From an optimization exercise on the open Yosys and OpenROAD flow, aimed at small area; shortcuts taken in it are not production practice. RTL that was checked went through simulation tests only; none was proved equivalent to the original. Some runs may be left out. An edit can pass the tests and still lose a function that they never use. For runs 3, 4 and 7, only the layout was checked, not whether the RTL still works. Power figures rest on the tool's default switching activity, not on a simulated workload.

--- run.sh ---
#!/bin/bash
# synth_recipe.tcl (not shown) runs the flow's synth.tcl, then flattens the netlist and writes it again
# the make line also repeats each setting of config.mk as NAME=value (left out here)
make -C /OpenROAD-flow-scripts/flow DESIGN_CONFIG=/design/flow/config.mk WORK_HOME=/design/flow/orfs CLKGATE_MAP_FILE= SYNTH_SCRIPT=/design/flow/synth_recipe.tcl finish
--- config.mk ---
export PLATFORM = sky130hd
export DESIGN_NAME = countdisplay_VGA
export DESIGN_NICKNAME = countdisplay_VGA
export VERILOG_FILES = /design/flow/design.v
export SDC_FILE = /design/flow/constraint.sdc
export NUM_CORES = 4
export LEC_CHECK = 0
export CAP_MARGIN = 20
export CORE_MARGIN = 2
export CORE_UTILIZATION = 40
export SLEW_MARGIN = 20
export SYNTH_MEMORY_MAX_BITS = 65536
--- constraint.sdc ---
create_clock -name core_clock -period 20.0 [get_ports {clk}]
set_input_delay 4.0000 -clock core_clock [delete_from_list [all_inputs] [get_ports {clk}]]
set_output_delay 4.0000 -clock core_clock [all_outputs]
set_load 0.01 [all_outputs]
--- design.v ---
`timescale 1ns / 1ps
module countdisplay_VGA(
    input clk,
    input rst,
    input [1:0]btn,
    input [1:0]btn2,
    input [1:0]count_light,
    input [3:0]count_55_0,
    input [3:0]count_55_1,
    input [3:0]turn_left_en,
    output [2:0] r,
    output [2:0] g,
    output [1:0] b,
    output hs,
    output vs
    );
    reg [9:0] hcount, vcount;
    reg rr, gg;
    assign r = {3{rr}};
    assign g = {3{gg}};
    assign b = 2'b00;
    assign hs = (hcount >= 10'd96);
    assign vs = (vcount >= 10'd2);
    wire [9:0] h = hcount;
    wire [9:0] v = vcount;
    wire h_end = (hcount == 10'd799);
    wire vs_rise = h_end && (vcount == 10'd1);
    always @(posedge clk) begin
        if (!rst) hcount <= 10'd0;
        else if (h_end) hcount <= 10'd0;
        else hcount <= hcount + 10'd1;
    end
    always @(posedge clk) begin
        if (!rst) vcount <= 10'd0;
        else if (h_end) begin
            if (vcount == 10'd520) vcount <= 10'd0;
            else vcount <= vcount + 10'd1;
        end
    end
    wire [1:0] cl = count_light;
    wire red1 = ~btn[1];           
    wire red2 = ~btn2[1];
    wire go_d = (btn == 2'b11) && (cl == 2'b01);
    wire go_r = (btn2 == 2'b11) && (cl == 2'b10);
    wire go_l = (btn2 == 2'b11) && (cl == 2'b00);
    wire go_u = (btn == 2'b11) && (cl == 2'b11);
    reg [9:0] dcu, tl0u, tl0l;
    always @(posedge clk) begin
        if (!rst) begin
            dcu <= 10'd418; tl0u <= 10'd418; tl0l <= 10'd471;
        end else if (vs_rise) begin
            if (dcu == 10'd31) dcu <= 10'd418;
            else if (go_d || (red1 && (dcu < 10'd405 || tl0u < 10'd405))) begin
                if (go_d || (red1 && dcu < 10'd405)) dcu <= dcu - 10'd1;
                if (tl0u > 10'd390) tl0u <= tl0u - 10'd1;
                else if (tl0u > 10'd240) begin tl0u <= tl0u - 10'd1; tl0l <= tl0l - 10'd1; end
                else if (tl0l > 10'd80) tl0l <= tl0l - 10'd1;
                else begin tl0u <= 10'd418; tl0l <= 10'd471; end
            end
        end
    end
    reg [9:0] tr0u, tr0l, tr1u, tr1l, tr2u, tr2l, tr3u, tr3l;
    always @(posedge clk) begin
        if (!rst) begin tr0u <= 10'd448; tr0l <= 10'd670; end
        else if (vs_rise && (!turn_left_en[0] || tr0u < 10'd405)) begin
            if (tr0u > 10'd385) begin tr0u <= tr0u - 10'd2; tr0l <= tr0l + 10'd1; end
            else if (tr0l <= 10'd733) tr0l <= tr0l + 10'd1;
            else begin tr0u <= 10'd448; tr0l <= 10'd670; end
        end
    end
    always @(posedge clk) begin
        if (!rst) begin tr1u <= 10'd135; tr1l <= 10'd715; end
        else if (vs_rise && (!turn_left_en[1] || tr1l < 10'd700)) begin
            if (tr1l > 10'd643) begin tr1u <= tr1u - 10'd1; tr1l <= tr1l - 10'd2; end
            else if (tr1u >= 10'd30) tr1u <= tr1u - 10'd1;
            else begin tr1u <= 10'd135; tr1l <= 10'd715; end
        end
    end
    always @(posedge clk) begin
        if (!rst) begin tr2u <= 10'd112; tr2l <= 10'd240; end
        else if (vs_rise && (!turn_left_en[2] || tr2u > 10'd127)) begin
            if (tr2u < 10'd168) begin tr2u <= tr2u + 10'd2; tr2l <= tr2l - 10'd1; end
            else if (tr2l >= 10'd30) tr2l <= tr2l - 10'd1;
            else begin tr2u <= 10'd112; tr2l <= 10'd240; end
        end
    end
    always @(posedge clk) begin
        if (!rst) begin tr3u <= 10'd400; tr3l <= 10'd220; end
        else if (vs_rise && (!turn_left_en[3] || tr3l > 10'd237)) begin
            if (tr3l < 10'd296) begin tr3u <= tr3u + 10'd1; tr3l <= tr3l + 10'd2; end
            else if (tr3u <= 10'd530) tr3u <= tr3u + 10'd1;
            else begin tr3u <= 10'd400; tr3l <= 10'd220; end
        end
    end
    reg [9:0] rcl, tl1u, tl1l;
    always @(posedge clk) begin
        if (!rst) begin
            rcl <= 10'd715; tl1u <= 10'd240; tl1l <= 10'd715;
        end else if (vs_rise) begin
            if (rcl == 10'd141) rcl <= 10'd715;
            else if (go_r || (red2 && (rcl < 10'd700 || tl1l < 10'd700))) begin
                if (go_r || (red2 && rcl < 10'd700)) rcl <= rcl - 10'd1;
                if (tl1l > 10'd690) tl1l <= tl1l - 10'd1;
                else if (tl1u <= 10'd403 && tl1l > 10'd355) begin tl1u <= tl1u + 10'd1; tl1l <= tl1l - 10'd2; end
                else if (tl1u < 10'd600 && tl1l <= 10'd355) tl1u <= tl1u + 10'd1;
                else if (tl1u >= 10'd600) begin tl1u <= 10'd240; tl1l <= 10'd715; end
            end
        end
    end
    reg [9:0] lcl, tl3u, tl3l;
    always @(posedge clk) begin
        if (!rst) begin
            lcl <= 10'd214; tl3u <= 10'd290; tl3l <= 10'd214;
        end else if (vs_rise) begin
            if (lcl == 10'd780) lcl <= 10'd214;
            else if (go_l || (red2 && (lcl > 10'd237 || tl3l > 10'd237))) begin
                if (go_l || (red2 && lcl > 10'd237)) lcl <= lcl + 10'd1;
                if (tl3u > 10'd148) begin tl3u <= tl3u - 10'd1; tl3l <= tl3l + 10'd2; end
                else if (tl3u >= 10'd90) tl3u <= tl3u - 10'd1;
                else begin tl3u <= 10'd290; tl3l <= 10'd214; end
            end
        end
    end
    reg [9:0] ucu, tl2u, tl2l;
    always @(posedge clk) begin
        if (!rst) begin
            ucu <= 10'd112; tl2u <= 10'd112; tl2l <= 10'd445;
        end else if (vs_rise) begin
            if (ucu == 10'd507) ucu <= 10'd112;
            else if (go_u || (red1 && (ucu > 10'd120 || tl2u > 10'd120))) begin
                if (go_u || (red1 && ucu > 10'd120)) ucu <= ucu + 10'd1;
                if (tl2u < 10'd190) tl2u <= tl2u + 10'd1;
                else if (tl2l < 10'd692) begin tl2u <= tl2u + 10'd1; tl2l <= tl2l + 10'd2; end
                else if (tl2l < 10'd780) tl2l <= tl2l + 10'd1;
                else begin tl2u <= 10'd112; tl2l <= 10'd445; end
            end
        end
    end
    wire [9:0] tr0_dh = h - tr0l;
    wire [9:0] tr0_dv = v - tr0u;
    wire tr0_hit = ((tr0_dh >= 10'd0 && tr0_dh <= 10'd3))
        && ((tr0_dv >= 10'd0 && tr0_dv <= 10'd3) || (tr0_dv >= 10'd6 && tr0_dv <= 10'd9) || (tr0_dv >= 10'd12 && tr0_dv <= 10'd15));
    wire [9:0] tr2_dh = h - tr2l;
    wire [9:0] tr2_dv = v - tr2u;
    wire tr2_hit = ((tr2_dh >= 10'd0 && tr2_dh <= 10'd3))
        && ((tr2_dv >= 10'd0 && tr2_dv <= 10'd3) || (tr2_dv >= 10'd1018 && tr2_dv <= 10'd1021) || (tr2_dv >= 10'd1012 && tr2_dv <= 10'd1015) || (tr2_dv >= 10'd1006 && tr2_dv <= 10'd1009));
    wire [9:0] tr3_dh = h - tr3l;
    wire [9:0] tr3_dv = v - tr3u;
    wire tr3_hit = ((tr3_dh >= 10'd0 && tr3_dh <= 10'd3) || (tr3_dh >= 10'd1018 && tr3_dh <= 10'd1021) || (tr3_dh >= 10'd1012 && tr3_dh <= 10'd1015) || (tr3_dh >= 10'd1006 && tr3_dh <= 10'd1009))
        && ((tr3_dv >= 10'd0 && tr3_dv <= 10'd3));
    wire [9:0] tl3_dh = h - tl3l;
    wire [9:0] tl3_dv = v - tl3u;
    wire tl3_hit = ((tl3_dh >= 10'd0 && tl3_dh <= 10'd3) || (tl3_dh >= 10'd1018 && tl3_dh <= 10'd1021) || (tl3_dh >= 10'd1012 && tl3_dh <= 10'd1015))
        && ((tl3_dv >= 10'd0 && tl3_dv <= 10'd3));
    wire [9:0] tl0_dh = h - tl0l;
    wire [9:0] tl0_dv = v - tl0u;
    wire tl0_hit = ((tl0_dh >= 10'd0 && tl0_dh <= 10'd3))
        && ((tl0_dv >= 10'd0 && tl0_dv <= 10'd3) || (tl0_dv >= 10'd6 && tl0_dv <= 10'd9) || (tl0_dv >= 10'd12 && tl0_dv <= 10'd15));
    wire [9:0] tl1_dh = h - tl1l;
    wire [9:0] tl1_dv = v - tl1u;
    wire tl1_hit = ((tl1_dh >= 10'd0 && tl1_dh <= 10'd3) || (tl1_dh >= 10'd6 && tl1_dh <= 10'd9) || (tl1_dh >= 10'd12 && tl1_dh <= 10'd15))
        && ((tl1_dv >= 10'd0 && tl1_dv <= 10'd3));
    wire [9:0] tl2_dh = h - tl2l;
    wire [9:0] tl2_dv = v - tl2u;
    wire tl2_hit = ((tl2_dh >= 10'd0 && tl2_dh <= 10'd3))
        && ((tl2_dv >= 10'd0 && tl2_dv <= 10'd3) || (tl2_dv >= 10'd1018 && tl2_dv <= 10'd1021) || (tl2_dv >= 10'd1012 && tl2_dv <= 10'd1015));
    wire [9:0] dc_dh = h - 10'd488;
    wire [9:0] dc_dv = v - dcu;
    wire dc_hit = ((dc_dh >= 10'd0 && dc_dh <= 10'd3) || (dc_dh >= 10'd15 && dc_dh <= 10'd18) || (dc_dh >= 10'd30 && dc_dh <= 10'd33) || (dc_dh >= 10'd120 && dc_dh <= 10'd123) || (dc_dh >= 10'd135 && dc_dh <= 10'd138) || (dc_dh >= 10'd150 && dc_dh <= 10'd153))
        && ((dc_dv >= 10'd0 && dc_dv <= 10'd3) || (dc_dv >= 10'd6 && dc_dv <= 10'd9) || (dc_dv >= 10'd12 && dc_dv <= 10'd15) || (dc_dv >= 10'd18 && dc_dv <= 10'd21));
    wire [9:0] uc_dh = h - 10'd408;
    wire [9:0] uc_dv = v - ucu;
    wire uc_hit = ((uc_dh >= 10'd0 && uc_dh <= 10'd3) || (uc_dh >= 10'd15 && uc_dh <= 10'd18) || (uc_dh >= 10'd30 && uc_dh <= 10'd33) || (uc_dh >= 10'd924 && uc_dh <= 10'd927) || (uc_dh >= 10'd909 && uc_dh <= 10'd912) || (uc_dh >= 10'd894 && uc_dh <= 10'd897))
        && ((uc_dv >= 10'd0 && uc_dv <= 10'd3) || (uc_dv >= 10'd1012 && uc_dv <= 10'd1015) || (uc_dv >= 10'd1018 && uc_dv <= 10'd1021) || (uc_dv >= 10'd1006 && uc_dv <= 10'd1009));
    wire [9:0] rc_dh = h - rcl;
    wire [9:0] rc_dv = v - 10'd212;
    wire rc_hit = ((rc_dh >= 10'd0 && rc_dh <= 10'd3) || (rc_dh >= 10'd6 && rc_dh <= 10'd9) || (rc_dh >= 10'd12 && rc_dh <= 10'd15) || (rc_dh >= 10'd18 && rc_dh <= 10'd21))
        && ((rc_dv >= 10'd0 && rc_dv <= 10'd3) || (rc_dv >= 10'd10 && rc_dv <= 10'd13) || (rc_dv >= 10'd20 && rc_dv <= 10'd23) || (rc_dv >= 10'd984 && rc_dv <= 10'd987) || (rc_dv >= 10'd1004 && rc_dv <= 10'd1007) || (rc_dv >= 10'd994 && rc_dv <= 10'd997));
    wire [9:0] lc_dh = h - lcl;
    wire [9:0] lc_dv = v - 10'd339;
    wire lc_hit = ((lc_dh >= 10'd0 && lc_dh <= 10'd3) || (lc_dh >= 10'd1018 && lc_dh <= 10'd1021) || (lc_dh >= 10'd1012 && lc_dh <= 10'd1015) || (lc_dh >= 10'd1006 && lc_dh <= 10'd1009))
        && ((lc_dv >= 10'd0 && lc_dv <= 10'd3) || (lc_dv >= 10'd1014 && lc_dv <= 10'd1017) || (lc_dv >= 10'd1004 && lc_dv <= 10'd1007) || (lc_dv >= 10'd20 && lc_dv <= 10'd23) || (lc_dv >= 10'd30 && lc_dv <= 10'd33) || (lc_dv >= 10'd40 && lc_dv <= 10'd43));
    wire [9:0] tr1_dh = h - tr1l;
    wire [9:0] tr1_dv = v - tr1u;
    wire tr1_hit = ((tr1_dh >= 10'd0 && tr1_dh <= 10'd3) || (tr1_dh >= 10'd6 && tr1_dh <= 10'd9) || (tr1_dh >= 10'd18 && tr1_dh <= 10'd21))
        && ((tr1_dv >= 10'd0 && tr1_dv <= 10'd3));
    wire car_hit = tr0_hit | tr2_hit | tr3_hit | tl3_hit | tl0_hit | tl1_hit | tl2_hit | dc_hit | uc_hit | rc_hit | lc_hit | tr1_hit;
    wire arrow_hit = ((v==104) && (h==522 || h==642))
      || ((v==105) && ((h>=521 && h<=523) || (h>=641 && h<=643)))
      || ((v==106 || (v>=109 && v<=114)) && ((h>=520 && h<=524) || (h>=640 && h<=644)))
      || ((v==107) && ((h>=519 && h<=525) || (h>=639 && h<=645)))
      || ((v==108) && ((h>=518 && h<=526) || (h>=638 && h<=646)))
      || ((v==163 || v==171 || v==223 || v==231) && (h==220))
      || ((v==164 || v==170 || v==224 || v==230) && ((h>=220 && h<=221)))
      || ((v==165 || v==169 || v==225 || v==229) && ((h>=214 && h<=222)))
      || ((v==166 || v==168 || v==226 || v==228) && ((h>=214 && h<=223)))
      || ((v==167 || v==227) && ((h>=214 && h<=224)))
      || ((v==178 || v==251) && (h==726))
      || ((v==179 || v==250) && ((h>=725 && h<=727)))
      || ((v==180 || v==246 || v==249) && ((h>=724 && h<=728)))
      || ((v==181 || v==248) && ((h>=723 && h<=729)))
      || ((v==182 || v==247) && ((h>=722 && h<=730)))
      || ((v==183) && ((h>=725 && h<=728)))
      || ((v==184) && ((h>=724 && h<=727)))
      || ((v==185) && ((h>=722 && h<=725)))
      || ((v==186) && ((h>=722 && h<=725) || h==730))
      || ((v==187) && ((h>=721 && h<=724) || (h>=730 && h<=731)))
      || ((v==188 || v==192 || v==237 || v==241) && ((h>=715 && h<=732)))
      || ((v==189 || v==191 || v==238 || v==240) && ((h>=715 && h<=733)))
      || ((v==190 || v==239) && ((h>=715 && h<=734)))
      || ((v==193 || v==236) && ((h>=730 && h<=731)))
      || ((v==194 || v==235) && (h==730))
      || ((v==242) && ((h>=720 && h<=724) || (h>=730 && h<=731)))
      || ((v==243) && ((h>=721 && h<=725) || h==730))
      || ((v==244) && ((h>=722 && h<=726)))
      || ((v==245) && ((h>=723 && h<=727)))
      || ((v==308 || v==381) && (h==209))
      || ((v==309 || v==380) && ((h>=208 && h<=209)))
      || ((v==310) && ((h>=207 && h<=224)))
      || ((v==311) && ((h>=206 && h<=224) || h==719))
      || ((v==312) && ((h>=205 && h<=224) || (h>=718 && h<=719)))
      || ((v==313) && ((h>=206 && h<=224) || (h>=717 && h<=725)))
      || ((v==314) && ((h>=207 && h<=224) || (h>=716 && h<=725)))
      || ((v==315) && ((h>=208 && h<=209) || (h>=215 && h<=219) || (h>=715 && h<=725)))
      || ((v==316) && (h==209 || (h>=214 && h<=218) || (h>=716 && h<=725)))
      || ((v==317) && ((h>=213 && h<=217) || (h>=717 && h<=725)))
      || ((v==318) && ((h>=212 && h<=216) || (h>=718 && h<=719)))
      || ((v==319) && ((h>=211 && h<=215) || h==719))
      || ((v==320 || v==369) && ((h>=209 && h<=217)))
      || ((v==321 || v==368) && ((h>=210 && h<=216)))
      || ((v==322 || v==367 || v==370) && ((h>=211 && h<=215)))
      || ((v==323 || v==366) && ((h>=212 && h<=214)))
      || ((v==324 || v==365) && (h==213))
      || ((v==371) && ((h>=212 && h<=216) || h==719))
      || ((v==372) && ((h>=213 && h<=217) || (h>=718 && h<=719)))
      || ((v==373) && (h==209 || (h>=214 && h<=218) || (h>=717 && h<=725)))
      || ((v==374) && ((h>=208 && h<=209) || (h>=215 && h<=219) || (h>=716 && h<=725)))
      || ((v==375) && ((h>=207 && h<=224) || (h>=715 && h<=725)))
      || ((v==376) && ((h>=206 && h<=224) || (h>=716 && h<=725)))
      || ((v==377) && ((h>=205 && h<=224) || (h>=717 && h<=725)))
      || ((v==378) && ((h>=206 && h<=224) || (h>=718 && h<=719)))
      || ((v==379) && ((h>=207 && h<=224) || h==719))
      || ((v==416) && ((h>=279 && h<=283) || (h>=399 && h<=403) || h==531 || h==640))
      || ((v==417) && ((h>=279 && h<=283) || (h>=399 && h<=403) || (h>=530 && h<=532) || (h>=639 && h<=641) || h==649))
      || ((v==418) && ((h>=279 && h<=283) || (h>=399 && h<=403) || h==522 || (h>=529 && h<=533) || (h>=638 && h<=642) || (h>=649 && h<=650)))
      || ((v==419) && ((h>=279 && h<=283) || (h>=399 && h<=403) || (h>=521 && h<=522) || (h>=528 && h<=534) || (h>=637 && h<=643) || (h>=649 && h<=651)))
      || ((v==420) && ((h>=279 && h<=283) || (h>=399 && h<=403) || (h>=521 && h<=523) || (h>=527 && h<=535) || (h>=636 && h<=644) || (h>=649 && h<=652)))
      || ((v==421) && ((h>=279 && h<=283) || (h>=399 && h<=403) || (h>=519 && h<=523) || (h>=529 && h<=533) || (h>=638 && h<=642) || (h>=648 && h<=653)))
      || ((v==422) && ((h>=277 && h<=285) || (h>=397 && h<=405) || (h>=518 && h<=524) || (h>=529 && h<=533) || (h>=638 && h<=642) || (h>=647 && h<=654)))
      || ((v==423) && ((h>=278 && h<=284) || (h>=398 && h<=404) || (h>=517 && h<=525) || (h>=529 && h<=533) || (h>=638 && h<=642) || (h>=646 && h<=655)))
      || ((v==424) && ((h>=279 && h<=283) || (h>=399 && h<=403) || (h>=516 && h<=526) || (h>=529 && h<=533) || (h>=638 && h<=642) || (h>=645 && h<=654)))
      || ((v==425) && ((h>=280 && h<=282) || (h>=400 && h<=402) || (h>=517 && h<=527) || (h>=529 && h<=533) || (h>=638 && h<=642) || (h>=644 && h<=653)))
      || ((v==426) && (h==281 || h==401 || (h>=518 && h<=522) || (h>=524 && h<=533) || (h>=638 && h<=647) || (h>=649 && h<=652)))
      || ((v==427) && ((h>=519 && h<=522) || (h>=525 && h<=533) || (h>=638 && h<=646) || (h>=649 && h<=651)))
      || ((v==428) && ((h>=520 && h<=522) || (h>=526 && h<=533) || (h>=638 && h<=645) || (h>=649 && h<=650)))
      || ((v==429) && ((h>=521 && h<=522) || (h>=527 && h<=533) || (h>=638 && h<=644) || h==649))
      || ((v==430) && (h==522 || (h>=528 && h<=533) || (h>=638 && h<=643)))
      || (((v>=431 && v<=435)) && ((h>=529 && h<=533) || (h>=638 && h<=642)));
    function glyph;
        input [3:0] d;
        input [4:0] x;
        input [4:0] y;
        reg T, M, B, U, L, Lc, Rc, Cc;
        begin
            T = (y <= 2); M = (y >= 9 && y <= 10); B = (y >= 17 && y <= 19);
            U = (y >= 3 && y <= 8); L = (y >= 11 && y <= 16);
            Lc = (x <= 4); Rc = (x >= 15 && x <= 19); Cc = (x >= 10 && x <= 14);
            case (d)
            4'd0: glyph = T | B | ((y >= 3 && y <= 16) & (Lc | Rc));
            4'd1: glyph = ((y == 0) & Cc) | ((y == 1) & (x >= 6 && x <= 14)) | ((y == 2) & (x >= 3 && x <= 14))
                        | ((y >= 3 && y <= 17) & Cc) | ((y >= 18 && y <= 19) & (x >= 5 && x <= 19));
            4'd2: glyph = T | M | B | (U & Rc) | (L & Lc);
            4'd3: glyph = T | M | B | ((U | L) & Rc);
            4'd4: glyph = ((y <= 8) & (Lc | Cc)) | M | ((y >= 11 && y <= 19) & Cc);
            4'd5: glyph = T | M | B | (U & Lc) | (L & Rc);
            4'd6: glyph = T | M | B | (U & Lc) | (L & (Lc | Rc));
            4'd7: glyph = T | ((y >= 3 && y <= 19) & Rc);
            4'd8: glyph = T | M | B | ((U | L) & (Lc | Rc));
            4'd9: glyph = T | M | (U & (Lc | Rc)) | ((y >= 11 && y <= 19) & Rc);
            default: glyph = 1'b0;
            endcase
        end
    endfunction
    reg win_l, win_r;
    reg [9:0] xl, yl, xr, yr;
    always @* begin
        case (cl)
        2'b01: begin
            win_l = h >= 500 && h < 520 && v >= 360 && v < 380; xl = h - 10'd500; yl = v - 10'd360;
            win_r = h >= 470 && h < 490 && v >= 360 && v < 380; xr = h - 10'd470; yr = v - 10'd360;
        end
        2'b10: begin
            win_l = h >= 620 && h < 640 && v >= 195 && v < 215; xl = 10'd214 - v; yl = h - 10'd620;
            win_r = h >= 620 && h < 640 && v >= 225 && v < 245; xr = 10'd244 - v; yr = h - 10'd620;
        end
        2'b11: begin
            win_l = h >= 380 && h < 400 && v >= 170 && v < 190; xl = h - 10'd380; yl = v - 10'd170;
            win_r = h >= 350 && h < 370 && v >= 170 && v < 190; xr = h - 10'd350; yr = v - 10'd170;
        end
        default: begin
            win_l = h >= 273 && h < 293 && v >= 350 && v < 370; xl = 10'd369 - v; yl = h - 10'd273;
            win_r = h >= 273 && h < 293 && v >= 380 && v < 400; xr = 10'd399 - v; yr = h - 10'd273;
        end
        endcase
    end
    wire digit_hit = (win_l & glyph(count_55_0, xl[4:0], yl[4:0])) | (win_r & glyph(count_55_1, xr[4:0], yr[4:0]));
    wire hm = (h % 10) < 3;
    wire vm = (v % 10) < 3;
    reg s_hit, s_r, s_g;
    always @* begin
        s_hit = 1'b1; s_r = 1'b0; s_g = 1'b0;
        if (v >= 390 && v <= 410 && ((h >= 500 && h <= 520) || (h >= 470 && h <= 490)) && cl == 2'b01 && btn == 2'b00) begin s_r = 1; s_g = 0; end
        else if (v >= 390 && v <= 410 && ((h >= 500 && h <= 520) || (h >= 470 && h <= 490)) && cl == 2'b01 && btn == 2'b01) begin s_r = 1; s_g = 1; end
        else if (v >= 390 && v <= 410 && ((h >= 500 && h <= 520) || (h >= 470 && h <= 490)) && cl == 2'b01 && btn == 2'b11) begin s_r = 0; s_g = 1; end
        else if (v >= 390 && v <= 410 && ((h >= 500 && h <= 520) || (h >= 470 && h <= 490)) && cl != 2'b01) begin s_r = 1; s_g = 0; end
        else if (v >= 390 && v <= 410 && h >= 530 && h <= 550) begin s_r = 0; s_g = 1; end
        else if (h >= 663 && h <= 683 && ((v >= 225 && v <= 245) || (v >= 255 && v <= 275)) && cl == 2'b10 && btn2 == 2'b00) begin s_r = 1; s_g = 0; end
        else if (h >= 663 && h <= 683 && ((v >= 225 && v <= 245) || (v >= 255 && v <= 275)) && cl == 2'b10 && btn2 == 2'b01) begin s_r = 1; s_g = 1; end
        else if (h >= 663 && h <= 683 && ((v >= 225 && v <= 245) || (v >= 255 && v <= 275)) && cl == 2'b10 && btn2 == 2'b11) begin s_r = 0; s_g = 1; end
        else if (h >= 663 && h <= 683 && ((v >= 225 && v <= 245) || (v >= 255 && v <= 275)) && cl != 2'b10) begin s_r = 1; s_g = 0; end
        else if (v >= 195 && v <= 215 && h >= 663 && h <= 683) begin s_r = 0; s_g = 1; end
        else if (v >= 140 && v <= 160 && ((h >= 380 && h <= 400) || (h >= 410 && h <= 430)) && cl == 2'b11) begin
            if (btn == 2'b01 || btn2 == 2'b01) begin s_r = 1; s_g = 1; end else begin s_r = 0; s_g = 1; end
        end
        else if (v >= 140 && v <= 160 && ((h >= 380 && h <= 400) || (h >= 410 && h <= 430)) && cl != 2'b11) begin s_r = 1; s_g = 0; end
        else if (v >= 140 && v <= 160 && h >= 350 && h <= 370) begin s_r = 0; s_g = 1; end
        else if (h >= 243 && h <= 263 && ((v >= 350 && v <= 370) || (v >= 320 && v <= 340)) && cl == 2'b00 && btn2 == 2'b00) begin s_r = 1; s_g = 0; end
        else if (h >= 243 && h <= 263 && ((v >= 350 && v <= 370) || (v >= 320 && v <= 340)) && cl == 2'b00 && btn2 == 2'b01) begin s_r = 1; s_g = 1; end
        else if (h >= 243 && h <= 263 && ((v >= 350 && v <= 370) || (v >= 320 && v <= 340)) && cl == 2'b00 && btn2 == 2'b11) begin s_r = 0; s_g = 1; end
        else if (h >= 243 && h <= 263 && ((v >= 350 && v <= 370) || (v >= 320 && v <= 340)) && cl != 2'b00) begin s_r = 1; s_g = 0; end
        else if (v >= 380 && v <= 400 && h >= 243 && h <= 263) begin s_r = 0; s_g = 1; end
        else if (v >= 405 && v <= 415 && h >= 15 && h <= 783 && hm && btn == 2'b00) begin s_r = 0; s_g = 1; end
        else if (v >= 405 && v <= 415 && h >= 15 && h <= 783 && hm && btn == 2'b01) begin s_r = 1; s_g = 1; end
        else if (v >= 405 && v <= 415 && h >= 15 && h <= 783 && hm && btn == 2'b11) begin s_r = 1; s_g = 0; end
        else if (v >= 120 && v <= 130 && h >= 15 && h <= 783 && hm && btn == 2'b00) begin s_r = 0; s_g = 1; end
        else if (v >= 120 && v <= 130 && h >= 15 && h <= 783 && hm && btn == 2'b01) begin s_r = 1; s_g = 1; end
        else if (v >= 120 && v <= 130 && h >= 15 && h <= 783 && hm && btn == 2'b11) begin s_r = 1; s_g = 0; end
        else if (h >= 230 && h <= 240 && v >= 15 && vm && v <= 740 && btn2 == 2'b00) begin s_r = 0; s_g = 1; end
        else if (h >= 230 && h <= 240 && v >= 15 && vm && v <= 740 && btn2 == 2'b01) begin s_r = 1; s_g = 1; end
        else if (h >= 230 && h <= 240 && v >= 15 && vm && v <= 740 && btn2 == 2'b11) begin s_r = 1; s_g = 0; end
        else if (h >= 700 && h <= 710 && v >= 15 && vm && v <= 740 && btn2 == 2'b00) begin s_r = 0; s_g = 1; end
        else if (h >= 700 && h <= 710 && v >= 15 && vm && v <= 740 && btn2 == 2'b01) begin s_r = 1; s_g = 1; end
        else if (h >= 700 && h <= 710 && v >= 15 && vm && v <= 740 && btn2 == 2'b11) begin s_r = 1; s_g = 0; end
        else if (h >= 15 && h <= 230 && v >= 282 && v <= 285) begin s_r = 1; s_g = 1; end
        else if (h >= 710 && h <= 775 && v >= 282 && v <= 285) begin s_r = 1; s_g = 1; end
        else if (h >= 465 && h <= 468 && v >= 415 && v <= 480) begin s_r = 1; s_g = 1; end
        else if (h >= 465 && h <= 468 && v >= 15 && v <= 120) begin s_r = 1; s_g = 1; end
        else if (h >= 15 && h <= 783 && v >= 206 && v <= 209 && hm && (h < 230 || h > 700)) begin s_r = 1; s_g = 0; end
        else if (h >= 15 && h <= 783 && v >= 345 && v <= 348 && hm && (h < 230 || h > 700)) begin s_r = 1; s_g = 0; end
        else if (h >= 584 && h <= 587 && v >= 15 && v <= 783 && vm && (v < 120 || v > 415)) begin s_r = 1; s_g = 0; end
        else if (h >= 352 && h <= 355 && v >= 15 && v <= 783 && vm && (v < 120 || v > 415)) begin s_r = 1; s_g = 0; end
        else s_hit = 1'b0;
    end
    wire r_next = s_hit ? s_r : car_hit;
    wire g_next = s_hit ? s_g : (!car_hit && (digit_hit || arrow_hit));
    always @(posedge clk) begin
        if (!rst) begin rr <= 1'b0; gg <= 1'b0; end
        else begin rr <= r_next; gg <= g_next; end
    end
endmodule
==> run_1/port_trees.png <==
The bar under the picture is 100 µm long.
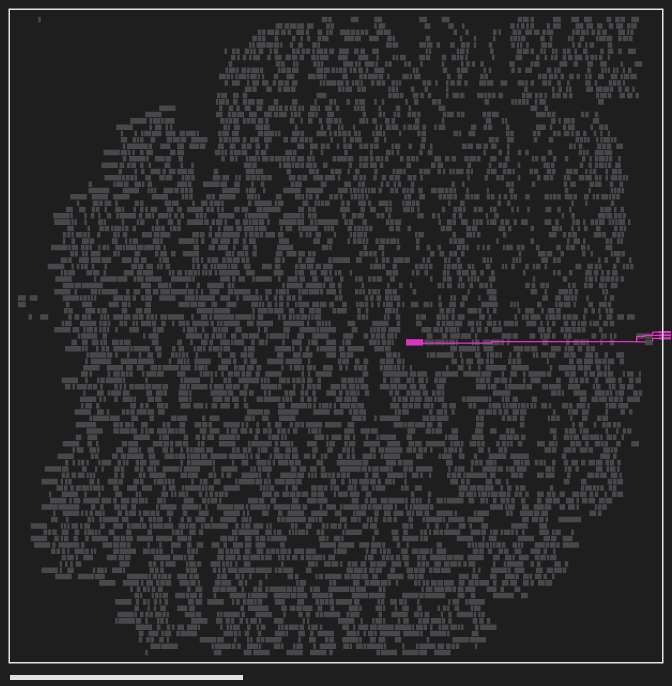
r: shown in magenta, bits 3, direction output, edge east, end cells 1, buffers 3, wire 119 µm.
I/O pins: 30
Port Buf Inserts: 27

==> run_1/placed.png <==
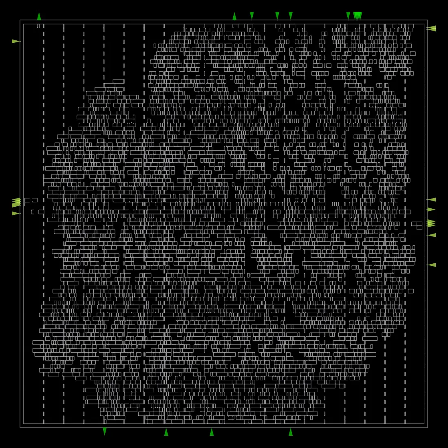
count of non-filler cells in the finished layout: 5354
CORE AREA: 75700 µm²
row cnt: 101
Final Util: 43.13%
number of sequential cells: 218

==> run_1/congestion_map.png <==
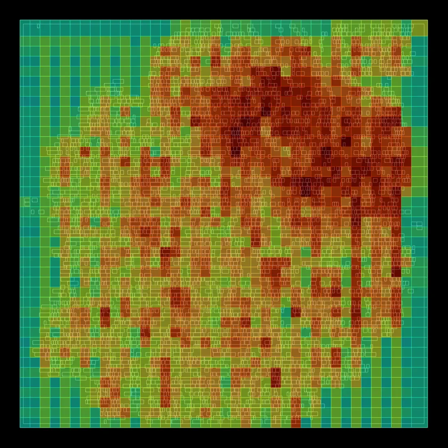
GRT Total Usage: 29.13%
met2 usage: 44.99%
M3 GR Usage: 5.396%
GR Util met1: 39.16%

==> reports/summary.txt, run 1 <==
status - finished clean
antenna violations before repair - 3
Max clock buf depth - 3
post-synthesis sequential area ratio - 14.30%
Clock Tree Root - clkbuf_16
NetSw - 0.3308 mW
WP data required - 20.46 ns
post-synth cell types - 117
HPWL after DPL - 85570 µm
Post-synth EDFFs - 0
gp weighted congestion - 1.089
Pint - 0.7942 mW
via count - 33810
Sw Share - 29.40%
global-route wire length before repair - 181800 µm
VDD IR-drop max - 0.06111 mV
CTS sink cnt - 218
asr flop ratio synth - 0%
post-detailed-routing wire length - 118600 µm
worst r2r path cells - 36
Final Hold Viols - 0
Max Clock Skew - 0.01541 ns
H-tree lvl count - 1
vias in the first global route - 30960
CP Launch Type - flip-flop
Period Utilization, post-route - 55.93%
DR vias/cell - 6.316
CTS tree - yes
die height - 280.2 µm
PwrDens - 34.45 nW/µm²
Slowest cell on crit path - a311oi_2
total CTS buffers - 29
Ys Warns - 1
gr ovfl total - 0
Post-Route Setup TNS - 0 ns
Final ANT Viol Nets - 0
CP dominant cell by count - ha_1
unrepaired setup endpoints after global routing - false
critical path capture point type - flip-flop
Max Clk Rate - 89.40 MHz
Pre-antenna DRT Iters - 9
area leader, netlist - dfxtp_1
drt wl/cell - 22.16 µm
R2R setup slack - 8.81 ns
Mapped Area - 30520 µm²
Cells after Synth - 4423
crit-path max cell delay - 0.93 ns
share of cells above drive strength 1 - 4.867%
drt first-iter violations - 3926
Synth Register Bits - 218
R2R Path Start - hcount[4]
WP data arrival - 11.64 ns
post-synth top area share - 14.30%
-- run 1: worst max path at each step --
stage	from	endpoint	cells past startpoint
2_1_floorplan	hcount[1]	gg	40
3_3_place_gp	hcount[4]	gg	36
3_5_place_dp	hcount[4]	gg	36
4_1_cts	hcount[4]	gg	36
5_1_grt	hcount[4]	gg	36
6_report	hcount[4]	gg	36
-- run 1: per-layer routing --
layer / share of wire, % / vias up / wire (µm)
met3: 9.1 / 423 / 10750
met1: 44 / 15740 / 51830
met2: 42 / 1686 / 50080
met5: 0.036 / - / 43
met4: 5.0 / 6 / 5932
li1: - / 15960 / -
-- run 1: area by class of cell --
cell class	instances	area share (%)
Multi-Input combinational cell	3725	74.39
Sequential cell	218	13.44
Tap cell	978	3.748
Inverter	295	3.391
Clock buffer	38	2.479
Timing Repair Buffer	84	2.123
Clock inverter	16	0.4292
-- run 1: layout by cell type, fill, tap and decap left out, types with 20 or more instances in the layout --
cell type          n
nand2_1          477
nor2_1           411
a21oi_1          377
inv_1            286
xnor2_1          282
o21ai_0          279
ha_1             261
dfxtp_1          200
nand3_1          158
nor3_1           149
a21o_1           109
nand4_1           80
nor4_1            76
xor2_1            74
a31oi_1           70
nand2b_1          63
buf_4             57
o22ai_1           47
a211oi_1          44
nor2b_1           41
o211ai_1          41
o21a_1            38
or3_1             38
o21bai_1          38
and3_1            35
o31ai_1           31
clkbuf_16         29
clkdlybuf4s50_1   26
and2_1            24
o2111ai_1         24
or2_2             24
mux2i_1           22
fa_1              21
a221oi_1          20
-- run 1: power by group through the flow --
stage	Clock [mW]	Sequential, mW	Combinational (mW)
after CTS	0.540	0.438	0.153
after global placement	0	0.447	0.153
after global routing	0.561	0.438	0.170
after detailed placement	0	0.447	0.152
after floorplan	0	0.447	0.101
final	0.528	0.438	0.159
-- run 1: through the flow --
stage,power [mW],instance area (µm²),hold WS (ns)
2_1_floorplan,0.5481,30530,0.4177
3_3_place_gp,0.6004,31700,0.4577
6_report,1.125,32650,0.4804
4_1_cts,1.131,32650,0.4813
5_1_grt,1.169,32650,0.4938
3_5_place_dp,0.5996,31700,0.4642
-- run 1: cell families (layout without fill, tap and decap cells) --
family / after synthesis / count (layout) / synth area share (%)
compound gates: 1366 / 1366 / 29.16
flops: 218 / 218 / 14.30
mux: 30 / 30 / 1.066
buf+inv: 484 / 433 / 6.203
other cells: 2 / 6 / 0.02461
simple gates: 1678 / 1678 / 26.68
fa+ha+maj: 287 / 287 / 12.24
xor+xnor: 358 / 358 / 10.32
-- run 1: critical path, delay by kind of cell, from the launching register on --
family | cells | cell delay [ns]
muxes | 1 | 0.19
buffers and inverters | 5 | 1.58
and+or+nand+nor | 10 | 3.01
AOI/OAI and AO/OA | 15 | 4.38
adders and majority gates | 3 | 1.24
DFF | 1 | 0.31
xor gates and xnor gates | 2 | 0.33
--- run 2 (changed files replaced; the others as in run 1) ---
==> design.v <==
`timescale 1ns / 1ps
module countdisplay_VGA(
    input clk,
    input rst,
    input [1:0]btn,
    input [1:0]btn2,
    input [1:0]count_light,
    input [3:0]count_55_0,
    input [3:0]count_55_1,
    input [3:0]turn_left_en,
    output [2:0] r,
    output [2:0] g,
    output [1:0] b,
    output hs,
    output vs
    );
    function [9:0] add10; input [9:0] a; input [9:0] b; integer i; reg c; begin
        c = 1'b0;
        for (i = 0; i < 10; i = i + 1) begin add10[i] = a[i] ^ b[i] ^ c; c = (a[i] & b[i]) | (c & (a[i] ^ b[i])); end
    end endfunction
    function [9:0] sub10; input [9:0] a; input [9:0] b; integer i; reg c; begin
        c = 1'b0;   
        for (i = 0; i < 10; i = i + 1) begin sub10[i] = a[i] ^ b[i] ^ c; c = (~a[i] & b[i]) | (c & ~(a[i] ^ b[i])); end
    end endfunction
    function [9:0] inc10; input [9:0] a; integer i; reg c; begin
        c = 1'b1;
        for (i = 0; i < 10; i = i + 1) begin inc10[i] = a[i] ^ c; c = a[i] & c; end
    end endfunction
    function lt10; input [9:0] a; input [9:0] b; integer i; reg r; begin
        r = 1'b0;
        for (i = 0; i < 10; i = i + 1) r = (~a[i] & b[i]) | (~(a[i] ^ b[i]) & r);
        lt10 = r;
    end endfunction
    function inr; input [9:0] x; input [9:0] lo; input [9:0] hi; begin
        inr = ~lt10(x, lo) & ~lt10(hi, x);
    end endfunction
    function ltc7; input [6:0] a; input [6:0] b; begin ltc7 = lt10({3'd0, a}, {3'd0, b}); end endfunction
    function ltc8; input [7:0] a; input [7:0] b; begin ltc8 = lt10({2'd0, a}, {2'd0, b}); end endfunction
    function ltc9; input [8:0] a; input [8:0] b; begin ltc9 = lt10({1'd0, a}, {1'd0, b}); end endfunction
    function ltc10; input [9:0] a; input [9:0] b; begin ltc10 = lt10(a, b); end endfunction
    reg [9:0] hcount, vcount;
    reg rr, gg;
    assign r = {3{rr}};
    assign g = {3{gg}};
    assign b = 2'b00;
    assign hs = ~lt10(hcount, 10'd96);
    assign vs = ~lt10(vcount, 10'd2);
    wire [9:0] h = hcount;
    wire [9:0] v = vcount;
    wire h_end = (hcount == 10'd799);
    wire vs_rise = h_end && (vcount == 10'd1);
    always @(posedge clk) begin
        if (!rst || h_end) hcount <= 10'd0;
        else hcount <= inc10(hcount);
    end
    always @(posedge clk) begin
        if (!rst) vcount <= 10'd0;
        else if (h_end) vcount <= (vcount == 10'd520) ? 10'd0 : inc10(vcount);
    end
    reg [4:0] hj, vj;
    always @(posedge clk) begin
        if (!rst) hj <= 5'd0;
        else hj <= {hj[3:0], ~hj[4]};
    end
    always @(posedge clk) begin
        if (!rst) vj <= 5'd0;
        else if (h_end) vj <= (vcount == 10'd520) ? 5'd0 : {vj[3:0], ~vj[4]};
    end
    wire hm = ~hj[4] & ~hj[2];    
    wire vm = ~vj[4] & ~vj[2];    
    wire [1:0] cl = count_light;
    wire red1 = ~btn[1];           
    wire red2 = ~btn2[1];
    wire go_d = (btn == 2'b11) && (cl == 2'b01);
    wire go_r = (btn2 == 2'b11) && (cl == 2'b10);
    wire go_l = (btn2 == 2'b11) && (cl == 2'b00);
    wire go_u = (btn == 2'b11) && (cl == 2'b11);
    reg [8:0] dc_k, tl0_k, uc_k, tl2_k;
    reg [9:0] rc_k, lc_k;
    reg [7:0] tl1_k, tl3_k, tr2_k, tr3_k;
    reg [6:0] tr0_k, tr1_k;
    wire dc_mv = go_d || (red1 && !ltc9(dc_k, 9'd14));
    always @(posedge clk) begin
        if (!rst) begin dc_k <= 9'd0; tl0_k <= 9'd0; end
        else if (vs_rise) begin
            if (dc_k == 9'd387) dc_k <= 9'd0;
            else if (dc_mv || (red1 && !ltc9(tl0_k, 9'd14))) begin
                if (dc_mv) dc_k <= inc10({1'b0, dc_k});
                tl0_k <= (tl0_k == 9'd419) ? 9'd0 : inc10({1'b0, tl0_k});
            end
        end
    end
    wire rc_mv = go_r || (red2 && !ltc10(rc_k, 10'd16));
    always @(posedge clk) begin
        if (!rst) begin rc_k <= 10'd0; tl1_k <= 8'd0; end
        else if (vs_rise) begin
            if (rc_k == 10'd574) rc_k <= 10'd0;
            else if (rc_mv || (red2 && !ltc8(tl1_k, 8'd16))) begin
                if (rc_mv) rc_k <= inc10(rc_k);
                if (tl1_k != 8'd189) tl1_k <= inc10({2'b0, tl1_k});
            end
        end
    end
    wire lc_mv = go_l || (red2 && !ltc10(lc_k, 10'd24));
    always @(posedge clk) begin
        if (!rst) begin lc_k <= 10'd0; tl3_k <= 8'd0; end
        else if (vs_rise) begin
            if (lc_k == 10'd566) lc_k <= 10'd0;
            else if (lc_mv || (red2 && !ltc8(tl3_k, 8'd12))) begin
                if (lc_mv) lc_k <= inc10(lc_k);
                tl3_k <= (tl3_k == 8'd201) ? 8'd0 : inc10({2'b0, tl3_k});
            end
        end
    end
    wire uc_mv = go_u || (red1 && !ltc9(uc_k, 9'd9));
    always @(posedge clk) begin
        if (!rst) begin uc_k <= 9'd0; tl2_k <= 9'd0; end
        else if (vs_rise) begin
            if (uc_k == 9'd395) uc_k <= 9'd0;
            else if (uc_mv || (red1 && !ltc9(tl2_k, 9'd9))) begin
                if (uc_mv) uc_k <= inc10({1'b0, uc_k});
                tl2_k <= (tl2_k == 9'd289) ? 9'd0 : inc10({1'b0, tl2_k});
            end
        end
    end
    always @(posedge clk) begin
        if (!rst) tr0_k <= 7'd0;
        else if (vs_rise && (!turn_left_en[0] || !ltc7(tr0_k, 7'd22)))
            tr0_k <= (tr0_k == 7'd64) ? 7'd0 : inc10({3'b0, tr0_k});
    end
    always @(posedge clk) begin
        if (!rst) tr1_k <= 7'd0;
        else if (vs_rise && (!turn_left_en[1] || !ltc7(tr1_k, 7'd8)))
            tr1_k <= (tr1_k == 7'd106) ? 7'd0 : inc10({3'b0, tr1_k});
    end
    always @(posedge clk) begin
        if (!rst) tr2_k <= 8'd0;
        else if (vs_rise && (!turn_left_en[2] || !ltc8(tr2_k, 8'd8)))
            tr2_k <= (tr2_k == 8'd211) ? 8'd0 : inc10({2'b0, tr2_k});
    end
    always @(posedge clk) begin
        if (!rst) tr3_k <= 8'd0;
        else if (vs_rise && (!turn_left_en[3] || !ltc8(tr3_k, 8'd9)))
            tr3_k <= (tr3_k == 8'd131) ? 8'd0 : inc10({2'b0, tr3_k});
    end
    wire [9:0] tr0_h0 = sub10(h, {3'd0, tr0_k});
    wire tr0_h = (inr(tr0_h0, 10'd670, 10'd673));
    wire [9:0] tr0_v0 = add10(v, {2'd0, tr0_k, 1'b0});
    wire tr0_v = ((ltc7(tr0_k, 7'd32)) && (inr(tr0_v0, 10'd448, 10'd451) | inr(tr0_v0, 10'd454, 10'd457) | inr(tr0_v0, 10'd460, 10'd463))) | ((!ltc7(tr0_k, 7'd32)) && (inr(v, 10'd384, 10'd387) | inr(v, 10'd390, 10'd393) | inr(v, 10'd396, 10'd399)));
    wire tr0_hit = tr0_h & tr0_v;
    wire [9:0] tr2_h0 = add10(h, {2'd0, tr2_k});
    wire tr2_h = (inr(tr2_h0, 10'd240, 10'd243));
    wire [9:0] tr2_v0 = sub10(v, {1'd0, tr2_k, 1'b0});
    wire tr2_v = ((ltc8(tr2_k, 8'd28)) && (inr(tr2_v0, 10'd94, 10'd97) | inr(tr2_v0, 10'd100, 10'd103) | inr(tr2_v0, 10'd106, 10'd109) | inr(tr2_v0, 10'd112, 10'd115))) | ((!ltc8(tr2_k, 8'd28)) && (inr(v, 10'd150, 10'd153) | inr(v, 10'd156, 10'd159) | inr(v, 10'd162, 10'd165) | inr(v, 10'd168, 10'd171)));
    wire tr2_hit = tr2_h & tr2_v;
    wire [9:0] tr3_h0 = sub10(h, {1'd0, tr3_k, 1'b0});
    wire tr3_h = ((ltc8(tr3_k, 8'd38)) && (inr(tr3_h0, 10'd202, 10'd205) | inr(tr3_h0, 10'd208, 10'd211) | inr(tr3_h0, 10'd214, 10'd217) | inr(tr3_h0, 10'd220, 10'd223))) | ((!ltc8(tr3_k, 8'd38)) && (inr(h, 10'd278, 10'd281) | inr(h, 10'd284, 10'd287) | inr(h, 10'd290, 10'd293) | inr(h, 10'd296, 10'd299)));
    wire [9:0] tr3_v0 = sub10(v, {2'd0, tr3_k});
    wire tr3_v = (inr(tr3_v0, 10'd400, 10'd403));
    wire tr3_hit = tr3_h & tr3_v;
    wire [9:0] tl3_h0 = sub10(h, {1'd0, tl3_k, 1'b0});
    wire tl3_h = ((ltc8(tl3_k, 8'd142)) && (inr(tl3_h0, 10'd202, 10'd205) | inr(tl3_h0, 10'd208, 10'd211) | inr(tl3_h0, 10'd214, 10'd217))) | ((!ltc8(tl3_k, 8'd142)) && (inr(h, 10'd486, 10'd489) | inr(h, 10'd492, 10'd495) | inr(h, 10'd498, 10'd501)));
    wire [9:0] tl3_v0 = add10(v, {2'd0, tl3_k});
    wire tl3_v = (inr(tl3_v0, 10'd290, 10'd293));
    wire tl3_hit = tl3_h & tl3_v;
    wire [9:0] tl0_h1 = add10(h, {1'd0, tl0_k});
    wire tl0_h = ((ltc9(tl0_k, 9'd28)) && (inr(h, 10'd471, 10'd474))) | ((!ltc9(tl0_k, 9'd28)) && (inr(tl0_h1, 10'd499, 10'd502)));
    wire [9:0] tl0_v0 = add10(v, {1'd0, tl0_k});
    wire tl0_v = ((ltc9(tl0_k, 9'd178)) && (inr(tl0_v0, 10'd418, 10'd421) | inr(tl0_v0, 10'd424, 10'd427) | inr(tl0_v0, 10'd430, 10'd433))) | ((!ltc9(tl0_k, 9'd178)) && (inr(v, 10'd240, 10'd243) | inr(v, 10'd246, 10'd249) | inr(v, 10'd252, 10'd255)));
    wire tl0_hit = tl0_h & tl0_v;
    wire [9:0] tl1_h0 = add10(h, {2'd0, tl1_k});
    wire [9:0] tl1_h1 = add10(h, {1'd0, tl1_k, 1'b0});
    wire tl1_h = ((ltc8(tl1_k, 8'd25)) && (inr(tl1_h0, 10'd715, 10'd718) | inr(tl1_h0, 10'd721, 10'd724) | inr(tl1_h0, 10'd727, 10'd730))) | ((!ltc8(tl1_k, 8'd25)) && (inr(tl1_h1, 10'd740, 10'd743) | inr(tl1_h1, 10'd746, 10'd749) | inr(tl1_h1, 10'd752, 10'd755)));
    wire [9:0] tl1_v1 = sub10(v, {2'd0, tl1_k});
    wire tl1_v = ((ltc8(tl1_k, 8'd25)) && (inr(v, 10'd240, 10'd243))) | ((!ltc8(tl1_k, 8'd25)) && (inr(tl1_v1, 10'd215, 10'd218)));
    wire tl1_hit = tl1_h & tl1_v;
    wire [9:0] tl2_h1 = sub10(h, {tl2_k[8:0],1'b0});
    wire [9:0] tl2_h2 = sub10(h, {1'd0, tl2_k});
    wire tl2_h = ((ltc9(tl2_k, 9'd78)) && (inr(h, 10'd445, 10'd448))) | ((!ltc9(tl2_k, 9'd78) && ltc9(tl2_k, 9'd202)) && (inr(tl2_h1, 10'd289, 10'd292))) | ((!ltc9(tl2_k, 9'd202)) && (inr(tl2_h2, 10'd491, 10'd494)));
    wire [9:0] tl2_v0 = sub10(v, {1'd0, tl2_k});
    wire tl2_v = ((ltc9(tl2_k, 9'd202)) && (inr(tl2_v0, 10'd100, 10'd103) | inr(tl2_v0, 10'd106, 10'd109) | inr(tl2_v0, 10'd112, 10'd115))) | ((!ltc9(tl2_k, 9'd202)) && (inr(v, 10'd302, 10'd305) | inr(v, 10'd308, 10'd311) | inr(v, 10'd314, 10'd317)));
    wire tl2_hit = tl2_h & tl2_v;
    wire dc_h = (inr(h, 10'd488, 10'd491) | inr(h, 10'd503, 10'd506) | inr(h, 10'd518, 10'd521) | inr(h, 10'd608, 10'd611) | inr(h, 10'd623, 10'd626) | inr(h, 10'd638, 10'd641));
    wire [9:0] dc_v0 = add10(v, {1'd0, dc_k});
    wire dc_v = (inr(dc_v0, 10'd418, 10'd421) | inr(dc_v0, 10'd424, 10'd427) | inr(dc_v0, 10'd430, 10'd433) | inr(dc_v0, 10'd436, 10'd439));
    wire dc_hit = dc_h & dc_v;
    wire uc_h = (inr(h, 10'd278, 10'd281) | inr(h, 10'd293, 10'd296) | inr(h, 10'd308, 10'd311) | inr(h, 10'd408, 10'd411) | inr(h, 10'd423, 10'd426) | inr(h, 10'd438, 10'd441));
    wire [9:0] uc_v0 = sub10(v, {1'd0, uc_k});
    wire uc_v = (inr(uc_v0, 10'd94, 10'd97) | inr(uc_v0, 10'd100, 10'd103) | inr(uc_v0, 10'd106, 10'd109) | inr(uc_v0, 10'd112, 10'd115));
    wire uc_hit = uc_h & uc_v;
    wire [9:0] rc_h0 = add10(h, rc_k);
    wire rc_h = (inr(rc_h0, 10'd715, 10'd718) | inr(rc_h0, 10'd721, 10'd724) | inr(rc_h0, 10'd727, 10'd730) | inr(rc_h0, 10'd733, 10'd736));
    wire rc_v = (inr(v, 10'd172, 10'd175) | inr(v, 10'd182, 10'd185) | inr(v, 10'd192, 10'd195) | inr(v, 10'd212, 10'd215) | inr(v, 10'd222, 10'd225) | inr(v, 10'd232, 10'd235));
    wire rc_hit = rc_h & rc_v;
    wire [9:0] lc_h0 = sub10(h, lc_k);
    wire lc_h = (inr(lc_h0, 10'd196, 10'd199) | inr(lc_h0, 10'd202, 10'd205) | inr(lc_h0, 10'd208, 10'd211) | inr(lc_h0, 10'd214, 10'd217));
    wire lc_v = (inr(v, 10'd319, 10'd322) | inr(v, 10'd329, 10'd332) | inr(v, 10'd339, 10'd342) | inr(v, 10'd359, 10'd362) | inr(v, 10'd369, 10'd372) | inr(v, 10'd379, 10'd382));
    wire lc_hit = lc_h & lc_v;
    wire [9:0] tr1_h0 = add10(h, {2'd0, tr1_k, 1'b0});
    wire tr1_h = ((ltc7(tr1_k, 7'd36)) && (inr(tr1_h0, 10'd715, 10'd718) | inr(tr1_h0, 10'd721, 10'd724) | inr(tr1_h0, 10'd733, 10'd736))) | ((!ltc7(tr1_k, 7'd36)) && (inr(h, 10'd643, 10'd646) | inr(h, 10'd649, 10'd652) | inr(h, 10'd661, 10'd664)));
    wire [9:0] tr1_v0 = add10(v, {3'd0, tr1_k});
    wire tr1_v = (inr(tr1_v0, 10'd135, 10'd138));
    wire tr1_hit = tr1_h & tr1_v;
    wire car_hit = tr0_hit | tr2_hit | tr3_hit | tl3_hit | tl0_hit | tl1_hit | tl2_hit | dc_hit | uc_hit | rc_hit | lc_hit | tr1_hit;
    wire arrow_hit = ((v==104) && (h==522 || h==642))
      || ((v==105) && ((h>=521 && h<=523) || (h>=641 && h<=643)))
      || ((v==106 || (v>=109 && v<=114)) && ((h>=520 && h<=524) || (h>=640 && h<=644)))
      || ((v==107) && ((h>=519 && h<=525) || (h>=639 && h<=645)))
      || ((v==108) && ((h>=518 && h<=526) || (h>=638 && h<=646)))
      || ((v==163 || v==171 || v==223 || v==231) && (h==220))
      || ((v==164 || v==170 || v==224 || v==230) && ((h>=220 && h<=221)))
      || ((v==165 || v==169 || v==225 || v==229) && ((h>=214 && h<=222)))
      || ((v==166 || v==168 || v==226 || v==228) && ((h>=214 && h<=223)))
      || ((v==167 || v==227) && ((h>=214 && h<=224)))
      || ((v==178 || v==251) && (h==726))
      || ((v==179 || v==250) && ((h>=725 && h<=727)))
      || ((v==180 || v==246 || v==249) && ((h>=724 && h<=728)))
      || ((v==181 || v==248) && ((h>=723 && h<=729)))
      || ((v==182 || v==247) && ((h>=722 && h<=730)))
      || ((v==183) && ((h>=725 && h<=728)))
      || ((v==184) && ((h>=724 && h<=727)))
      || ((v==185) && ((h>=722 && h<=725)))
      || ((v==186) && ((h>=722 && h<=725) || h==730))
      || ((v==187) && ((h>=721 && h<=724) || (h>=730 && h<=731)))
      || ((v==188 || v==192 || v==237 || v==241) && ((h>=715 && h<=732)))
      || ((v==189 || v==191 || v==238 || v==240) && ((h>=715 && h<=733)))
      || ((v==190 || v==239) && ((h>=715 && h<=734)))
      || ((v==193 || v==236) && ((h>=730 && h<=731)))
      || ((v==194 || v==235) && (h==730))
      || ((v==242) && ((h>=720 && h<=724) || (h>=730 && h<=731)))
      || ((v==243) && ((h>=721 && h<=725) || h==730))
      || ((v==244) && ((h>=722 && h<=726)))
      || ((v==245) && ((h>=723 && h<=727)))
      || ((v==308 || v==381) && (h==209))
      || ((v==309 || v==380) && ((h>=208 && h<=209)))
      || ((v==310) && ((h>=207 && h<=224)))
      || ((v==311) && ((h>=206 && h<=224) || h==719))
      || ((v==312) && ((h>=205 && h<=224) || (h>=718 && h<=719)))
      || ((v==313) && ((h>=206 && h<=224) || (h>=717 && h<=725)))
      || ((v==314) && ((h>=207 && h<=224) || (h>=716 && h<=725)))
      || ((v==315) && ((h>=208 && h<=209) || (h>=215 && h<=219) || (h>=715 && h<=725)))
      || ((v==316) && (h==209 || (h>=214 && h<=218) || (h>=716 && h<=725)))
      || ((v==317) && ((h>=213 && h<=217) || (h>=717 && h<=725)))
      || ((v==318) && ((h>=212 && h<=216) || (h>=718 && h<=719)))
      || ((v==319) && ((h>=211 && h<=215) || h==719))
      || ((v==320 || v==369) && ((h>=209 && h<=217)))
      || ((v==321 || v==368) && ((h>=210 && h<=216)))
      || ((v==322 || v==367 || v==370) && ((h>=211 && h<=215)))
      || ((v==323 || v==366) && ((h>=212 && h<=214)))
      || ((v==324 || v==365) && (h==213))
      || ((v==371) && ((h>=212 && h<=216) || h==719))
      || ((v==372) && ((h>=213 && h<=217) || (h>=718 && h<=719)))
      || ((v==373) && (h==209 || (h>=214 && h<=218) || (h>=717 && h<=725)))
      || ((v==374) && ((h>=208 && h<=209) || (h>=215 && h<=219) || (h>=716 && h<=725)))
      || ((v==375) && ((h>=207 && h<=224) || (h>=715 && h<=725)))
      || ((v==376) && ((h>=206 && h<=224) || (h>=716 && h<=725)))
      || ((v==377) && ((h>=205 && h<=224) || (h>=717 && h<=725)))
      || ((v==378) && ((h>=206 && h<=224) || (h>=718 && h<=719)))
      || ((v==379) && ((h>=207 && h<=224) || h==719))
      || ((v==416) && ((h>=279 && h<=283) || (h>=399 && h<=403) || h==531 || h==640))
      || ((v==417) && ((h>=279 && h<=283) || (h>=399 && h<=403) || (h>=530 && h<=532) || (h>=639 && h<=641) || h==649))
      || ((v==418) && ((h>=279 && h<=283) || (h>=399 && h<=403) || h==522 || (h>=529 && h<=533) || (h>=638 && h<=642) || (h>=649 && h<=650)))
      || ((v==419) && ((h>=279 && h<=283) || (h>=399 && h<=403) || (h>=521 && h<=522) || (h>=528 && h<=534) || (h>=637 && h<=643) || (h>=649 && h<=651)))
      || ((v==420) && ((h>=279 && h<=283) || (h>=399 && h<=403) || (h>=521 && h<=523) || (h>=527 && h<=535) || (h>=636 && h<=644) || (h>=649 && h<=652)))
      || ((v==421) && ((h>=279 && h<=283) || (h>=399 && h<=403) || (h>=519 && h<=523) || (h>=529 && h<=533) || (h>=638 && h<=642) || (h>=648 && h<=653)))
      || ((v==422) && ((h>=277 && h<=285) || (h>=397 && h<=405) || (h>=518 && h<=524) || (h>=529 && h<=533) || (h>=638 && h<=642) || (h>=647 && h<=654)))
      || ((v==423) && ((h>=278 && h<=284) || (h>=398 && h<=404) || (h>=517 && h<=525) || (h>=529 && h<=533) || (h>=638 && h<=642) || (h>=646 && h<=655)))
      || ((v==424) && ((h>=279 && h<=283) || (h>=399 && h<=403) || (h>=516 && h<=526) || (h>=529 && h<=533) || (h>=638 && h<=642) || (h>=645 && h<=654)))
      || ((v==425) && ((h>=280 && h<=282) || (h>=400 && h<=402) || (h>=517 && h<=527) || (h>=529 && h<=533) || (h>=638 && h<=642) || (h>=644 && h<=653)))
      || ((v==426) && (h==281 || h==401 || (h>=518 && h<=522) || (h>=524 && h<=533) || (h>=638 && h<=647) || (h>=649 && h<=652)))
      || ((v==427) && ((h>=519 && h<=522) || (h>=525 && h<=533) || (h>=638 && h<=646) || (h>=649 && h<=651)))
      || ((v==428) && ((h>=520 && h<=522) || (h>=526 && h<=533) || (h>=638 && h<=645) || (h>=649 && h<=650)))
      || ((v==429) && ((h>=521 && h<=522) || (h>=527 && h<=533) || (h>=638 && h<=644) || h==649))
      || ((v==430) && (h==522 || (h>=528 && h<=533) || (h>=638 && h<=643)))
      || (((v>=431 && v<=435)) && ((h>=529 && h<=533) || (h>=638 && h<=642)));
    function glyph;
        input [3:0] d;
        input [4:0] x;
        input [4:0] y;
        reg T, M, B, U, L, Lc, Rc, Cc;
        begin
            T = (y <= 2); M = (y >= 9 && y <= 10); B = (y >= 17 && y <= 19);
            U = (y >= 3 && y <= 8); L = (y >= 11 && y <= 16);
            Lc = (x <= 4); Rc = (x >= 15 && x <= 19); Cc = (x >= 10 && x <= 14);
            case (d)
            4'd0: glyph = T | B | ((y >= 3 && y <= 16) & (Lc | Rc));
            4'd1: glyph = ((y == 0) & Cc) | ((y == 1) & (x >= 6 && x <= 14)) | ((y == 2) & (x >= 3 && x <= 14))
                        | ((y >= 3 && y <= 17) & Cc) | ((y >= 18 && y <= 19) & (x >= 5 && x <= 19));
            4'd2: glyph = T | M | B | (U & Rc) | (L & Lc);
            4'd3: glyph = T | M | B | ((U | L) & Rc);
            4'd4: glyph = ((y <= 8) & (Lc | Cc)) | M | ((y >= 11 && y <= 19) & Cc);
            4'd5: glyph = T | M | B | (U & Lc) | (L & Rc);
            4'd6: glyph = T | M | B | (U & Lc) | (L & (Lc | Rc));
            4'd7: glyph = T | ((y >= 3 && y <= 19) & Rc);
            4'd8: glyph = T | M | B | ((U | L) & (Lc | Rc));
            4'd9: glyph = T | M | (U & (Lc | Rc)) | ((y >= 11 && y <= 19) & Rc);
            default: glyph = 1'b0;
            endcase
        end
    endfunction
    reg win_l, win_r;
    reg [9:0] xl, yl, xr, yr;
    always @* begin
        case (cl)
        2'b01: begin
            win_l = h >= 500 && h < 520 && v >= 360 && v < 380; xl = h - 10'd500; yl = v - 10'd360;
            win_r = h >= 470 && h < 490 && v >= 360 && v < 380; xr = h - 10'd470; yr = v - 10'd360;
        end
        2'b10: begin
            win_l = h >= 620 && h < 640 && v >= 195 && v < 215; xl = 10'd214 - v; yl = h - 10'd620;
            win_r = h >= 620 && h < 640 && v >= 225 && v < 245; xr = 10'd244 - v; yr = h - 10'd620;
        end
        2'b11: begin
            win_l = h >= 380 && h < 400 && v >= 170 && v < 190; xl = h - 10'd380; yl = v - 10'd170;
            win_r = h >= 350 && h < 370 && v >= 170 && v < 190; xr = h - 10'd350; yr = v - 10'd170;
        end
        default: begin
            win_l = h >= 273 && h < 293 && v >= 350 && v < 370; xl = 10'd369 - v; yl = h - 10'd273;
            win_r = h >= 273 && h < 293 && v >= 380 && v < 400; xr = 10'd399 - v; yr = h - 10'd273;
        end
        endcase
    end
    wire [3:0] dsel = win_l ? count_55_0 : count_55_1;
    wire [4:0] xs = win_l ? xl[4:0] : xr[4:0];
    wire [4:0] ys = win_l ? yl[4:0] : yr[4:0];
    wire digit_hit = (win_l | win_r) & glyph(dsel, xs, ys);
    reg s_hit, s_r, s_g;
    always @* begin
        s_hit = 1'b1; s_r = 1'b0; s_g = 1'b0;
        if (v >= 390 && v <= 410 && ((h >= 500 && h <= 520) || (h >= 470 && h <= 490)) && cl == 2'b01 && btn == 2'b00) begin s_r = 1; s_g = 0; end
        else if (v >= 390 && v <= 410 && ((h >= 500 && h <= 520) || (h >= 470 && h <= 490)) && cl == 2'b01 && btn == 2'b01) begin s_r = 1; s_g = 1; end
        else if (v >= 390 && v <= 410 && ((h >= 500 && h <= 520) || (h >= 470 && h <= 490)) && cl == 2'b01 && btn == 2'b11) begin s_r = 0; s_g = 1; end
        else if (v >= 390 && v <= 410 && ((h >= 500 && h <= 520) || (h >= 470 && h <= 490)) && cl != 2'b01) begin s_r = 1; s_g = 0; end
        else if (v >= 390 && v <= 410 && h >= 530 && h <= 550) begin s_r = 0; s_g = 1; end
        else if (h >= 663 && h <= 683 && ((v >= 225 && v <= 245) || (v >= 255 && v <= 275)) && cl == 2'b10 && btn2 == 2'b00) begin s_r = 1; s_g = 0; end
        else if (h >= 663 && h <= 683 && ((v >= 225 && v <= 245) || (v >= 255 && v <= 275)) && cl == 2'b10 && btn2 == 2'b01) begin s_r = 1; s_g = 1; end
        else if (h >= 663 && h <= 683 && ((v >= 225 && v <= 245) || (v >= 255 && v <= 275)) && cl == 2'b10 && btn2 == 2'b11) begin s_r = 0; s_g = 1; end
        else if (h >= 663 && h <= 683 && ((v >= 225 && v <= 245) || (v >= 255 && v <= 275)) && cl != 2'b10) begin s_r = 1; s_g = 0; end
        else if (v >= 195 && v <= 215 && h >= 663 && h <= 683) begin s_r = 0; s_g = 1; end
        else if (v >= 140 && v <= 160 && ((h >= 380 && h <= 400) || (h >= 410 && h <= 430)) && cl == 2'b11) begin
            if (btn == 2'b01 || btn2 == 2'b01) begin s_r = 1; s_g = 1; end else begin s_r = 0; s_g = 1; end
        end
        else if (v >= 140 && v <= 160 && ((h >= 380 && h <= 400) || (h >= 410 && h <= 430)) && cl != 2'b11) begin s_r = 1; s_g = 0; end
        else if (v >= 140 && v <= 160 && h >= 350 && h <= 370) begin s_r = 0; s_g = 1; end
        else if (h >= 243 && h <= 263 && ((v >= 350 && v <= 370) || (v >= 320 && v <= 340)) && cl == 2'b00 && btn2 == 2'b00) begin s_r = 1; s_g = 0; end
        else if (h >= 243 && h <= 263 && ((v >= 350 && v <= 370) || (v >= 320 && v <= 340)) && cl == 2'b00 && btn2 == 2'b01) begin s_r = 1; s_g = 1; end
        else if (h >= 243 && h <= 263 && ((v >= 350 && v <= 370) || (v >= 320 && v <= 340)) && cl == 2'b00 && btn2 == 2'b11) begin s_r = 0; s_g = 1; end
        else if (h >= 243 && h <= 263 && ((v >= 350 && v <= 370) || (v >= 320 && v <= 340)) && cl != 2'b00) begin s_r = 1; s_g = 0; end
        else if (v >= 380 && v <= 400 && h >= 243 && h <= 263) begin s_r = 0; s_g = 1; end
        else if (v >= 405 && v <= 415 && h >= 15 && h <= 783 && hm && btn == 2'b00) begin s_r = 0; s_g = 1; end
        else if (v >= 405 && v <= 415 && h >= 15 && h <= 783 && hm && btn == 2'b01) begin s_r = 1; s_g = 1; end
        else if (v >= 405 && v <= 415 && h >= 15 && h <= 783 && hm && btn == 2'b11) begin s_r = 1; s_g = 0; end
        else if (v >= 120 && v <= 130 && h >= 15 && h <= 783 && hm && btn == 2'b00) begin s_r = 0; s_g = 1; end
        else if (v >= 120 && v <= 130 && h >= 15 && h <= 783 && hm && btn == 2'b01) begin s_r = 1; s_g = 1; end
        else if (v >= 120 && v <= 130 && h >= 15 && h <= 783 && hm && btn == 2'b11) begin s_r = 1; s_g = 0; end
        else if (h >= 230 && h <= 240 && v >= 15 && vm && v <= 740 && btn2 == 2'b00) begin s_r = 0; s_g = 1; end
        else if (h >= 230 && h <= 240 && v >= 15 && vm && v <= 740 && btn2 == 2'b01) begin s_r = 1; s_g = 1; end
        else if (h >= 230 && h <= 240 && v >= 15 && vm && v <= 740 && btn2 == 2'b11) begin s_r = 1; s_g = 0; end
        else if (h >= 700 && h <= 710 && v >= 15 && vm && v <= 740 && btn2 == 2'b00) begin s_r = 0; s_g = 1; end
        else if (h >= 700 && h <= 710 && v >= 15 && vm && v <= 740 && btn2 == 2'b01) begin s_r = 1; s_g = 1; end
        else if (h >= 700 && h <= 710 && v >= 15 && vm && v <= 740 && btn2 == 2'b11) begin s_r = 1; s_g = 0; end
        else if (h >= 15 && h <= 230 && v >= 282 && v <= 285) begin s_r = 1; s_g = 1; end
        else if (h >= 710 && h <= 775 && v >= 282 && v <= 285) begin s_r = 1; s_g = 1; end
        else if (h >= 465 && h <= 468 && v >= 415 && v <= 480) begin s_r = 1; s_g = 1; end
        else if (h >= 465 && h <= 468 && v >= 15 && v <= 120) begin s_r = 1; s_g = 1; end
        else if (h >= 15 && h <= 783 && v >= 206 && v <= 209 && hm && (h < 230 || h > 700)) begin s_r = 1; s_g = 0; end
        else if (h >= 15 && h <= 783 && v >= 345 && v <= 348 && hm && (h < 230 || h > 700)) begin s_r = 1; s_g = 0; end
        else if (h >= 584 && h <= 587 && v >= 15 && v <= 783 && vm && (v < 120 || v > 415)) begin s_r = 1; s_g = 0; end
        else if (h >= 352 && h <= 355 && v >= 15 && v <= 783 && vm && (v < 120 || v > 415)) begin s_r = 1; s_g = 0; end
        else s_hit = 1'b0;
    end
    wire r_next = s_hit ? s_r : car_hit;
    wire g_next = s_hit ? s_g : (!car_hit && (digit_hit || arrow_hit));
    always @(posedge clk) begin
        if (!rst) begin rr <= 1'b0; gg <= 1'b0; end
        else begin rr <= r_next; gg <= g_next; end
    end
endmodule
==> run_2/gates.png <==
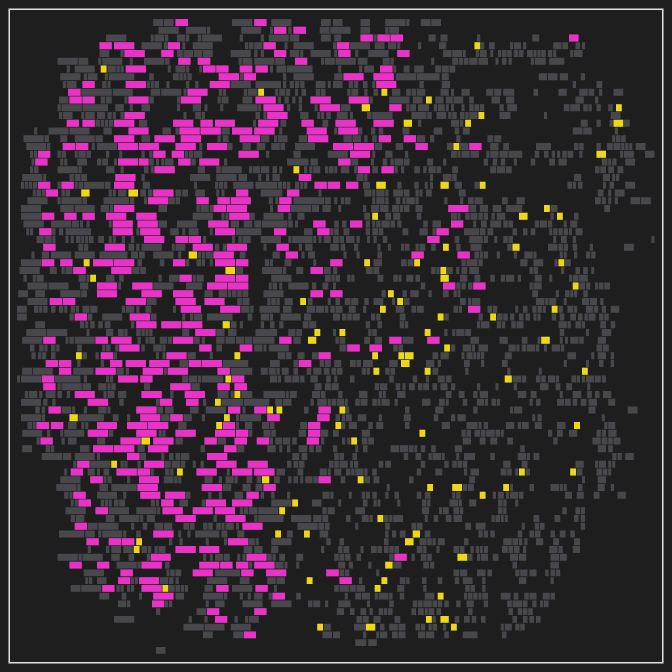
and/or cells: shown in yellow, cells 104, where all over the die. fa/ha/maj cells: shown in magenta, cells 335.
most common cell after layout, fill and taps aside: nor2_1
count of non-filler cells in the finished layout: 3283

==> reports/summary.txt, run 2 <==
post-placement cell area - 21170 µm² (-33%)
Top delay family on crit path - compound AO/OA/AOI/OAI gates
post-detailed-routing wire length - 92210 µm (-22%)
Final ANT Viol Nets - 0 (unchanged)
die height - 228.8 µm (-18%)
Port Buf Inserts - 27 (unchanged)
area leader, netlist - fa_1
GRT Total Usage - 34.53% (+5.4 points)
Slowest cell on crit path - a2111oi_0
status - finished clean
total CTS buffers - 17 (-41%)
Pre-antenna DRT Iters - 8 (-1)
drt wl/cell - 28.09 µm (+27%)
I/O pins - 30 (unchanged)
antenna violations before repair - 4 (+1)
Ys Warns - 1 (unchanged)
crit path buf inv count - 2 (-3)
gp weighted congestion - 1.033 (-5.2%)
Max Clock Skew - 0.01960 ns (+0.004185 ns)
critical path capture point type - flip-flop
row cnt - 82 (-19%)
HPWL after DPL - 67790 µm (-21%)
Post-synth EDFFs - 0 (unchanged)
Cells after Synth - 2632 (-40%)
post-synthesis sequential area ratio - 13.27% (-1.0 points)
==> run_2/placed.png <==
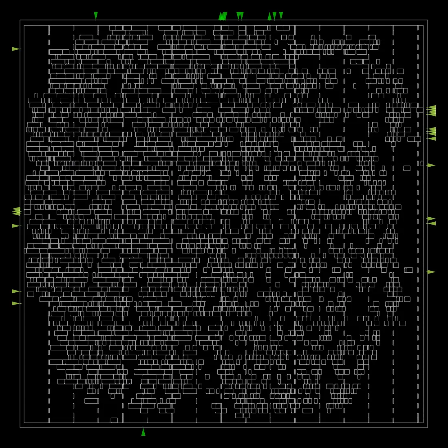
CORE AREA: 49970 µm²
sequential cell area share: 12.34%
Fill cells: 5069

## run 2: where the power goes
part / switching (mW) / internal, mW
combinational: 0.0674 / 0.0289
sequential: 0.000552 / 0.268
clock: 0.136 / 0.190
## run 2: cell type report
| type | count | area, µm² | share of cell area [%] |
|---|---|---|---|
| Timing Repair Buffer | 93 | 783.3 | 3.586 |
| Multi-Input combinational cell | 2157 | 16190 | 74.12 |
| Antenna cell | 1 | 2.502 | 0.01146 |
| Inverter | 194 | 728.2 | 3.334 |
| Sequential cell | 134 | 2695 | 12.34 |
| Tap cell | 672 | 840.8 | 3.850 |
| Clock inverter | 14 | 162.7 | 0.7448 |
| Clock buffer | 18 | 439.2 | 2.011 |
## run 2: layer usage
layer  track usage [%]  vias to the layer above
li1                  -                     9505
met1             43.89                    10590
met2             52.73                     1339
met3             8.246                      383
met4             21.63                        2
met5                 0                        -
## run 2: cell families after synthesis
kind of cell             Yosys count
AND/OR/NAND/NOR                  971
buffers and inverters            342
other                              1
flip-flops                       134
XOR/XNOR                          61
multiplexers                      61
AO/OA/AOI/OAI                    727
adder cells (fa/ha/maj)          335
## run 2: final timing paths
check        slack [ns]  endpoint  cells past startpoint      startpoint
max reg2reg       13.92        rr                     16       hcount[4]
max               12.19        gg                     15  count_light[1]
min                0.44     hj[0]                      1           hj[4]
min reg2reg        0.44     hj[0]                      1           hj[4]
## Run 3: large edit since run 2, in outline
design.v: 378 -> 353 lines; modules unchanged: 0
  countdisplay_VGA: edited, 377 -> 352 lines
--- a/config.mk
+++ b/config.mk
@@ -9,4 +9,5 @@
 export CORE_MARGIN = 2
 export CORE_UTILIZATION = 40
+export CTS_BUF_LIST = sky130_fd_sc_hd__clkbuf_8
 export SLEW_MARGIN = 20
 export SYNTH_MEMORY_MAX_BITS = 65536
==> run_3/class_map.png <==
The bar under the picture is 50 µm long.
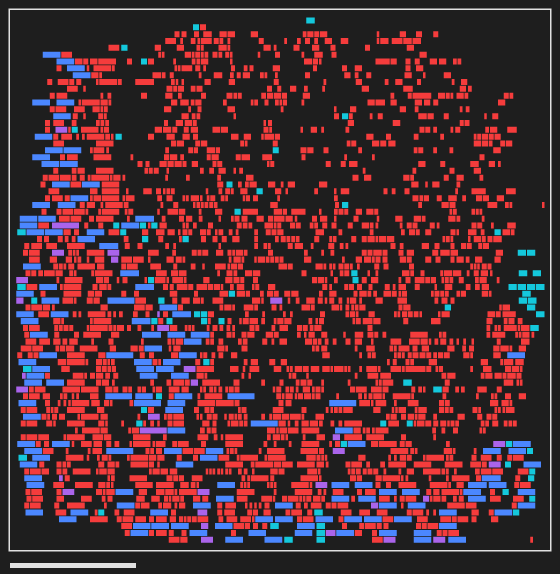
registers: shown in blue, cells 142, share of their area 16%. remaining logic cells: shown in red, cells 1959, share of their area 78%. remaining buffers and delay cells: shown in cyan, cells 74, share of their area 3.4%. clock drivers and dummy loads: shown in purple, cells 32, share of their area 2.2%.
Final Cell Area: 18880 µm²
row cnt: 77
Final Util: 42.80%

==> reports/summary.txt, run 3 <==
Pre-antenna DRT Iters - 7 (-1)
Mean Syn Cell Area - 7.900 µm²
MaxCap Viol Count - 0
worst r2r path cells - 21 (+5)
PwrDens - 33.31 nW/µm²
hold endpoint - hj[4]
I/O pins - 30 (unchanged)
Mapped Area - 17810 µm²
Die Wd - 215.0 µm
die height - 215.0 µm (-6.0%)
gp weighted congestion - 1.023 (-0.96%)
hold depth - 1 (unchanged)
CP Launch Type - primary input
post-synthesis sequential area ratio - 16.41% (+3.1 points)
most common cell after layout, fill and taps aside - nand2_1
H-tree lvl count - 4
post-detailed-routing wire length - 80760 µm (-12%)
WP data required - 20.47 ns
antenna violations before repair - 2 (-2)
clock period minus worst slack - 8.784 ns
Post-Route Setup TNS - 0 ns
Max Clock Skew - 0.02085 ns (+0.001254 ns)
area leader, netlist - dfxtp_1
Clock Latency Late Sink - 0.54 ns
CORE AREA - 44120 µm² (-12%)
share of cells above drive strength 1 - 6.615%
Rel. slew slack - 30.51%
R2R Path End - rr
HPWL after DPL - 60790 µm (-10%)
unrepaired setup endpoints after global routing - false
commonest non-fill, non-tap cells in the layout - 170 x nand2_1, 147 x nor2_1, 142 x ha_1
CTS-repair resized insts - 0
Cells after Synth - 2254 (-14%)
Initial Utilization - 40.35%
ant diodes - 0 (-1)
via count - 18880
largest net degree at the start of global routing - 59
post-placement cell area - 18480 µm² (-13%)
Max Clk Rate - 113.8 MHz
commonest cells in the netlist - 170 x nand2_1, 147 x nor2_1, 142 x ha_1, 134 x dfxtp_1, 133 x and2_1
clock slew at reported path FFs - 0.10 ns
Final ANT Viol Nets - 0 (unchanged)
R2R setup slack - 12.06 ns (-1.86 ns)
hold buffers post-CTS - 0
Period Utilization, post-route - 43.92%
Clock Tree Root - clkbuf_8
R2R Path Start - hcount[6]
status - finished clean
critical path capture point type - flip-flop
hold_sp - hj[3]
total CTS buffers - 17 (unchanged)
Post-synth EDFFs - 8 (+8)
fin nets - 2447
Ys Warns - 1 (unchanged)
Port Buf Inserts - 27 (unchanged)
count leader, synth - nand2_1
final worst slack - 11.22 ns
==> run_3/congestion_map.png <==
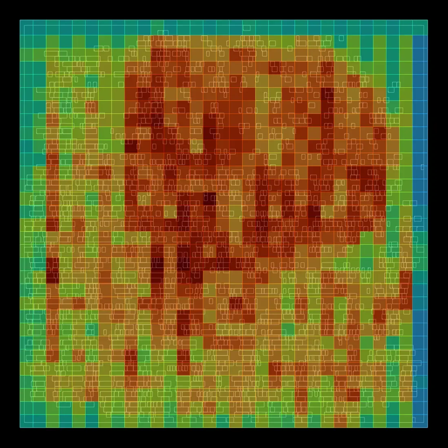
GR Util met1: 45.75%
GRT Total Usage: 34.41%
drt wl/cell: 28.85 µm
met2 usage: 52.33%
M3 GR Usage: 9.257%

==> run 3: cell type report <==
cell class,instances,area [µm²]
flip-flops and latches,142,2935
clock buffers,18,247.7
well taps,592,740.7
repair buffers,74,623.1
multi-input cells,1826,13680
inverters,133,499.2
clock inverters,14,156.4
fillers,4593,25240
==> run 3: worst max-delay path by stage <==
stage / start / depth (start not counted) / slack, ns / to
6_report: count_light[0] / 18 / 11.22 / gg
5_1_grt: count_light[0] / 18 / 10.92 / gg
4_1_cts: count_light[0] / 18 / 11.36 / gg
3_5_place_dp: count_light[0] / 18 / 10.75 / gg
3_3_place_gp: count_light[0] / 18 / 10.84 / gg
2_1_floorplan: count_light[0] / 22 / 11.90 / gg
==> run 3: power breakdown <==
part | switching, mW | internal (mW)
registers | 0.000370 | 0.286
logic | 0.0692 | 0.0293
clock network | 0.128 | 0.116
==> run 3: per-layer routing <==
metal / vias to the layer above / share of wire (%) / GRT usage, %
met3: 271 / 11 / 9.257
met2: 1179 / 43 / 52.33
met5: - / 0.031 / 0
met4: 4 / 4.9 / 14.97
met1: 9193 / 41 / 45.75
li1: 8235 / - / -
==> run 3: cell families (layout without fill, tap and decap cells) <==
group / count (synthesis) / after routing / synth area share (%)
and+or+nand+nor: 932 / 932 / 29.31
AOI/OAI and AO/OA: 580 / 580 / 22.86
buffers and inverters: 287 / 239 / 6.943
adders and majority gates: 233 / 233 / 20.21
DFF: 142 / 142 / 16.41
xor gates and xnor gates: 51 / 51 / 2.586
muxes: 28 / 28 / 1.658
other: 1 / 2 / 0.02106
==> run 3: stage by stage <==
stage	power, mW	std cells
CTS	0.6340	2799
finish	0.6291	2799
floorplan	0.3518	2255
detailed placement	0.3866	2767
global placement	0.3867	2767
global route	0.6534	2799
==> run 3: critical path, cell delays in order <==
cell and delay (ns):
clkdlybuf4s50_1 0.93, inv_1 0.21, ha_1 0.38, nand4_1 0.14, o32a_1 0.19, a31o_2 0.50
a21oi_1 0.15, ha_1 0.38, a21o_1 0.20, a21oi_1 0.16, xnor3_1 0.37, mux2i_1 0.50
a31oi_1 0.14, o311ai_1 0.28, o2111a_1 0.22, a211oi_1 0.05, a311o_1 0.34, o21ai_2 0.11
==> inputs of run 4 (changes only) <==
--- a/config.mk
+++ b/config.mk
@@ -7,2 +7,3 @@
 export LEC_CHECK = 0
+export ABC_AREA = 1
 export CAP_MARGIN = 20
==> run_4/gates.png <==
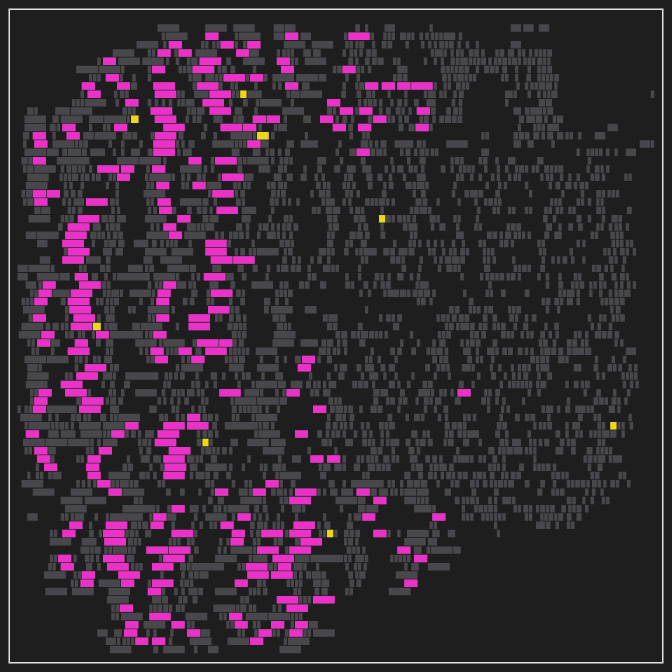
fa/ha/maj cells: shown in magenta, cells 233. and/or cells: shown in yellow, cells 8.

==> reports/summary.txt, run 4 <==
status - finished clean
Port Buf Inserts - 27 (unchanged)
post-synthesis sequential area ratio - 16.57% (+0.15 points)
sequential share of power - 46.6% (+1.1 points)
PwrDens - 32.72 nW/µm² (-1.8%)
simple-gate share of the synthesized area - 36.91% (+7.6 points)
Mapped Area - 17640 µm² (-0.92%)
hold depth - 1 (unchanged)
Post-synth EDFFs - 8 (unchanged)
compound-cell area share of the yosys netlist - 12.25% (-11 points)
Sw Share - 30.23% (-1.2 points)
multiplexer area fraction after synthesis - 0.05674% (-1.6 points)
Max Clk Rate - 117.2 MHz (+2.9%)
clock period minus worst slack - 8.533 ns (-0.2508 ns)
Die Wd - 214.0 µm (-0.45%)
Post-Synth Adder-Cell Area - 20.40% (+0.19 points)
Comb power frac - 14.6% (-1.1 points)
Reg area - 2923 µm² (-0.43%)
CORE AREA - 43270 µm² (-1.9%)
xor and xnor area share after synthesis - 1.489% (-1.1 points)
hold endpoint - hj[0]
unrepaired setup endpoints after global routing - false
critical path capture point type - flip-flop
commonest cells in the netlist - 683 x nand2_1, 445 x inv_1, 363 x nor2_1, 222 x nand3_1, 143 x o21ai_0
Initial Utilization - 40.78% (+0.42 points)
hold buffers post-CTS - 0 (unchanged)
count leader, synth - nand2_1
Final ANT Viol Nets - 0 (unchanged)
WP data required - 20.43 ns (-0.04 ns)
row cnt - 76 (-1.3%)
H-tree lvl count - 4 (unchanged)
antenna violations before repair - 2 (unchanged)
fin nets - 3038 (+24%)
R2R Path End - rr
total CTS buffers - 17 (unchanged)
Cells after Synth - 2781 (+23%)
Clock Latency Late Sink - 0.50 ns (-0.04 ns)
share of cells above drive strength 1 - 6.362% (-0.25 points)
area of the multi-input gates - 12550 µm² (-8.2%)
gp weighted congestion - 1.047 (+2.4%)
commonest non-fill, non-tap cells in the layout - 683 x nand2_1, 446 x inv_1, 363 x nor2_1
Ys Warns - 1 (unchanged)
Fill cells - 4654 (+1.3%)
==> run_4/congestion_map.png <==
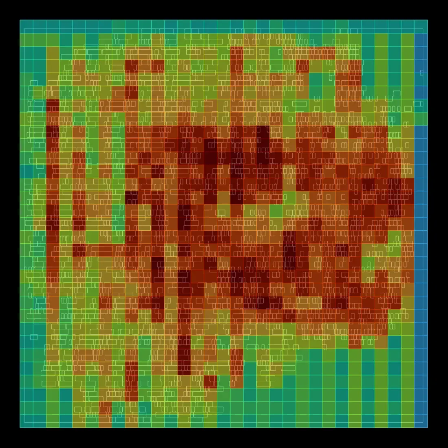
GR Util met1: 37.50%
M3 GR Usage: 5.362%
drt wl/cell: 20.59 µm

-- run 4: cell types whose count changed in the layout (fill, tap and decap cells not counted), sizes merged, moves of 24 or more --
cell / previous run / this run
a31oi: 42 / 15
nor3: 80 / 46
inv: 133 / 468
nor2b: 31 / 1
nor4: 51 / 19
nor2: 149 / 405
and3: 31 / 0
nand3: 65 / 225
buf: 47 / 21
a21oi: 103 / 79
and2: 134 / 1
nand2b: 33 / 0
nand2: 171 / 723
o21ai: 118 / 175
-- run 4: how the worst max path moves through the flow --
stage                         startpoint  end  slack [ns]  cells after the start
after floorplan           count_light[0]   gg       12.84                     30
after global placement    count_light[0]   gg       11.20                     29
after detailed placement  count_light[0]   gg       10.99                     29
after CTS                 count_light[0]   gg       11.53                     27
after global routing      count_light[0]   gg       10.92                     29
final                     count_light[0]   gg       11.47                     27
-- run 4: cell type report --
class                      count  area share, %
antenna                        1        0.01332
clock buffer                  19          1.392
clock inverter                13         0.7129
inverter                     464          9.300
multi-input combinational   2112          66.84
sequential                   142          15.56
tap                          585          3.897
timing repair buffer          48          2.278
-- run 4: logic make-up (layout without fill, tap and decap cells) --
family	Yosys count	in the layout
buf+inv	528	544
flops	142	142
xor+xnor	30	30
other cells	1	3
fa+ha+maj	233	233
mux	1	1
simple gates	1486	1486
compound gates	360	360
-- run 4: stage by stage --
stage | total power [mW] | util [%] | instances | instance area [µm²] | setup slack, ns
final | 0.6145 | 43.41 | 3384 | 18780 | 11.47
after global placement | 0.3778 | 42.48 | 3351 | 18380 | 11.20
after CTS | 0.6196 | 43.40 | 3383 | 18780 | 11.53
after floorplan | 0.3522 | - | 2782 | 17650 | 12.84
after detailed placement | 0.3796 | 42.48 | 3351 | 18380 | 10.99
after global routing | 0.6418 | 43.41 | 3384 | 18780 | 10.92
-- run 4: critical path: stages --
cell             delay (ns)
clkdlybuf4s50_1        0.90
inv_1                  0.29
ha_1                   0.43
inv_1                  0.23
nand2_1                0.11
nand2_1                0.12
nand3_4                0.12
nand2_2                0.26
nand3_1                0.13
o21ai_0                0.10
inv_1                  0.10
fa_1                   0.44
xor2_1                 0.34
nand2_1                0.10
o21ai_0                0.24
nand2_1                0.18
inv_1                  0.10
nand2_1                0.05
nand3_1                0.08
nand3_1                0.06
nand2_1                0.07
nand2_1                0.05
nand2_1                0.07
o21bai_1               0.07
nand2_1                0.12
nand2_1                0.08
a21oi_2                0.11
-- run 4: routing by layer --
metal | routed length [µm] | share of wire (%) | GRT usage (%)
met4 | 5595 | 8.0 | 22.03
met1 | 27340 | 39 | 37.50
met3 | 6450 | 9.3 | 5.362
met5 | 13 | 0.019 | 0
met2 | 30270 | 43 | 47.22
-- run 4: power by group through the flow --
stage	clock (mW)	combinational, mW	sequential (mW)
detailed placement	0	0.0869	0.293
global route	0.257	0.0983	0.286
CTS	0.246	0.0872	0.286
global placement	0	0.0851	0.293
floorplan	0	0.0593	0.293
finish	0.239	0.0899	0.286
==> inputs of run 5 (changes only) <==
--- a/design.v
+++ b/design.v
@@ -291,18 +291,28 @@
     endfunction
-    wire t = cl[0];
-    wire [4:0] P = t ? h[4:0] : v[4:0];
-    wire [4:0] Q = t ? v[4:0] : h[4:0];
-    reg rowin, inL, inR; reg [4:0] yc, xcL, xcR;
+    reg win_l, win_r;
+    reg [9:0] xl, yl, xr, yr;
     always @* begin
         case (cl)
-        2'b01: begin rowin = inr(v, 10'd360, 10'd379); inL = inr(h, 10'd500, 10'd519); inR = inr(h, 10'd470, 10'd489); yc = 5'd24; xcL = 5'd12; xcR = 5'd10; end
-        2'b11: begin rowin = inr(v, 10'd170, 10'd189); inL = inr(h, 10'd380, 10'd399); inR = inr(h, 10'd350, 10'd369); yc = 5'd22; xcL = 5'd4;  xcR = 5'd2;  end
-        2'b10: begin rowin = inr(h, 10'd620, 10'd639); inL = inr(v, 10'd195, 10'd214); inR = inr(v, 10'd225, 10'd244); yc = 5'd20; xcL = 5'd23; xcR = 5'd21; end
-        default: begin rowin = inr(h, 10'd273, 10'd292); inL = inr(v, 10'd350, 10'd369); inR = inr(v, 10'd380, 10'd399); yc = 5'd15; xcL = 5'd18; xcR = 5'd16; end
+        2'b01: begin
+            win_l = h >= 500 && h < 520 && v >= 360 && v < 380; xl = h - 10'd500; yl = v - 10'd360;
+            win_r = h >= 470 && h < 490 && v >= 360 && v < 380; xr = h - 10'd470; yr = v - 10'd360;
+        end
+        2'b10: begin
+            win_l = h >= 620 && h < 640 && v >= 195 && v < 215; xl = 10'd214 - v; yl = h - 10'd620;
+            win_r = h >= 620 && h < 640 && v >= 225 && v < 245; xr = 10'd244 - v; yr = h - 10'd620;
+        end
+        2'b11: begin
+            win_l = h >= 380 && h < 400 && v >= 170 && v < 190; xl = h - 10'd380; yl = v - 10'd170;
+            win_r = h >= 350 && h < 370 && v >= 170 && v < 190; xr = h - 10'd350; yr = v - 10'd170;
+        end
+        default: begin
+            win_l = h >= 273 && h < 293 && v >= 350 && v < 370; xl = 10'd369 - v; yl = h - 10'd273;
+            win_r = h >= 273 && h < 293 && v >= 380 && v < 400; xr = 10'd399 - v; yr = h - 10'd273;
+        end
         endcase
     end
-    wire [4:0] y = Q + yc;
-    wire [4:0] x = (t ? P : ~P) + (inL ? xcL : xcR);
-    wire [3:0] dsel = inL ? count_55_0 : count_55_1;
-    wire digit_hit = rowin & (inL | inR) & glyph(dsel, x, y);
+    wire [3:0] dsel = win_l ? count_55_0 : count_55_1;
+    wire [4:0] xs = win_l ? xl[4:0] : xr[4:0];
+    wire [4:0] ys = win_l ? yl[4:0] : yr[4:0];
+    wire digit_hit = (win_l | win_r) & glyph(dsel, xs, ys);
     wire v390_410 = inr(v, 10'd390, 10'd410);
--- a/config.mk
+++ b/config.mk
@@ -7,3 +7,2 @@
 export LEC_CHECK = 0
-export ABC_AREA = 1
 export CAP_MARGIN = 20
@@ -11,3 +10,2 @@
 export CORE_UTILIZATION = 40
-export CTS_BUF_LIST = sky130_fd_sc_hd__clkbuf_8
 export SLEW_MARGIN = 20
==> run_5/placed.png <==
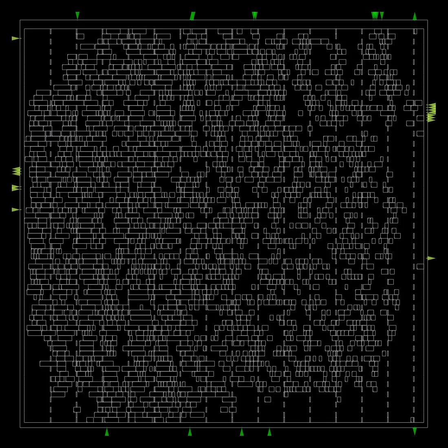
# Taps: 592
number of sequential cells: 142
sequential cell area share: 15.09%

==> reports/summary.txt, run 5 <==
status - finished clean
final worst slack - 11.74 ns (+0.2689 ns)
H-tree lvl count - 4 (unchanged)
Die Wd - 216.9 µm (+1.3%)
Post-synth EDFFs - 8 (unchanged)
R2R Path End - gg
grt peak-use layer - met2
hold buffers post-CTS - 0 (unchanged)
Initial Utilization - 40.72% (-0.060 points)
count leader, synth - nand2_1
multiplexer area fraction after synthesis - 2.057% (+2.0 points)
hold depth - 1 (unchanged)
critical path capture point type - flip-flop
Max Clk Rate - 121.0 MHz (+3.3%)
sequential share of power - 41.2% (-5.4 points)
CORE AREA - 44510 µm² (+2.9%)
compound-cell area share of the yosys netlist - 23.52% (+11 points)
Port Buf Inserts - 27 (unchanged)
gp weighted congestion - 1.047 (about the same)
post-synthesis sequential area ratio - 16.13% (-0.44 points)
Mapped Area - 18120 µm² (+2.7%)
row cnt - 77 (+1.3%)
Post-Synth Adder-Cell Area - 21.40% (+1.0 points)
fin nets - 2555 (-16%)
Ys Warns - 1 (unchanged)
beginning of the critical path - hcount[4]
Final ANT Viol Nets - 0 (unchanged)
xor and xnor area share after synthesis - 2.465% (+0.98 points)
antenna violations before repair - 1 (-1)
Cells after Synth - 2333 (-16%)
Final Util - 43.63% (+0.22 points)
total CTS buffers - 17 (unchanged)
Sw Share - 28.78% (-1.5 points)
simple-gate share of the synthesized area - 27.89% (-9.0 points)
Comb power frac - 12.3% (-2.3 points)
total power - 0.6972 mW (+13%)
Clock Latency Late Sink - 0.47 ns (-0.03 ns)
clock period minus worst slack - 8.264 ns (-0.2689 ns)
commonest cells in the netlist - 187 x nand2_1, 166 x ha_1, 164 x nor2_1, 146 x o21ai_0, 139 x inv_1
unrepaired setup endpoints after global routing - false
Worst Setup Slack post-DPL - 11.90 ns (+0.9116 ns)
Fill cells - 4565 (-1.9%)
met2 usage - 52.53% (+5.3 points)
final setup violation count - 0
area of the multi-input gates - 14040 µm² (+12%)
hold endpoint - hj[2]
Reg area - 2930 µm² (+0.26%)
count of non-filler cells in the finished layout - 2885 (-15%)
==> run_5/closeup.png <==
The bar under the picture is 10 µm long. Window x 88 to 128, y 45 to 85 µm. Cells in grey, sequential cells in the stronger grey; small squares are vias.
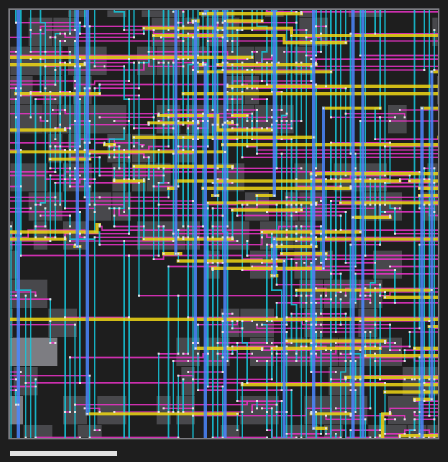
M2: shown in cyan. M4: shown in blue. M3: shown in yellow. M1: shown in magenta.
Most frequent: o21ai_0 (11), nand2_1 (8), nand4_1 (7). Netlist names of flops here include hcount (1). Sequential cells in the window: 1. 93 logic cells have their middle in the window.

-- run 5: cell count changes after synthesis, moves of 59 or more --
cell / before / now
nand3_1: 222 / 75
and2_1: 1 / 130
nor2_1: 363 / 164
nand2_1: 683 / 187
clkbuf_1: 16 / 75
inv_1: 445 / 139
-- run 5: logic make-up (layout without fill, tap and decap cells) --
family	Yosys count	after routing
simple gates	930	930
compound gates	631	631
buf+inv	287	245
fa+ha+maj	256	256
flops	142	142
xor+xnor	51	51
mux	35	35
other cells	1	3
-- run 5: critical path: stages (launching register included) --
cell and delay (ns):
dfxtp_2 0.41, nor4_2 0.06, nand2_1 0.51, clkinv_1 0.89, nand2_1 0.42, nand2_1 0.21
fa_1 0.47, fa_1 0.39, fa_1 0.39, fa_1 0.40, fa_1 0.40, fa_1 0.40
fa_1 0.38, inv_1 0.08, fa_1 0.45, nor3b_1 0.28, nand4_1 0.12, mux2_2 0.28
o32ai_1 0.19, a22oi_1 0.15, a31oi_1 0.46, nor4_1 0.18, o21ai_0 0.52, a31oi_1 0.10
-- run 5: layout make-up --
type / instances / share of cell area, %
timing repair buffer: 68 / 2.977
clock buffer: 17 / 2.191
multi-input combinational: 1905 / 72.29
inverter: 145 / 2.803
antenna: 1 / 0.01289
tap: 592 / 3.814
clock inverter: 15 / 0.8247
sequential: 142 / 15.09
-- run 5: power groups by stage --
stage | sequential (mW) | combinational (mW) | clock [mW]
after floorplan | 0.293 | 0.0491 | 0
after global placement | 0.294 | 0.0825 | 0
after detailed placement | 0.294 | 0.0818 | 0
after CTS | 0.287 | 0.0823 | 0.332
after global routing | 0.287 | 0.0900 | 0.342
final | 0.287 | 0.0857 | 0.324
-- run 5: through the flow --
stage	hold slack [ns]	instance area, µm²
after floorplan	0.3932	18130
after global placement	0.4143	18820
after detailed placement	0.4210	18820
after CTS	0.4367	19410
after global routing	0.4650	19420
final	0.4354	19420
-- run 5: how the worst max path moves through the flow --
stage	endpoint	slack (ns)	cells past startpoint
final	gg	11.74	23
after CTS	gg	12.08	23
after floorplan	gg	13.00	15
after detailed placement	gg	11.90	14
after global routing	gg	11.52	23
after global placement	gg	12.00	13
-- run 5: metal layers --
layer | part of all wire (%) | routed length [µm] | vias up
li1 | - | - | 8518
met4 | 8.0 | 6493 | 0
met3 | 9.3 | 7498 | 361
met1 | 40 | 32310 | 9392
met5 | 0 | 0 | -
met2 | 43 | 34460 | 1197
==> inputs of run 6 (changes only) <==
--- a/config.mk
+++ b/config.mk
@@ -7,2 +7,3 @@
 export LEC_CHECK = 0
+export ABC_AREA = 1
 export CAP_MARGIN = 20
==> run_6/placed.png <==
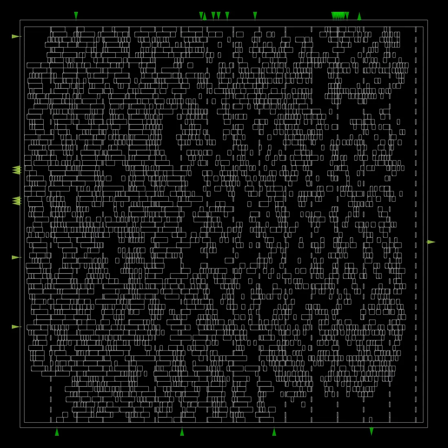
Final Util: 43.85%
Fill cells: 4728

==> reports/summary.txt, run 6 <==
die footprint - 46560 µm²
Slowest cell on crit path - nor2_2
ant diodes - 0 (-1)
Max Clk Rate - 121.8 MHz (+0.63%)
critical path depth - 28 (+22%)
Ys Warns - 1 (unchanged)
Pint - 0.5025 mW
crit path buf inv count - 5 (+3)
GRT Total Usage - 34.29%
H-tree lvl count - 4 (unchanged)
row cnt - 77 (unchanged)
status - finished clean
fin nets - 3038 (+19%)
Final Hold Viols - 0
total power - 0.7175 mW (+2.9%)
clock period minus worst slack - 8.213 ns (-0.05150 ns)
count leader, synth - inv_1
Clock Latency Late Sink - 0.45 ns (-0.02 ns)
Mapped Area - 17940 µm² (-1.0%)
post-synthesis sequential area ratio - 16.29% (+0.16 points)
antenna violations before repair - 0 (-1)
CP dominant cell by count - fa_1
Top delay family on crit path - adder cells
Initial Utilization - 40.57% (-0.15 points)
Die Wd - 215.8 µm (-0.50%)
hold depth - 2 (+1)
commonest cells in the netlist - 484 x inv_1, 476 x nand2_1, 402 x nor2_1, 189 x o21ai_0, 166 x ha_1
CTS-repair resized insts - 0
Comb power frac - 12.9% (+0.6 points)
total CTS buffers - 17 (unchanged)
critical path capture point type - flip-flop
commonest non-fill, non-tap cells in the layout - 484 x inv_1, 476 x nand2_1, 401 x nor2_1
post-detailed-routing wire length - 79980 µm
Post-synth EDFFs - 8 (unchanged)
final worst slack - 11.79 ns (+0.05150 ns)
CORE AREA - 44220 µm² (-0.65%)
CTS tree - yes
unrepaired setup endpoints after global routing - false
Sw Share - 29.96% (+1.2 points)
Port Buf Inserts - 27 (unchanged)
post-placement cell area - 18780 µm² (-0.25%)
Final ANT Viol Nets - 0 (unchanged)
final setup violation count - 0 (unchanged)
Final Cell Area - 19390 µm² (-0.15%)
clock network power share - 47.1%
gp weighted congestion - 1.029 (-1.7%)
crit-path max cell delay - 0.71 ns (-0.18 ns)
hold buffers post-CTS - 0 (unchanged)
==> run_6/congestion_map.png <==
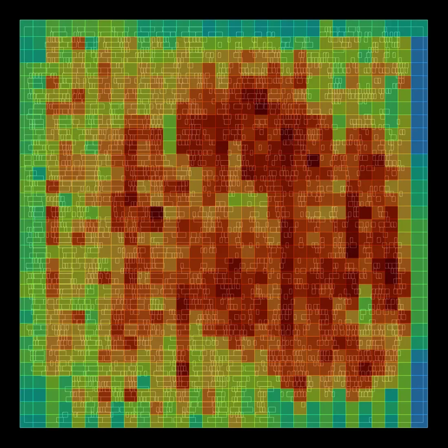
drt wl/cell: 23.75 µm
met2 usage: 55.61%
M3 GR Usage: 4.665%
GR Util met1: 42.13%

==> run 6: kinds of logic after synthesis <==
family / synth area share (%)
other: 0.02090
xor gates and xnor gates: 1.611
AOI/OAI and AO/OA: 17.05
adders and majority gates: 21.62
and+or+nand+nor: 30.55
muxes: 0.07670
buffers and inverters: 12.78
DFF: 16.29
==> run 6: worst reg2reg max path, delay by kind of cell, from the launching register on <==
family | cells | cell delay, ns
DFF | 1 | 0.70
adders and majority gates | 9 | 3.28
and+or+nand+nor | 8 | 2.48
AOI/OAI and AO/OA | 6 | 0.77
buffers and inverters | 5 | 0.94
==> run 6: worst paths after layout <==
path / start / slack (ns) / to
setup / recovery: hcount[9] / 11.79 / rr
hold / removal: hj[1] / 0.42 / hj[2]
setup reg to reg: hcount[9] / 11.79 / rr
hold reg to reg: hj[1] / 0.42 / hj[2]
==> run 6: area by class of cell <==
type / instances / area, µm² / share of cell area (%)
flip-flops and latches: 142 / 2923 / 15.07
clock buffers: 17 / 425.4 / 2.194
inverters: 511 / 1923 / 9.918
clock inverters: 15 / 186.4 / 0.9615
repair buffers: 52 / 457.9 / 2.362
multi-input cells: 2038 / 12730 / 65.67
well taps: 592 / 740.7 / 3.820
==> run 6: per-layer routing <==
layer,global-route usage (%),routed length (µm)
met5,0,0
met4,23.93,6364
met3,4.665,6067
met2,55.61,36070
met1,42.13,31470
==> run 6: power by group through the flow <==
| stage | sequential, mW | combinational, mW | clock, mW |
|---|---|---|---|
| floorplan | 0.293 | 0.0570 | 0 |
| global placement | 0.293 | 0.0888 | 0 |
| detailed placement | 0.293 | 0.0889 | 0 |
| CTS | 0.287 | 0.0893 | 0.345 |
| global route | 0.287 | 0.0997 | 0.355 |
| finish | 0.287 | 0.0925 | 0.338 |
==> run 6: per-stage QoR <==
stage | hold WS [ns] | instances | utilization (%)
CTS | 0.4263 | 3367 | 43.84
detailed placement | 0.4133 | 3335 | 42.46
global placement | 0.4001 | 3335 | 42.46
finish | 0.4216 | 3367 | 43.85
global route | 0.4375 | 3367 | 43.85
floorplan | 0.3891 | 2759 | -
==> run 7: too many edits to list; what changed since run 6 <==
design.v: 363 -> 361 lines; modules unchanged: 0
  countdisplay_VGA: edited, 362 -> 360 lines
--- a/config.mk
+++ b/config.mk
@@ -10,4 +10,5 @@
 export CORE_MARGIN = 2
 export CORE_UTILIZATION = 40
+export CTS_BUF_LIST = sky130_fd_sc_hd__clkbuf_8
 export SLEW_MARGIN = 20
 export SYNTH_MEMORY_MAX_BITS = 65536
==> run_7/congestion_map.png <==
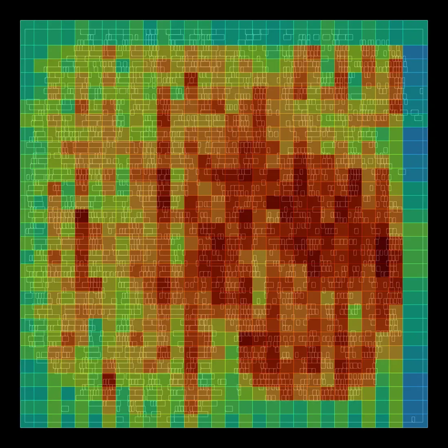
GR Util met1: 39.43%
M3 GR Usage: 6.082%
met2 usage: 51.94%
Final Util: 43.64%
grt peak-use layer: met2

==> reports/summary.txt, run 7 <==
drt wl/cell - 21.83 µm (-8.1%)
CTS tree - yes
Initial Utilization - 40.78% (+0.21 points)
post-synthesis sequential area ratio - 17.96% (+1.7 points)
CORE AREA - 39910 µm² (-9.7%)
die footprint - 42320 µm² (-9.1%)
count leader, synth - nand2_1
hold buffers post-CTS - 0 (unchanged)
row cnt - 73 (-5.2%)
crit-path max cell delay - 0.75 ns (+0.04 ns)
fin nets - 2756 (-9.3%)
ant diodes - 0 (unchanged)
post-detailed-routing wire length - 66370 µm (-17%)
H-tree lvl count - 4 (unchanged)
gp weighted congestion - 1.015 (-1.4%)
Max Clk Rate - 122.8 MHz (+0.84%)
unrepaired setup endpoints after global routing - false
commonest non-fill, non-tap cells in the layout - 472 x nand2_1, 444 x inv_1, 347 x nor2_1
count of non-filler cells in the finished layout - 3040 (-9.7%)
commonest cells in the netlist - 472 x nand2_1, 442 x inv_1, 347 x nor2_1, 183 x nand3_1, 155 x o21ai_0
Mapped Area - 16280 µm² (-9.3%)
dpl cells - 3008 (-9.8%)
Die Wd - 205.7 µm (-4.7%)
Post-synth EDFFs - 8 (unchanged)
status - finished clean
post-placement cell area - 17050 µm² (-9.2%)
CP dominant cell by count - nand2_1
CTS-repair resized insts - 0 (unchanged)
GRT Total Usage - 31.75% (-2.5 points)
total CTS buffers - 17 (unchanged)
Final Cell Area - 17420 µm² (-10%)
Slowest cell on crit path - clkdlybuf4s50_1
Final ANT Viol Nets - 0 (unchanged)
==> run_7/placed.png <==
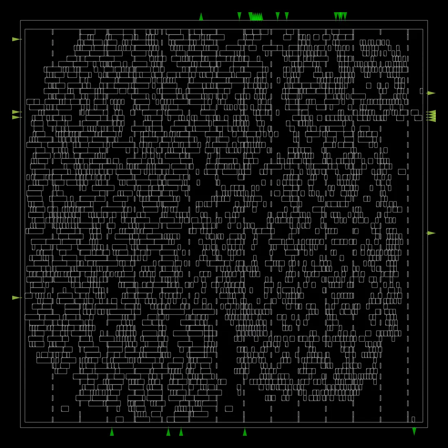
# Taps: 525
Fill cells: 4261

run 7: worst paths after layout:
check | slack (ns) | from | cells past startpoint | to
setup / recovery | 11.86 | count_light[0] | 27 | gg
hold / removal | 0.41 | hj[0] | 2 | hj[1]
setup reg to reg | 12.61 | hcount[4] | 31 | gg
hold reg to reg | 0.41 | hj[0] | 2 | hj[1]
run 7: cell type report:
| type | instances | area [µm²] |
|---|---|---|
| clock inverters | 14 | 117.6 |
| inverters | 452 | 1697 |
| clock buffers | 18 | 247.7 |
| fillers | 4261 | 22500 |
| flip-flops and latches | 142 | 2923 |
| well taps | 525 | 656.9 |
| repair buffers | 55 | 480.5 |
| multi-input cells | 1834 | 11290 |
run 7: cell families after synthesis:
family / Yosys count / synth area share, %
xor+xnor: 27 / 1.453
flops: 142 / 17.96
other cells: 1 / 0.02304
buf+inv: 523 / 12.71
fa+ha+maj: 234 / 22.18
simple gates: 1206 / 32.49
compound gates: 365 / 13.18
run 7: worst max-delay path: cells and delay by family:
family	cells	cell delay (ns)
AO/OA/AOI/OAI	2	0.38
adder cells (fa/ha/maj)	2	0.99
buffers and inverters	6	1.62
AND/OR/NAND/NOR	17	1.59
run 7: routing by layer:
layer	share of wire [%]	GRT usage, %
met5	0.036	0
met4	5.4	17.06
met3	8.9	6.082
met2	46	51.94
met1	40	39.43
run 7: per-stage QoR:
stage | hold WS (ns) | util (%) | total power [mW] | setup slack [ns]
after floorplan | 0.3905 | - | 0.3940 | 12.96
after global placement | 0.3931 | 42.72 | 0.4343 | 11.51
after detailed placement | 0.4015 | 42.72 | 0.4360 | 11.40
after CTS | 0.4188 | 43.64 | 0.6645 | 11.95
after global routing | 0.4297 | 43.64 | 0.6950 | 11.40
final | 0.4139 | 43.64 | 0.6585 | 11.86
run 7: power by group:
| group | leakage [nW] | switching (mW) | internal [mW] |
|---|---|---|---|
| combinational | 7.19 | 0.0977 | 0.0454 |
| clock | 0.193 | 0.125 | 0.101 |
| sequential | 1.16 | 0.000947 | 0.288 |
==> inputs of run 8 (changes only) <==
--- a/design.v
+++ b/design.v
@@ -108,7 +108,7 @@
     always @(posedge clk) tr3_k <= (!rst || (tr3_st && (&{tr3_k[7], tr3_k[1], tr3_k[0]}))) ? 8'd0 : stepk({2'b0, tr3_k}, tr3_st);
-    wire early = (hcount == 10'd0);
-    wire [9:0] bx_v   = h | ({10{early}} & v);
-    wire [9:0] bx_nvh = h | ({10{early}} & ~{1'b0, v[9:1]});
-    wire [9:0] bx_v2  = h | ({10{early}} & {v[8:0], 1'b0});
-    wire [9:0] bx_nv2 = h | ({10{early}} & ~{v[8:0], 1'b0});
+    wire early = (hcount[9:4] == 6'd0);
+    wire [9:0] bx_v   = early ? v : h;
+    wire [9:0] bx_nvh = early ? ~{1'b0, v[9:1]} : h;
+    wire [9:0] bx_v2  = early ? {v[8:0], 1'b0} : h;
+    wire [9:0] bx_nv2 = early ? ~{v[8:0], 1'b0} : h;
     wire [9:0] tr0_op = {3'd0, tr0_k};
==> run_8/placed.png <==
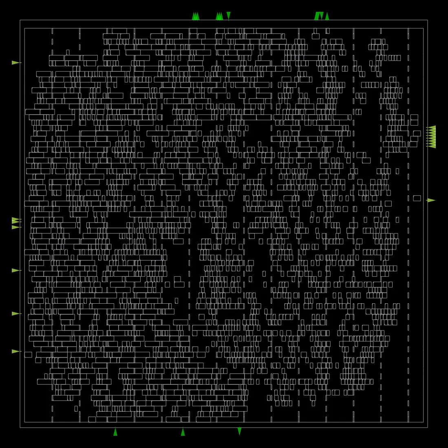
CORE AREA: 39910 µm²
sequential cell area share: 16.84%

==> reports/summary.txt, run 8 <==
status - finished clean
CTS tree - yes
R2R Path Start - hcount[8]
Post-synth EDFFs - 8 (unchanged)
gr ovfl total - 0
H-tree lvl count - 4 (unchanged)
Reg area - 2923 µm² (unchanged)
commonest cells in the netlist - 503 x nand2_1, 432 x inv_1, 381 x nor2_1, 157 x nand3_1, 143 x ha_1
Mapped Area - 16230 µm² (-0.27%)
total CTS buffers - 17 (unchanged)
R2R Path End - gg
CP Launch Type - primary input
Final ANT Viol Nets - 0 (unchanged)
unrepaired setup endpoints after global routing - false
GRT Total Usage - 31.83% (+0.073 points)
count leader, synth - nand2_1
die footprint - 42210 µm² (-0.26%)
final setup violation count - 0
row cnt - 73 (unchanged)
NetSw - 0.1778 mW (-21%)
drt wl/cell - 21.63 µm (-0.93%)
hold buffers post-CTS - 0 (unchanged)
worst r2r path cells - 30 (-3.2%)
CTS-repair resized insts - 0 (unchanged)
clock network power share - 38.2% (+3.8 points)
Max Clk Rate - 114.4 MHz (-6.8%)
Die Wd - 205.5 µm (-0.13%)
Fill cells - 4237 (-0.56%)
hold endpoint - hj[2]
gp weighted congestion - 1.023 (+0.82%)
commonest non-fill, non-tap cells in the layout - 503 x nand2_1, 433 x inv_1, 381 x nor2_1
hold_ws - 0.4263 ns (+0.01239 ns)
total power - 0.5940 mW (-9.8%)
DR vias/cell - 5.739
Worst Setup Slack post-DPL - 10.84 ns (-0.5651 ns)
fin nets - 2767 (+0.40%)
sequential share of power - 48.2% (+4.3 points)
post-synthesis sequential area ratio - 18.01% (+0.048 points)
final worst slack - 11.26 ns (-0.5947 ns)
R2R setup slack - 12.83 ns (+0.22 ns)
Comb power frac - 13.5% (-8.2 points)
Initial Utilization - 40.67% (-0.11 points)
Pint - 0.4162 mW (-4.3%)
area of the multi-input gates - 11270 µm² (-0.21%)
==> run_8/port_trees.png <==
The bar under the picture is 50 µm long.
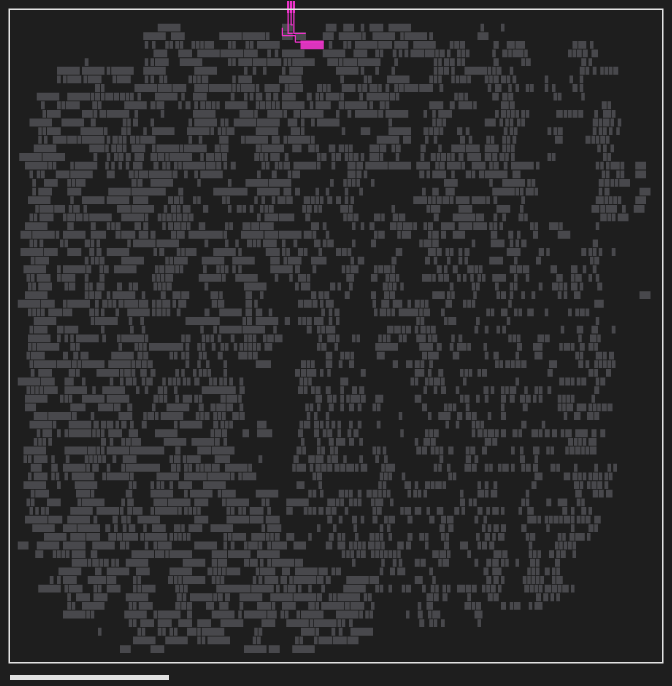

run 8: worst max path at each step:
stage,start,depth (start not counted),to,slack [ns]
finish,count_light[0],26,gg,11.26
global route,count_light[0],26,gg,10.66
floorplan,count_light[0],27,gg,12.47
CTS,count_light[0],28,gg,11.35
detailed placement,count_light[0],28,gg,10.84
global placement,count_light[0],27,gg,10.99
run 8: power groups by stage:
stage / Combinational (mW) / Sequential, mW / Clock, mW
5_1_grt: 0.0908 / 0.287 / 0.243
3_5_place_dp: 0.0784 / 0.293 / 0
2_1_floorplan: 0.0528 / 0.293 / 0
3_3_place_gp: 0.0783 / 0.293 / 0
4_1_cts: 0.0788 / 0.286 / 0.234
6_report: 0.0805 / 0.287 / 0.227
run 8: area by class of cell:
type,count,share of cell area [%]
diodes,1,0.01441
clock buffers,20,1.586
clock inverters,11,0.5117
inverters,455,9.838
multi-input cells,1848,64.92
flip-flops and latches,142,16.84
well taps,525,3.784
repair buffers,49,2.508
run 8: per-stage QoR:
stage               instance area, µm²  utilization, %  cells
floorplan                        16240               -   2508
global placement                 16990           42.58   3019
detailed placement               16990           42.58   3019
CTS                              17360           43.49   3050
global route                     17360           43.49   3050
finish                           17360           43.49   3051
run 8: kinds of logic (layout without fill, tap and decap cells):
group	count (synthesis)	after routing	synth area share, %
and+or+nand+nor	1233	1233	32.77
buffers and inverters	518	535	12.59
AOI/OAI and AO/OA	350	350	12.80
adders and majority gates	234	234	22.24
DFF	142	142	18.01
xor gates and xnor gates	28	28	1.511
other	1	3	0.02310
muxes	1	1	0.06166
run 8: per-layer routing:
layer	GRT usage (%)	routed length, µm	share of wire (%)	vias up
met3	5.812	5992	9.1	271
li1	-	-	-	8126
met5	0	0	0	-
met2	51.16	29160	44	986
met1	39.63	26360	40	8128
met4	19.37	4483	6.8	0
run 8: critical path, stage by stage:
cell             delay (ns)
clkdlybuf4s50_1        0.94
inv_1                  0.25
ha_1                   0.37
inv_1                  0.34
nand2_1                0.12
o21ai_2                0.47
a31oi_1                0.26
fa_1                   0.45
nand2_1                0.11
nand2_1                0.07
a21oi_1                0.23
inv_1                  0.09
nand2_1                0.07
nand2_1                0.06
nor2_1                 0.23
inv_1                  0.10
nand2_1                0.13
nand3_1                0.08
and3_1                 0.19
nor2_1                 0.10
nor2_1                 0.06
nand2_1                0.07
nand2_1                0.05
nand2_1                0.11
nand2_1                0.08
a21oi_2                0.12
==> inputs of run 9 (changes only) <==
--- a/design.v
+++ b/design.v
@@ -108,7 +108,7 @@
     always @(posedge clk) tr3_k <= (!rst || (tr3_st && (&{tr3_k[7], tr3_k[1], tr3_k[0]}))) ? 8'd0 : stepk({2'b0, tr3_k}, tr3_st);
-    wire early = (hcount[9:4] == 6'd0);
-    wire [9:0] bx_v   = early ? v : h;
-    wire [9:0] bx_nvh = early ? ~{1'b0, v[9:1]} : h;
-    wire [9:0] bx_v2  = early ? {v[8:0], 1'b0} : h;
-    wire [9:0] bx_nv2 = early ? ~{v[8:0], 1'b0} : h;
+    wire early = (hcount == 10'd0);
+    wire [9:0] bx_v   = h | ({10{early}} & v);
+    wire [9:0] bx_nvh = h | ({10{early}} & ~{1'b0, v[9:1]});
+    wire [9:0] bx_v2  = h | ({10{early}} & {v[8:0], 1'b0});
+    wire [9:0] bx_nv2 = h | ({10{early}} & ~{v[8:0], 1'b0});
     wire [9:0] tr0_op = {3'd0, tr0_k};
@@ -278,21 +278,28 @@
         input [4:0] y;
-        reg T, M, B, U, L, Lc, Rc, Cc;
+        reg T, U, M, L, B, Lc, Cc, Rc, one;
+        reg [9:0] dd;
         begin
-            T = le5(y, 5'd2); M = in5(y, 5'd9, 5'd10); B = in5(y, 5'd17, 5'd19);
-            U = in5(y, 5'd3, 5'd8); L = in5(y, 5'd11, 5'd16);
-            Lc = le5(x, 5'd4); Rc = in5(x, 5'd15, 5'd19); Cc = in5(x, 5'd10, 5'd14);
+            T = le5(y, 5'd2); U = in5(y, 5'd3, 5'd8); M = in5(y, 5'd9, 5'd10);
+            L = in5(y, 5'd11, 5'd16); B = in5(y, 5'd17, 5'd19);
+            Lc = le5(x, 5'd4); Cc = in5(x, 5'd10, 5'd14); Rc = in5(x, 5'd15, 5'd19);
+            one = ((y == 5'd0) & Cc) | ((y == 5'd1) & in5(x, 5'd6, 5'd14)) | ((y == 5'd2) & in5(x, 5'd3, 5'd14))
+                | (in5(y, 5'd3, 5'd17) & Cc) | (in5(y, 5'd18, 5'd19) & in5(x, 5'd5, 5'd19));
+            dd = 10'd0;
             case (d)
-            4'd0: glyph = T | B | (in5(y, 5'd3, 5'd16) & (Lc | Rc));
-            4'd1: glyph = ((y == 5'd0) & Cc) | ((y == 5'd1) & in5(x, 5'd6, 5'd14)) | ((y == 5'd2) & in5(x, 5'd3, 5'd14))
-                        | (in5(y, 5'd3, 5'd17) & Cc) | (in5(y, 5'd18, 5'd19) & in5(x, 5'd5, 5'd19));
-            4'd2: glyph = T | M | B | (U & Rc) | (L & Lc);
-            4'd3: glyph = T | M | B | ((U | L) & Rc);
-            4'd4: glyph = (le5(y, 5'd8) & (Lc | Cc)) | M | (in5(y, 5'd11, 5'd19) & Cc);
-            4'd5: glyph = T | M | B | (U & Lc) | (L & Rc);
-            4'd6: glyph = T | M | B | (U & Lc) | (L & (Lc | Rc));
-            4'd7: glyph = T | (in5(y, 5'd3, 5'd19) & Rc);
-            4'd8: glyph = T | M | B | ((U | L) & (Lc | Rc));
-            4'd9: glyph = T | M | (U & (Lc | Rc)) | (in5(y, 5'd11, 5'd19) & Rc);
-            default: glyph = 1'b0;
+            4'd0: dd[0] = 1'b1; 4'd1: dd[1] = 1'b1; 4'd2: dd[2] = 1'b1; 4'd3: dd[3] = 1'b1; 4'd4: dd[4] = 1'b1;
+            4'd5: dd[5] = 1'b1; 4'd6: dd[6] = 1'b1; 4'd7: dd[7] = 1'b1; 4'd8: dd[8] = 1'b1; 4'd9: dd[9] = 1'b1;
+            default: dd = 10'd0;
             endcase
+            glyph = ((dd[0] | dd[2] | dd[3] | dd[5] | dd[6] | dd[7] | dd[8] | dd[9]) & T)
+                  | ((dd[2] | dd[3] | dd[4] | dd[5] | dd[6] | dd[8] | dd[9]) & M)
+                  | ((dd[0] | dd[2] | dd[3] | dd[5] | dd[6] | dd[8]) & B)
+                  | ((dd[0] | dd[4] | dd[5] | dd[6] | dd[8] | dd[9]) & U & Lc)
+                  | ((dd[0] | dd[2] | dd[3] | dd[7] | dd[8] | dd[9]) & U & Rc)
+                  | ((dd[0] | dd[2] | dd[6] | dd[8]) & L & Lc)
+                  | ((dd[0] | dd[3] | dd[5] | dd[6] | dd[7] | dd[8] | dd[9]) & L & Rc)
+                  | (dd[0] & M & Lc)
+                  | ((dd[0] | dd[7]) & M & Rc)
+                  | ((dd[7] | dd[9]) & B & Rc)
+                  | (dd[4] & (((T | U) & (Lc | Cc)) | ((L | B) & Cc)))
+                  | (dd[1] & one);
         end
@@ -311,4 +318,8 @@
     end
-    wire [4:0] y = Q + yc;
-    wire [4:0] x = (t ? P : ~P) + (inL ? xcL : xcR);
+    function [4:0] add5; input [4:0] a; input [4:0] b; integer i; reg c; begin
+        c = 1'b0;
+        for (i = 0; i < 5; i = i + 1) begin add5[i] = a[i] ^ b[i] ^ c; c = (a[i] & b[i]) | (c & (a[i] ^ b[i])); end
+    end endfunction
+    wire [4:0] y = add5(Q, yc);
+    wire [4:0] x = add5(t ? P : ~P, inL ? xcL : xcR);
     wire [3:0] dsel = inL ? count_55_0 : count_55_1;
--- a/config.mk
+++ b/config.mk
@@ -8,3 +8,3 @@
 export ABC_AREA = 1
-export CAP_MARGIN = 20
+export CAP_MARGIN = 0
 export CORE_MARGIN = 2
@@ -12,3 +12,3 @@
 export CTS_BUF_LIST = sky130_fd_sc_hd__clkbuf_8
-export SLEW_MARGIN = 20
+export SLEW_MARGIN = 0
 export SYNTH_MEMORY_MAX_BITS = 65536
==> run_9/port_trees.png <==
The bar under the picture is 50 µm long.
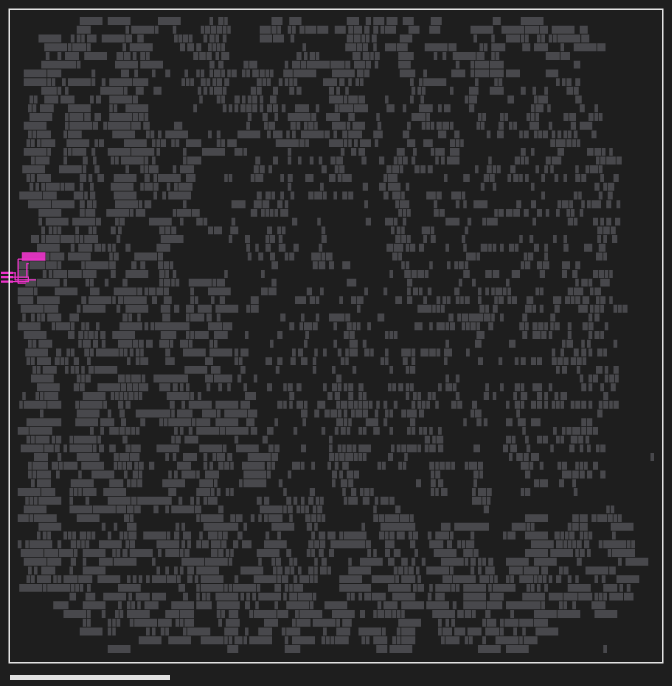
r: shown in magenta, bits 3, direction output, edge west, end cells 1, buffers 3, wire 44.2 µm.

==> reports/summary.txt, run 9 <==
compound-cell area share of the yosys netlist - 15.51% (+2.7 points)
post-placement cell area - 16730 µm² (-1.5%)
DR vias/cell - 5.737 (about the same)
xor and xnor area share after synthesis - 1.598% (+0.087 points)
Final ANT Viol Nets - 0 (unchanged)
total CTS buffers - 17 (unchanged)
Met1 Wirelength - 27600 µm (+4.7%)
status - finished clean
antenna violations before repair - 2
Slowest cell on crit path - clkdlybuf4s50_1
drt wl/cell - 22.90 µm (+5.8%)
count of non-filler cells in the finished layout - 2923 (-4.2%)
post-synthesis sequential area ratio - 18.38% (+0.38 points)
met3 WL - 5203 µm (-13%)
commonest cells in the netlist - 438 x inv_1, 365 x nand2_1, 331 x nor2_1, 171 x o21ai_0, 154 x nand3_1
Post-Synth Adder-Cell Area - 22.74% (+0.50 points)
CP dominant cell by count - nand2_1
hold buffers post-CTS - 0 (unchanged)
H-tree lvl count - 4 (unchanged)
clock network power share - 38.3% (about the same)
Pint - 0.4573 mW (+9.9%)
commonest non-fill, non-tap cells in the layout - 439 x inv_1, 365 x nand2_1, 331 x nor2_1
gp weighted congestion - 1.050 (+2.6%)
sequential share of power - 42.8% (-5.4 points)
final setup violation count - 0 (unchanged)
Initial Utilization - 40.29% (-0.38 points)
Final Cell Area - 17160 µm² (-1.1%)
Comb power frac - 18.9% (+5.4 points)
WL met2 - 29560 µm (+1.4%)
multiplexer area fraction after synthesis - 0% (-0.062 points)
CORE AREA - 39460 µm² (-1.1%)
R2R Path End - rr
die footprint - 41360 µm² (-2.0%)
CTS tree - yes
Top Layer Used - met5
hold endpoint - hj[0]
worst path cell trace - clkdlybuf4s50_1 -> inv_1 -> ha_1 -> inv_1 -> nand2_4 -> nand2_2 -> o32ai_1 -> inv_1 -> fa_1 -> fa_1 -> fa_1 -> a21oi_1 -> a21boi_0 -> nand2_1 -> nand4_1 -> o211ai_1 -> nand3b_1 -> nand2_1 -> a21oi_1 -> nand3_1 -> nand2_1 -> nand2_1 -> nand2_1 -> a21oi_2
R2R Path Start - hcount[1]
worst r2r path cells - 27 (-10%)
WP data arrival - 8.98 ns
GRT Total Usage - 32.77% (+0.94 points)
Max Clk Rate - 117.0 MHz (+2.2%)
fin nets - 2636 (-4.7%)
dpl cells - 2890 (-4.3%)
unrepaired setup endpoints after global routing - false
CTS-repair resized insts - 0 (unchanged)
R2R setup slack - 12.29 ns (-0.54 ns)
gr ovfl total - 0 (unchanged)
==> run_9/closeup.png <==
The bar under the picture is 10 µm long. Window x 82 to 122, y 41 to 81 µm. Cells in grey, sequential cells in the stronger grey; small squares are vias.
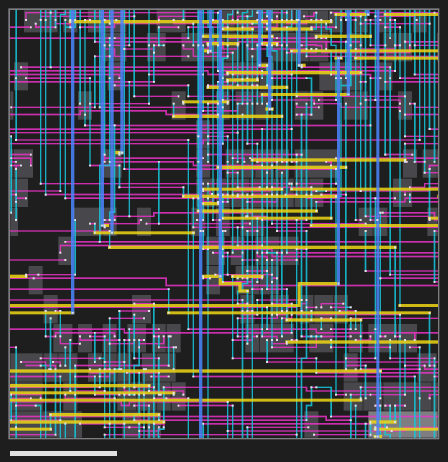
M1: shown in magenta. M4: shown in blue. M3: shown in yellow. M2: shown in cyan.
Netlist names of flops here include tr2_vr (1). 125 logic cells have their middle in the window. Sequential cells in the window: 1. Most frequent: nand2_1 (27), nor2_1 (23), inv_1 (20).

run 9: worst max-delay path by stage:
stage | start | endpoint | slack, ns
3_3_place_gp | count_light[0] | gg | 11.00
3_5_place_dp | count_light[0] | gg | 10.87
2_1_floorplan | count_light[0] | gg | 11.94
4_1_cts | count_light[0] | gg | 11.52
6_report | count_light[0] | gg | 11.45
5_1_grt | count_light[0] | gg | 11.07
run 9: cells by family (layout without fill, tap and decap cells):
group,after synthesis,in the layout
AO/OA/AOI/OAI,411,411
XOR/XNOR,29,29
adder cells (fa/ha/maj),232,232
buffers and inverters,516,541
flip-flops,142,142
other,1,3
AND/OR/NAND/NOR,1040,1040
run 9: metal layers:
metal | vias to the layer above | GRT usage, %
met4 | 2 | 19.99
li1 | 7806 | -
met2 | 828 | 51.45
met5 | - | 0
met1 | 7902 | 40.95
met3 | 230 | 7.430
run 9: metrics by stage:
stage / power [mW] / util, % / hold WS, ns / setup WS, ns
after detailed placement: 0.4224 / 42.41 / 0.4004 / 10.87
after global routing: 0.7138 / 43.49 / 0.4338 / 11.07
after global placement: 0.4215 / 42.41 / 0.3937 / 11.00
after floorplan: 0.3836 / - / 0.3905 / 11.94
final: 0.6771 / 43.50 / 0.4102 / 11.45
after CTS: 0.6882 / 43.49 / 0.4229 / 11.52
run 9: area by class of cell:
type	instances	area (µm²)
multi-input combinational	1714	10970
tap	525	656.9
antenna	1	2.502
clock buffer	18	247.7
inverter	454	1707
timing repair buffer	55	480.5
clock inverter	14	180.2
fill	4270	22300
sequential	142	2923
run 9: power by group through the flow:
stage	sequential, mW	combinational (mW)	clock, mW
finish	0.290	0.128	0.259
global route	0.290	0.142	0.281
CTS	0.290	0.127	0.272
detailed placement	0.296	0.126	0
global placement	0.297	0.125	0
floorplan	0.296	0.0876	0
run 9: worst max-delay path: cells and delay by family:
family                     cells  cell delay, ns
AOI/OAI and AO/OA              6            0.92
adders and majority gates      4            1.73
buffers and inverters          4            1.38
and+or+nand+nor               10            0.95

==> notes/layouts.md <==
Pictures saved along the way, in no particular order.

I/O nets highlighted.
The bar under the picture is 50 µm long.
shot_01.png
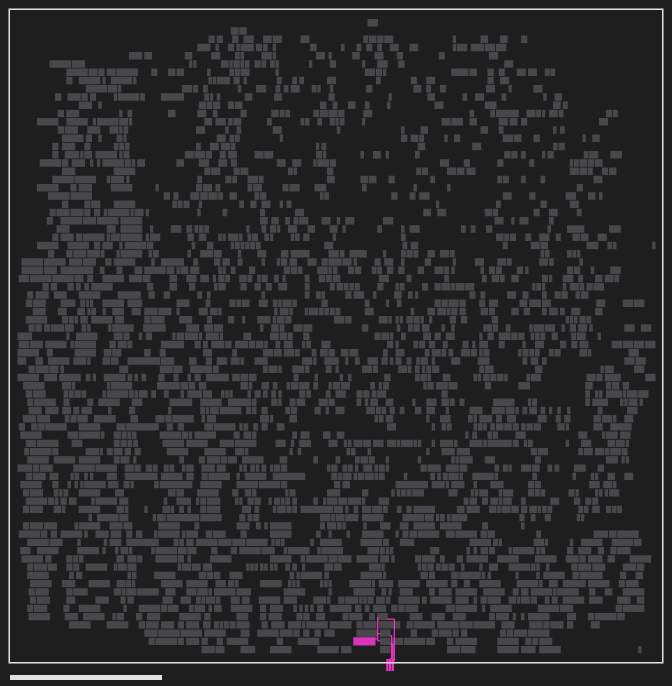
shot_02.png
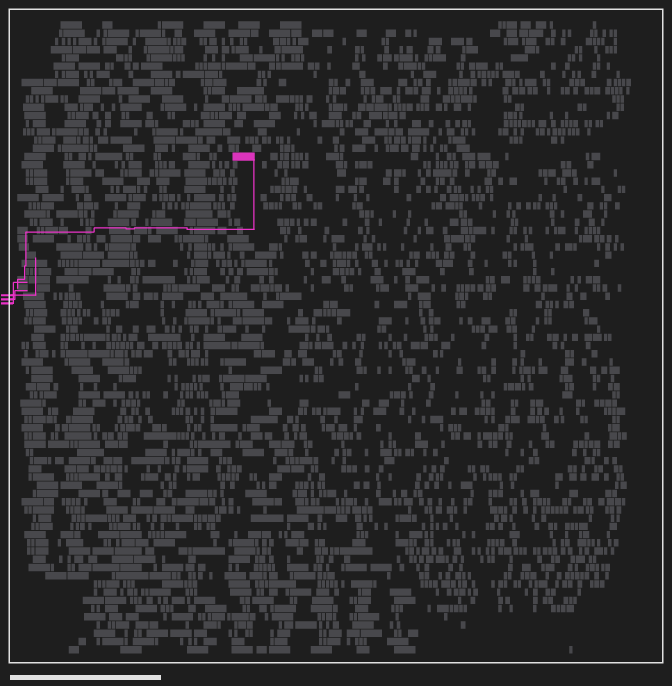
shot_03.png
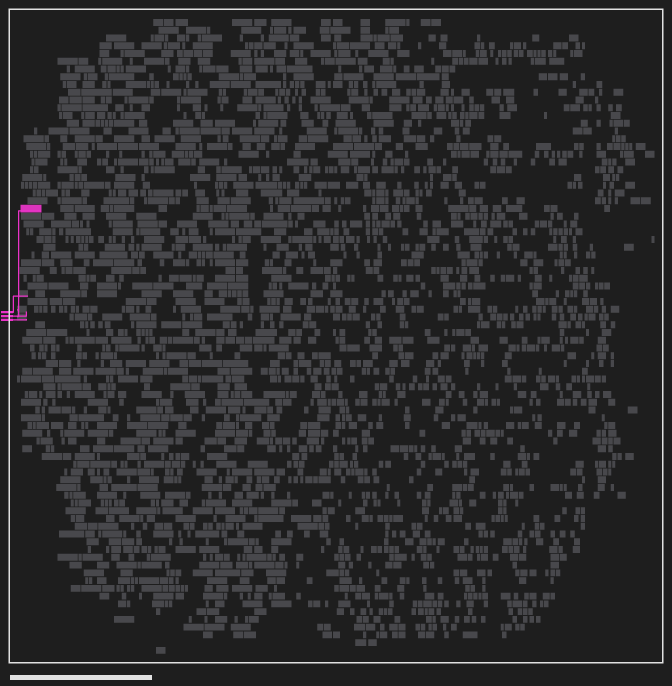
shot_04.png
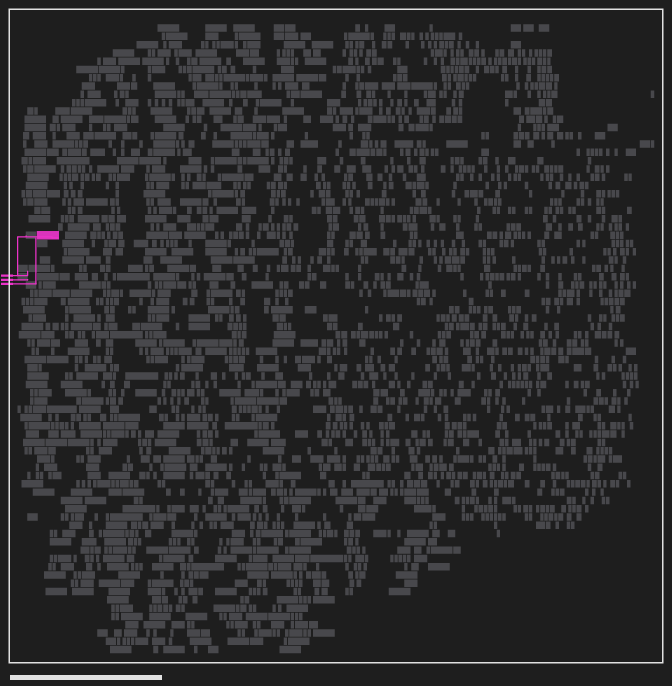
shot_05.png
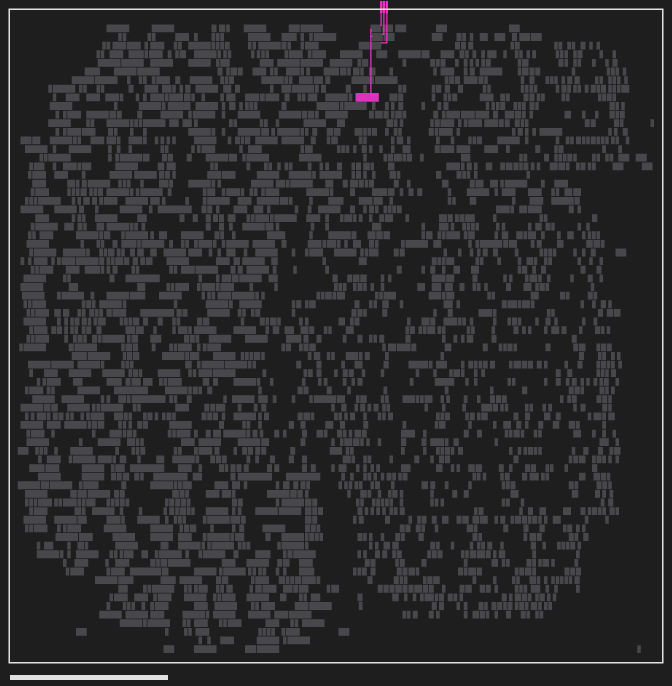
Run 7 is shot_05.png.
Run 6 is shot_02.png.
Run 4 is shot_04.png.
Run 3 is shot_01.png.
Run 2 is shot_03.png.

Key to shot_01.png:
r: shown in magenta, bits 3, direction output, edge south, end cells 1, buffers 3, wire 44.7 µm.


==> gallery <==
Placed standard cells.
(a)
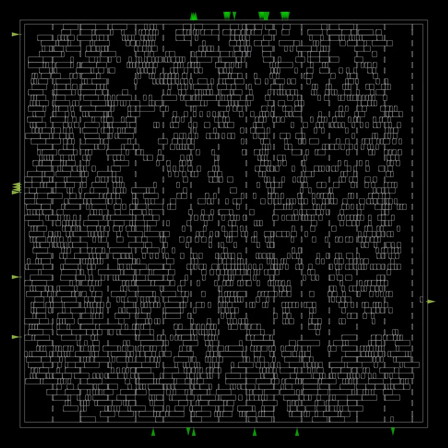
(b)
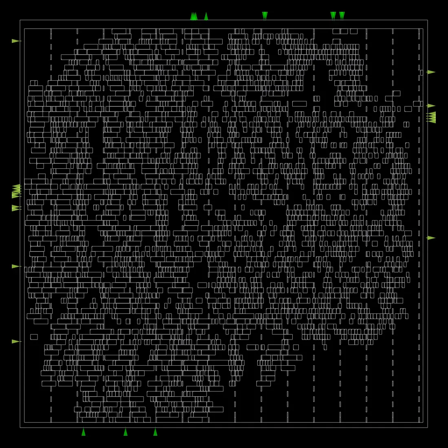
(c)
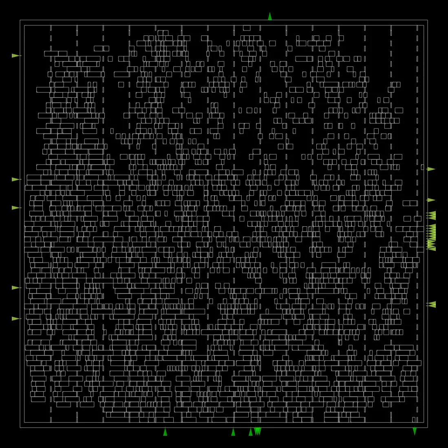
run 9: (a)
run 3: (c)
run 4: (b)
Of these, most cells: (b)

re-timing with driven ports:
No port has a modelled driver above. Below, the same layouts with a new extraction and two added sets of constraints. Step 1: set_driving_cell puts a clkbuf_16 on clk and a buf_2 on each other input, an assumption about the parent block. Step 2 moves the port delays by t, midway between the first and last clock arrival at a register: inputs arrive t later, outputs are due t later. That takes back most of the time a late clock gives input paths. Three values: ideal, step 1, step 2; two values: the first two.
| run | shift t [ns] | setup slack, ns | clock arrival spread, ns |
|---|---|---|---|
| run 1 | 0.637 | 8.814 / 8.814 / 8.814 | 0.016 / 0.017 |
| run 2 | 0.502 | 12.191 / 12.219 / 11.717 | 0.020 / 0.019 |
| run 3 | 0.581 | 11.216 / 11.210 / 10.628 | 0.021 / 0.021 |
| run 4 | 0.536 | 11.467 / 11.478 / 10.942 | 0.016 / 0.016 |
| run 5 | 0.504 | 11.736 / 11.736 / 11.736 | 0.024 / 0.025 |
| run 6 | 0.498 | 11.787 / 11.787 / 11.787 | 0.010 / 0.010 |
| run 7 | 0.542 | 11.856 / 11.884 / 11.341 | 0.022 / 0.021 |
| run 8 | 0.530 | 11.261 / 11.269 / 10.739 | 0.015 / 0.015 |
| run 9 | 0.591 | 11.450 / 11.478 / 10.886 | 0.021 / 0.021 |
After both steps every run listed still meets setup and hold. For run 3, which loses most, drivers alone change the setup slack by -0.006 ns; drivers and shift together by -0.588 ns.
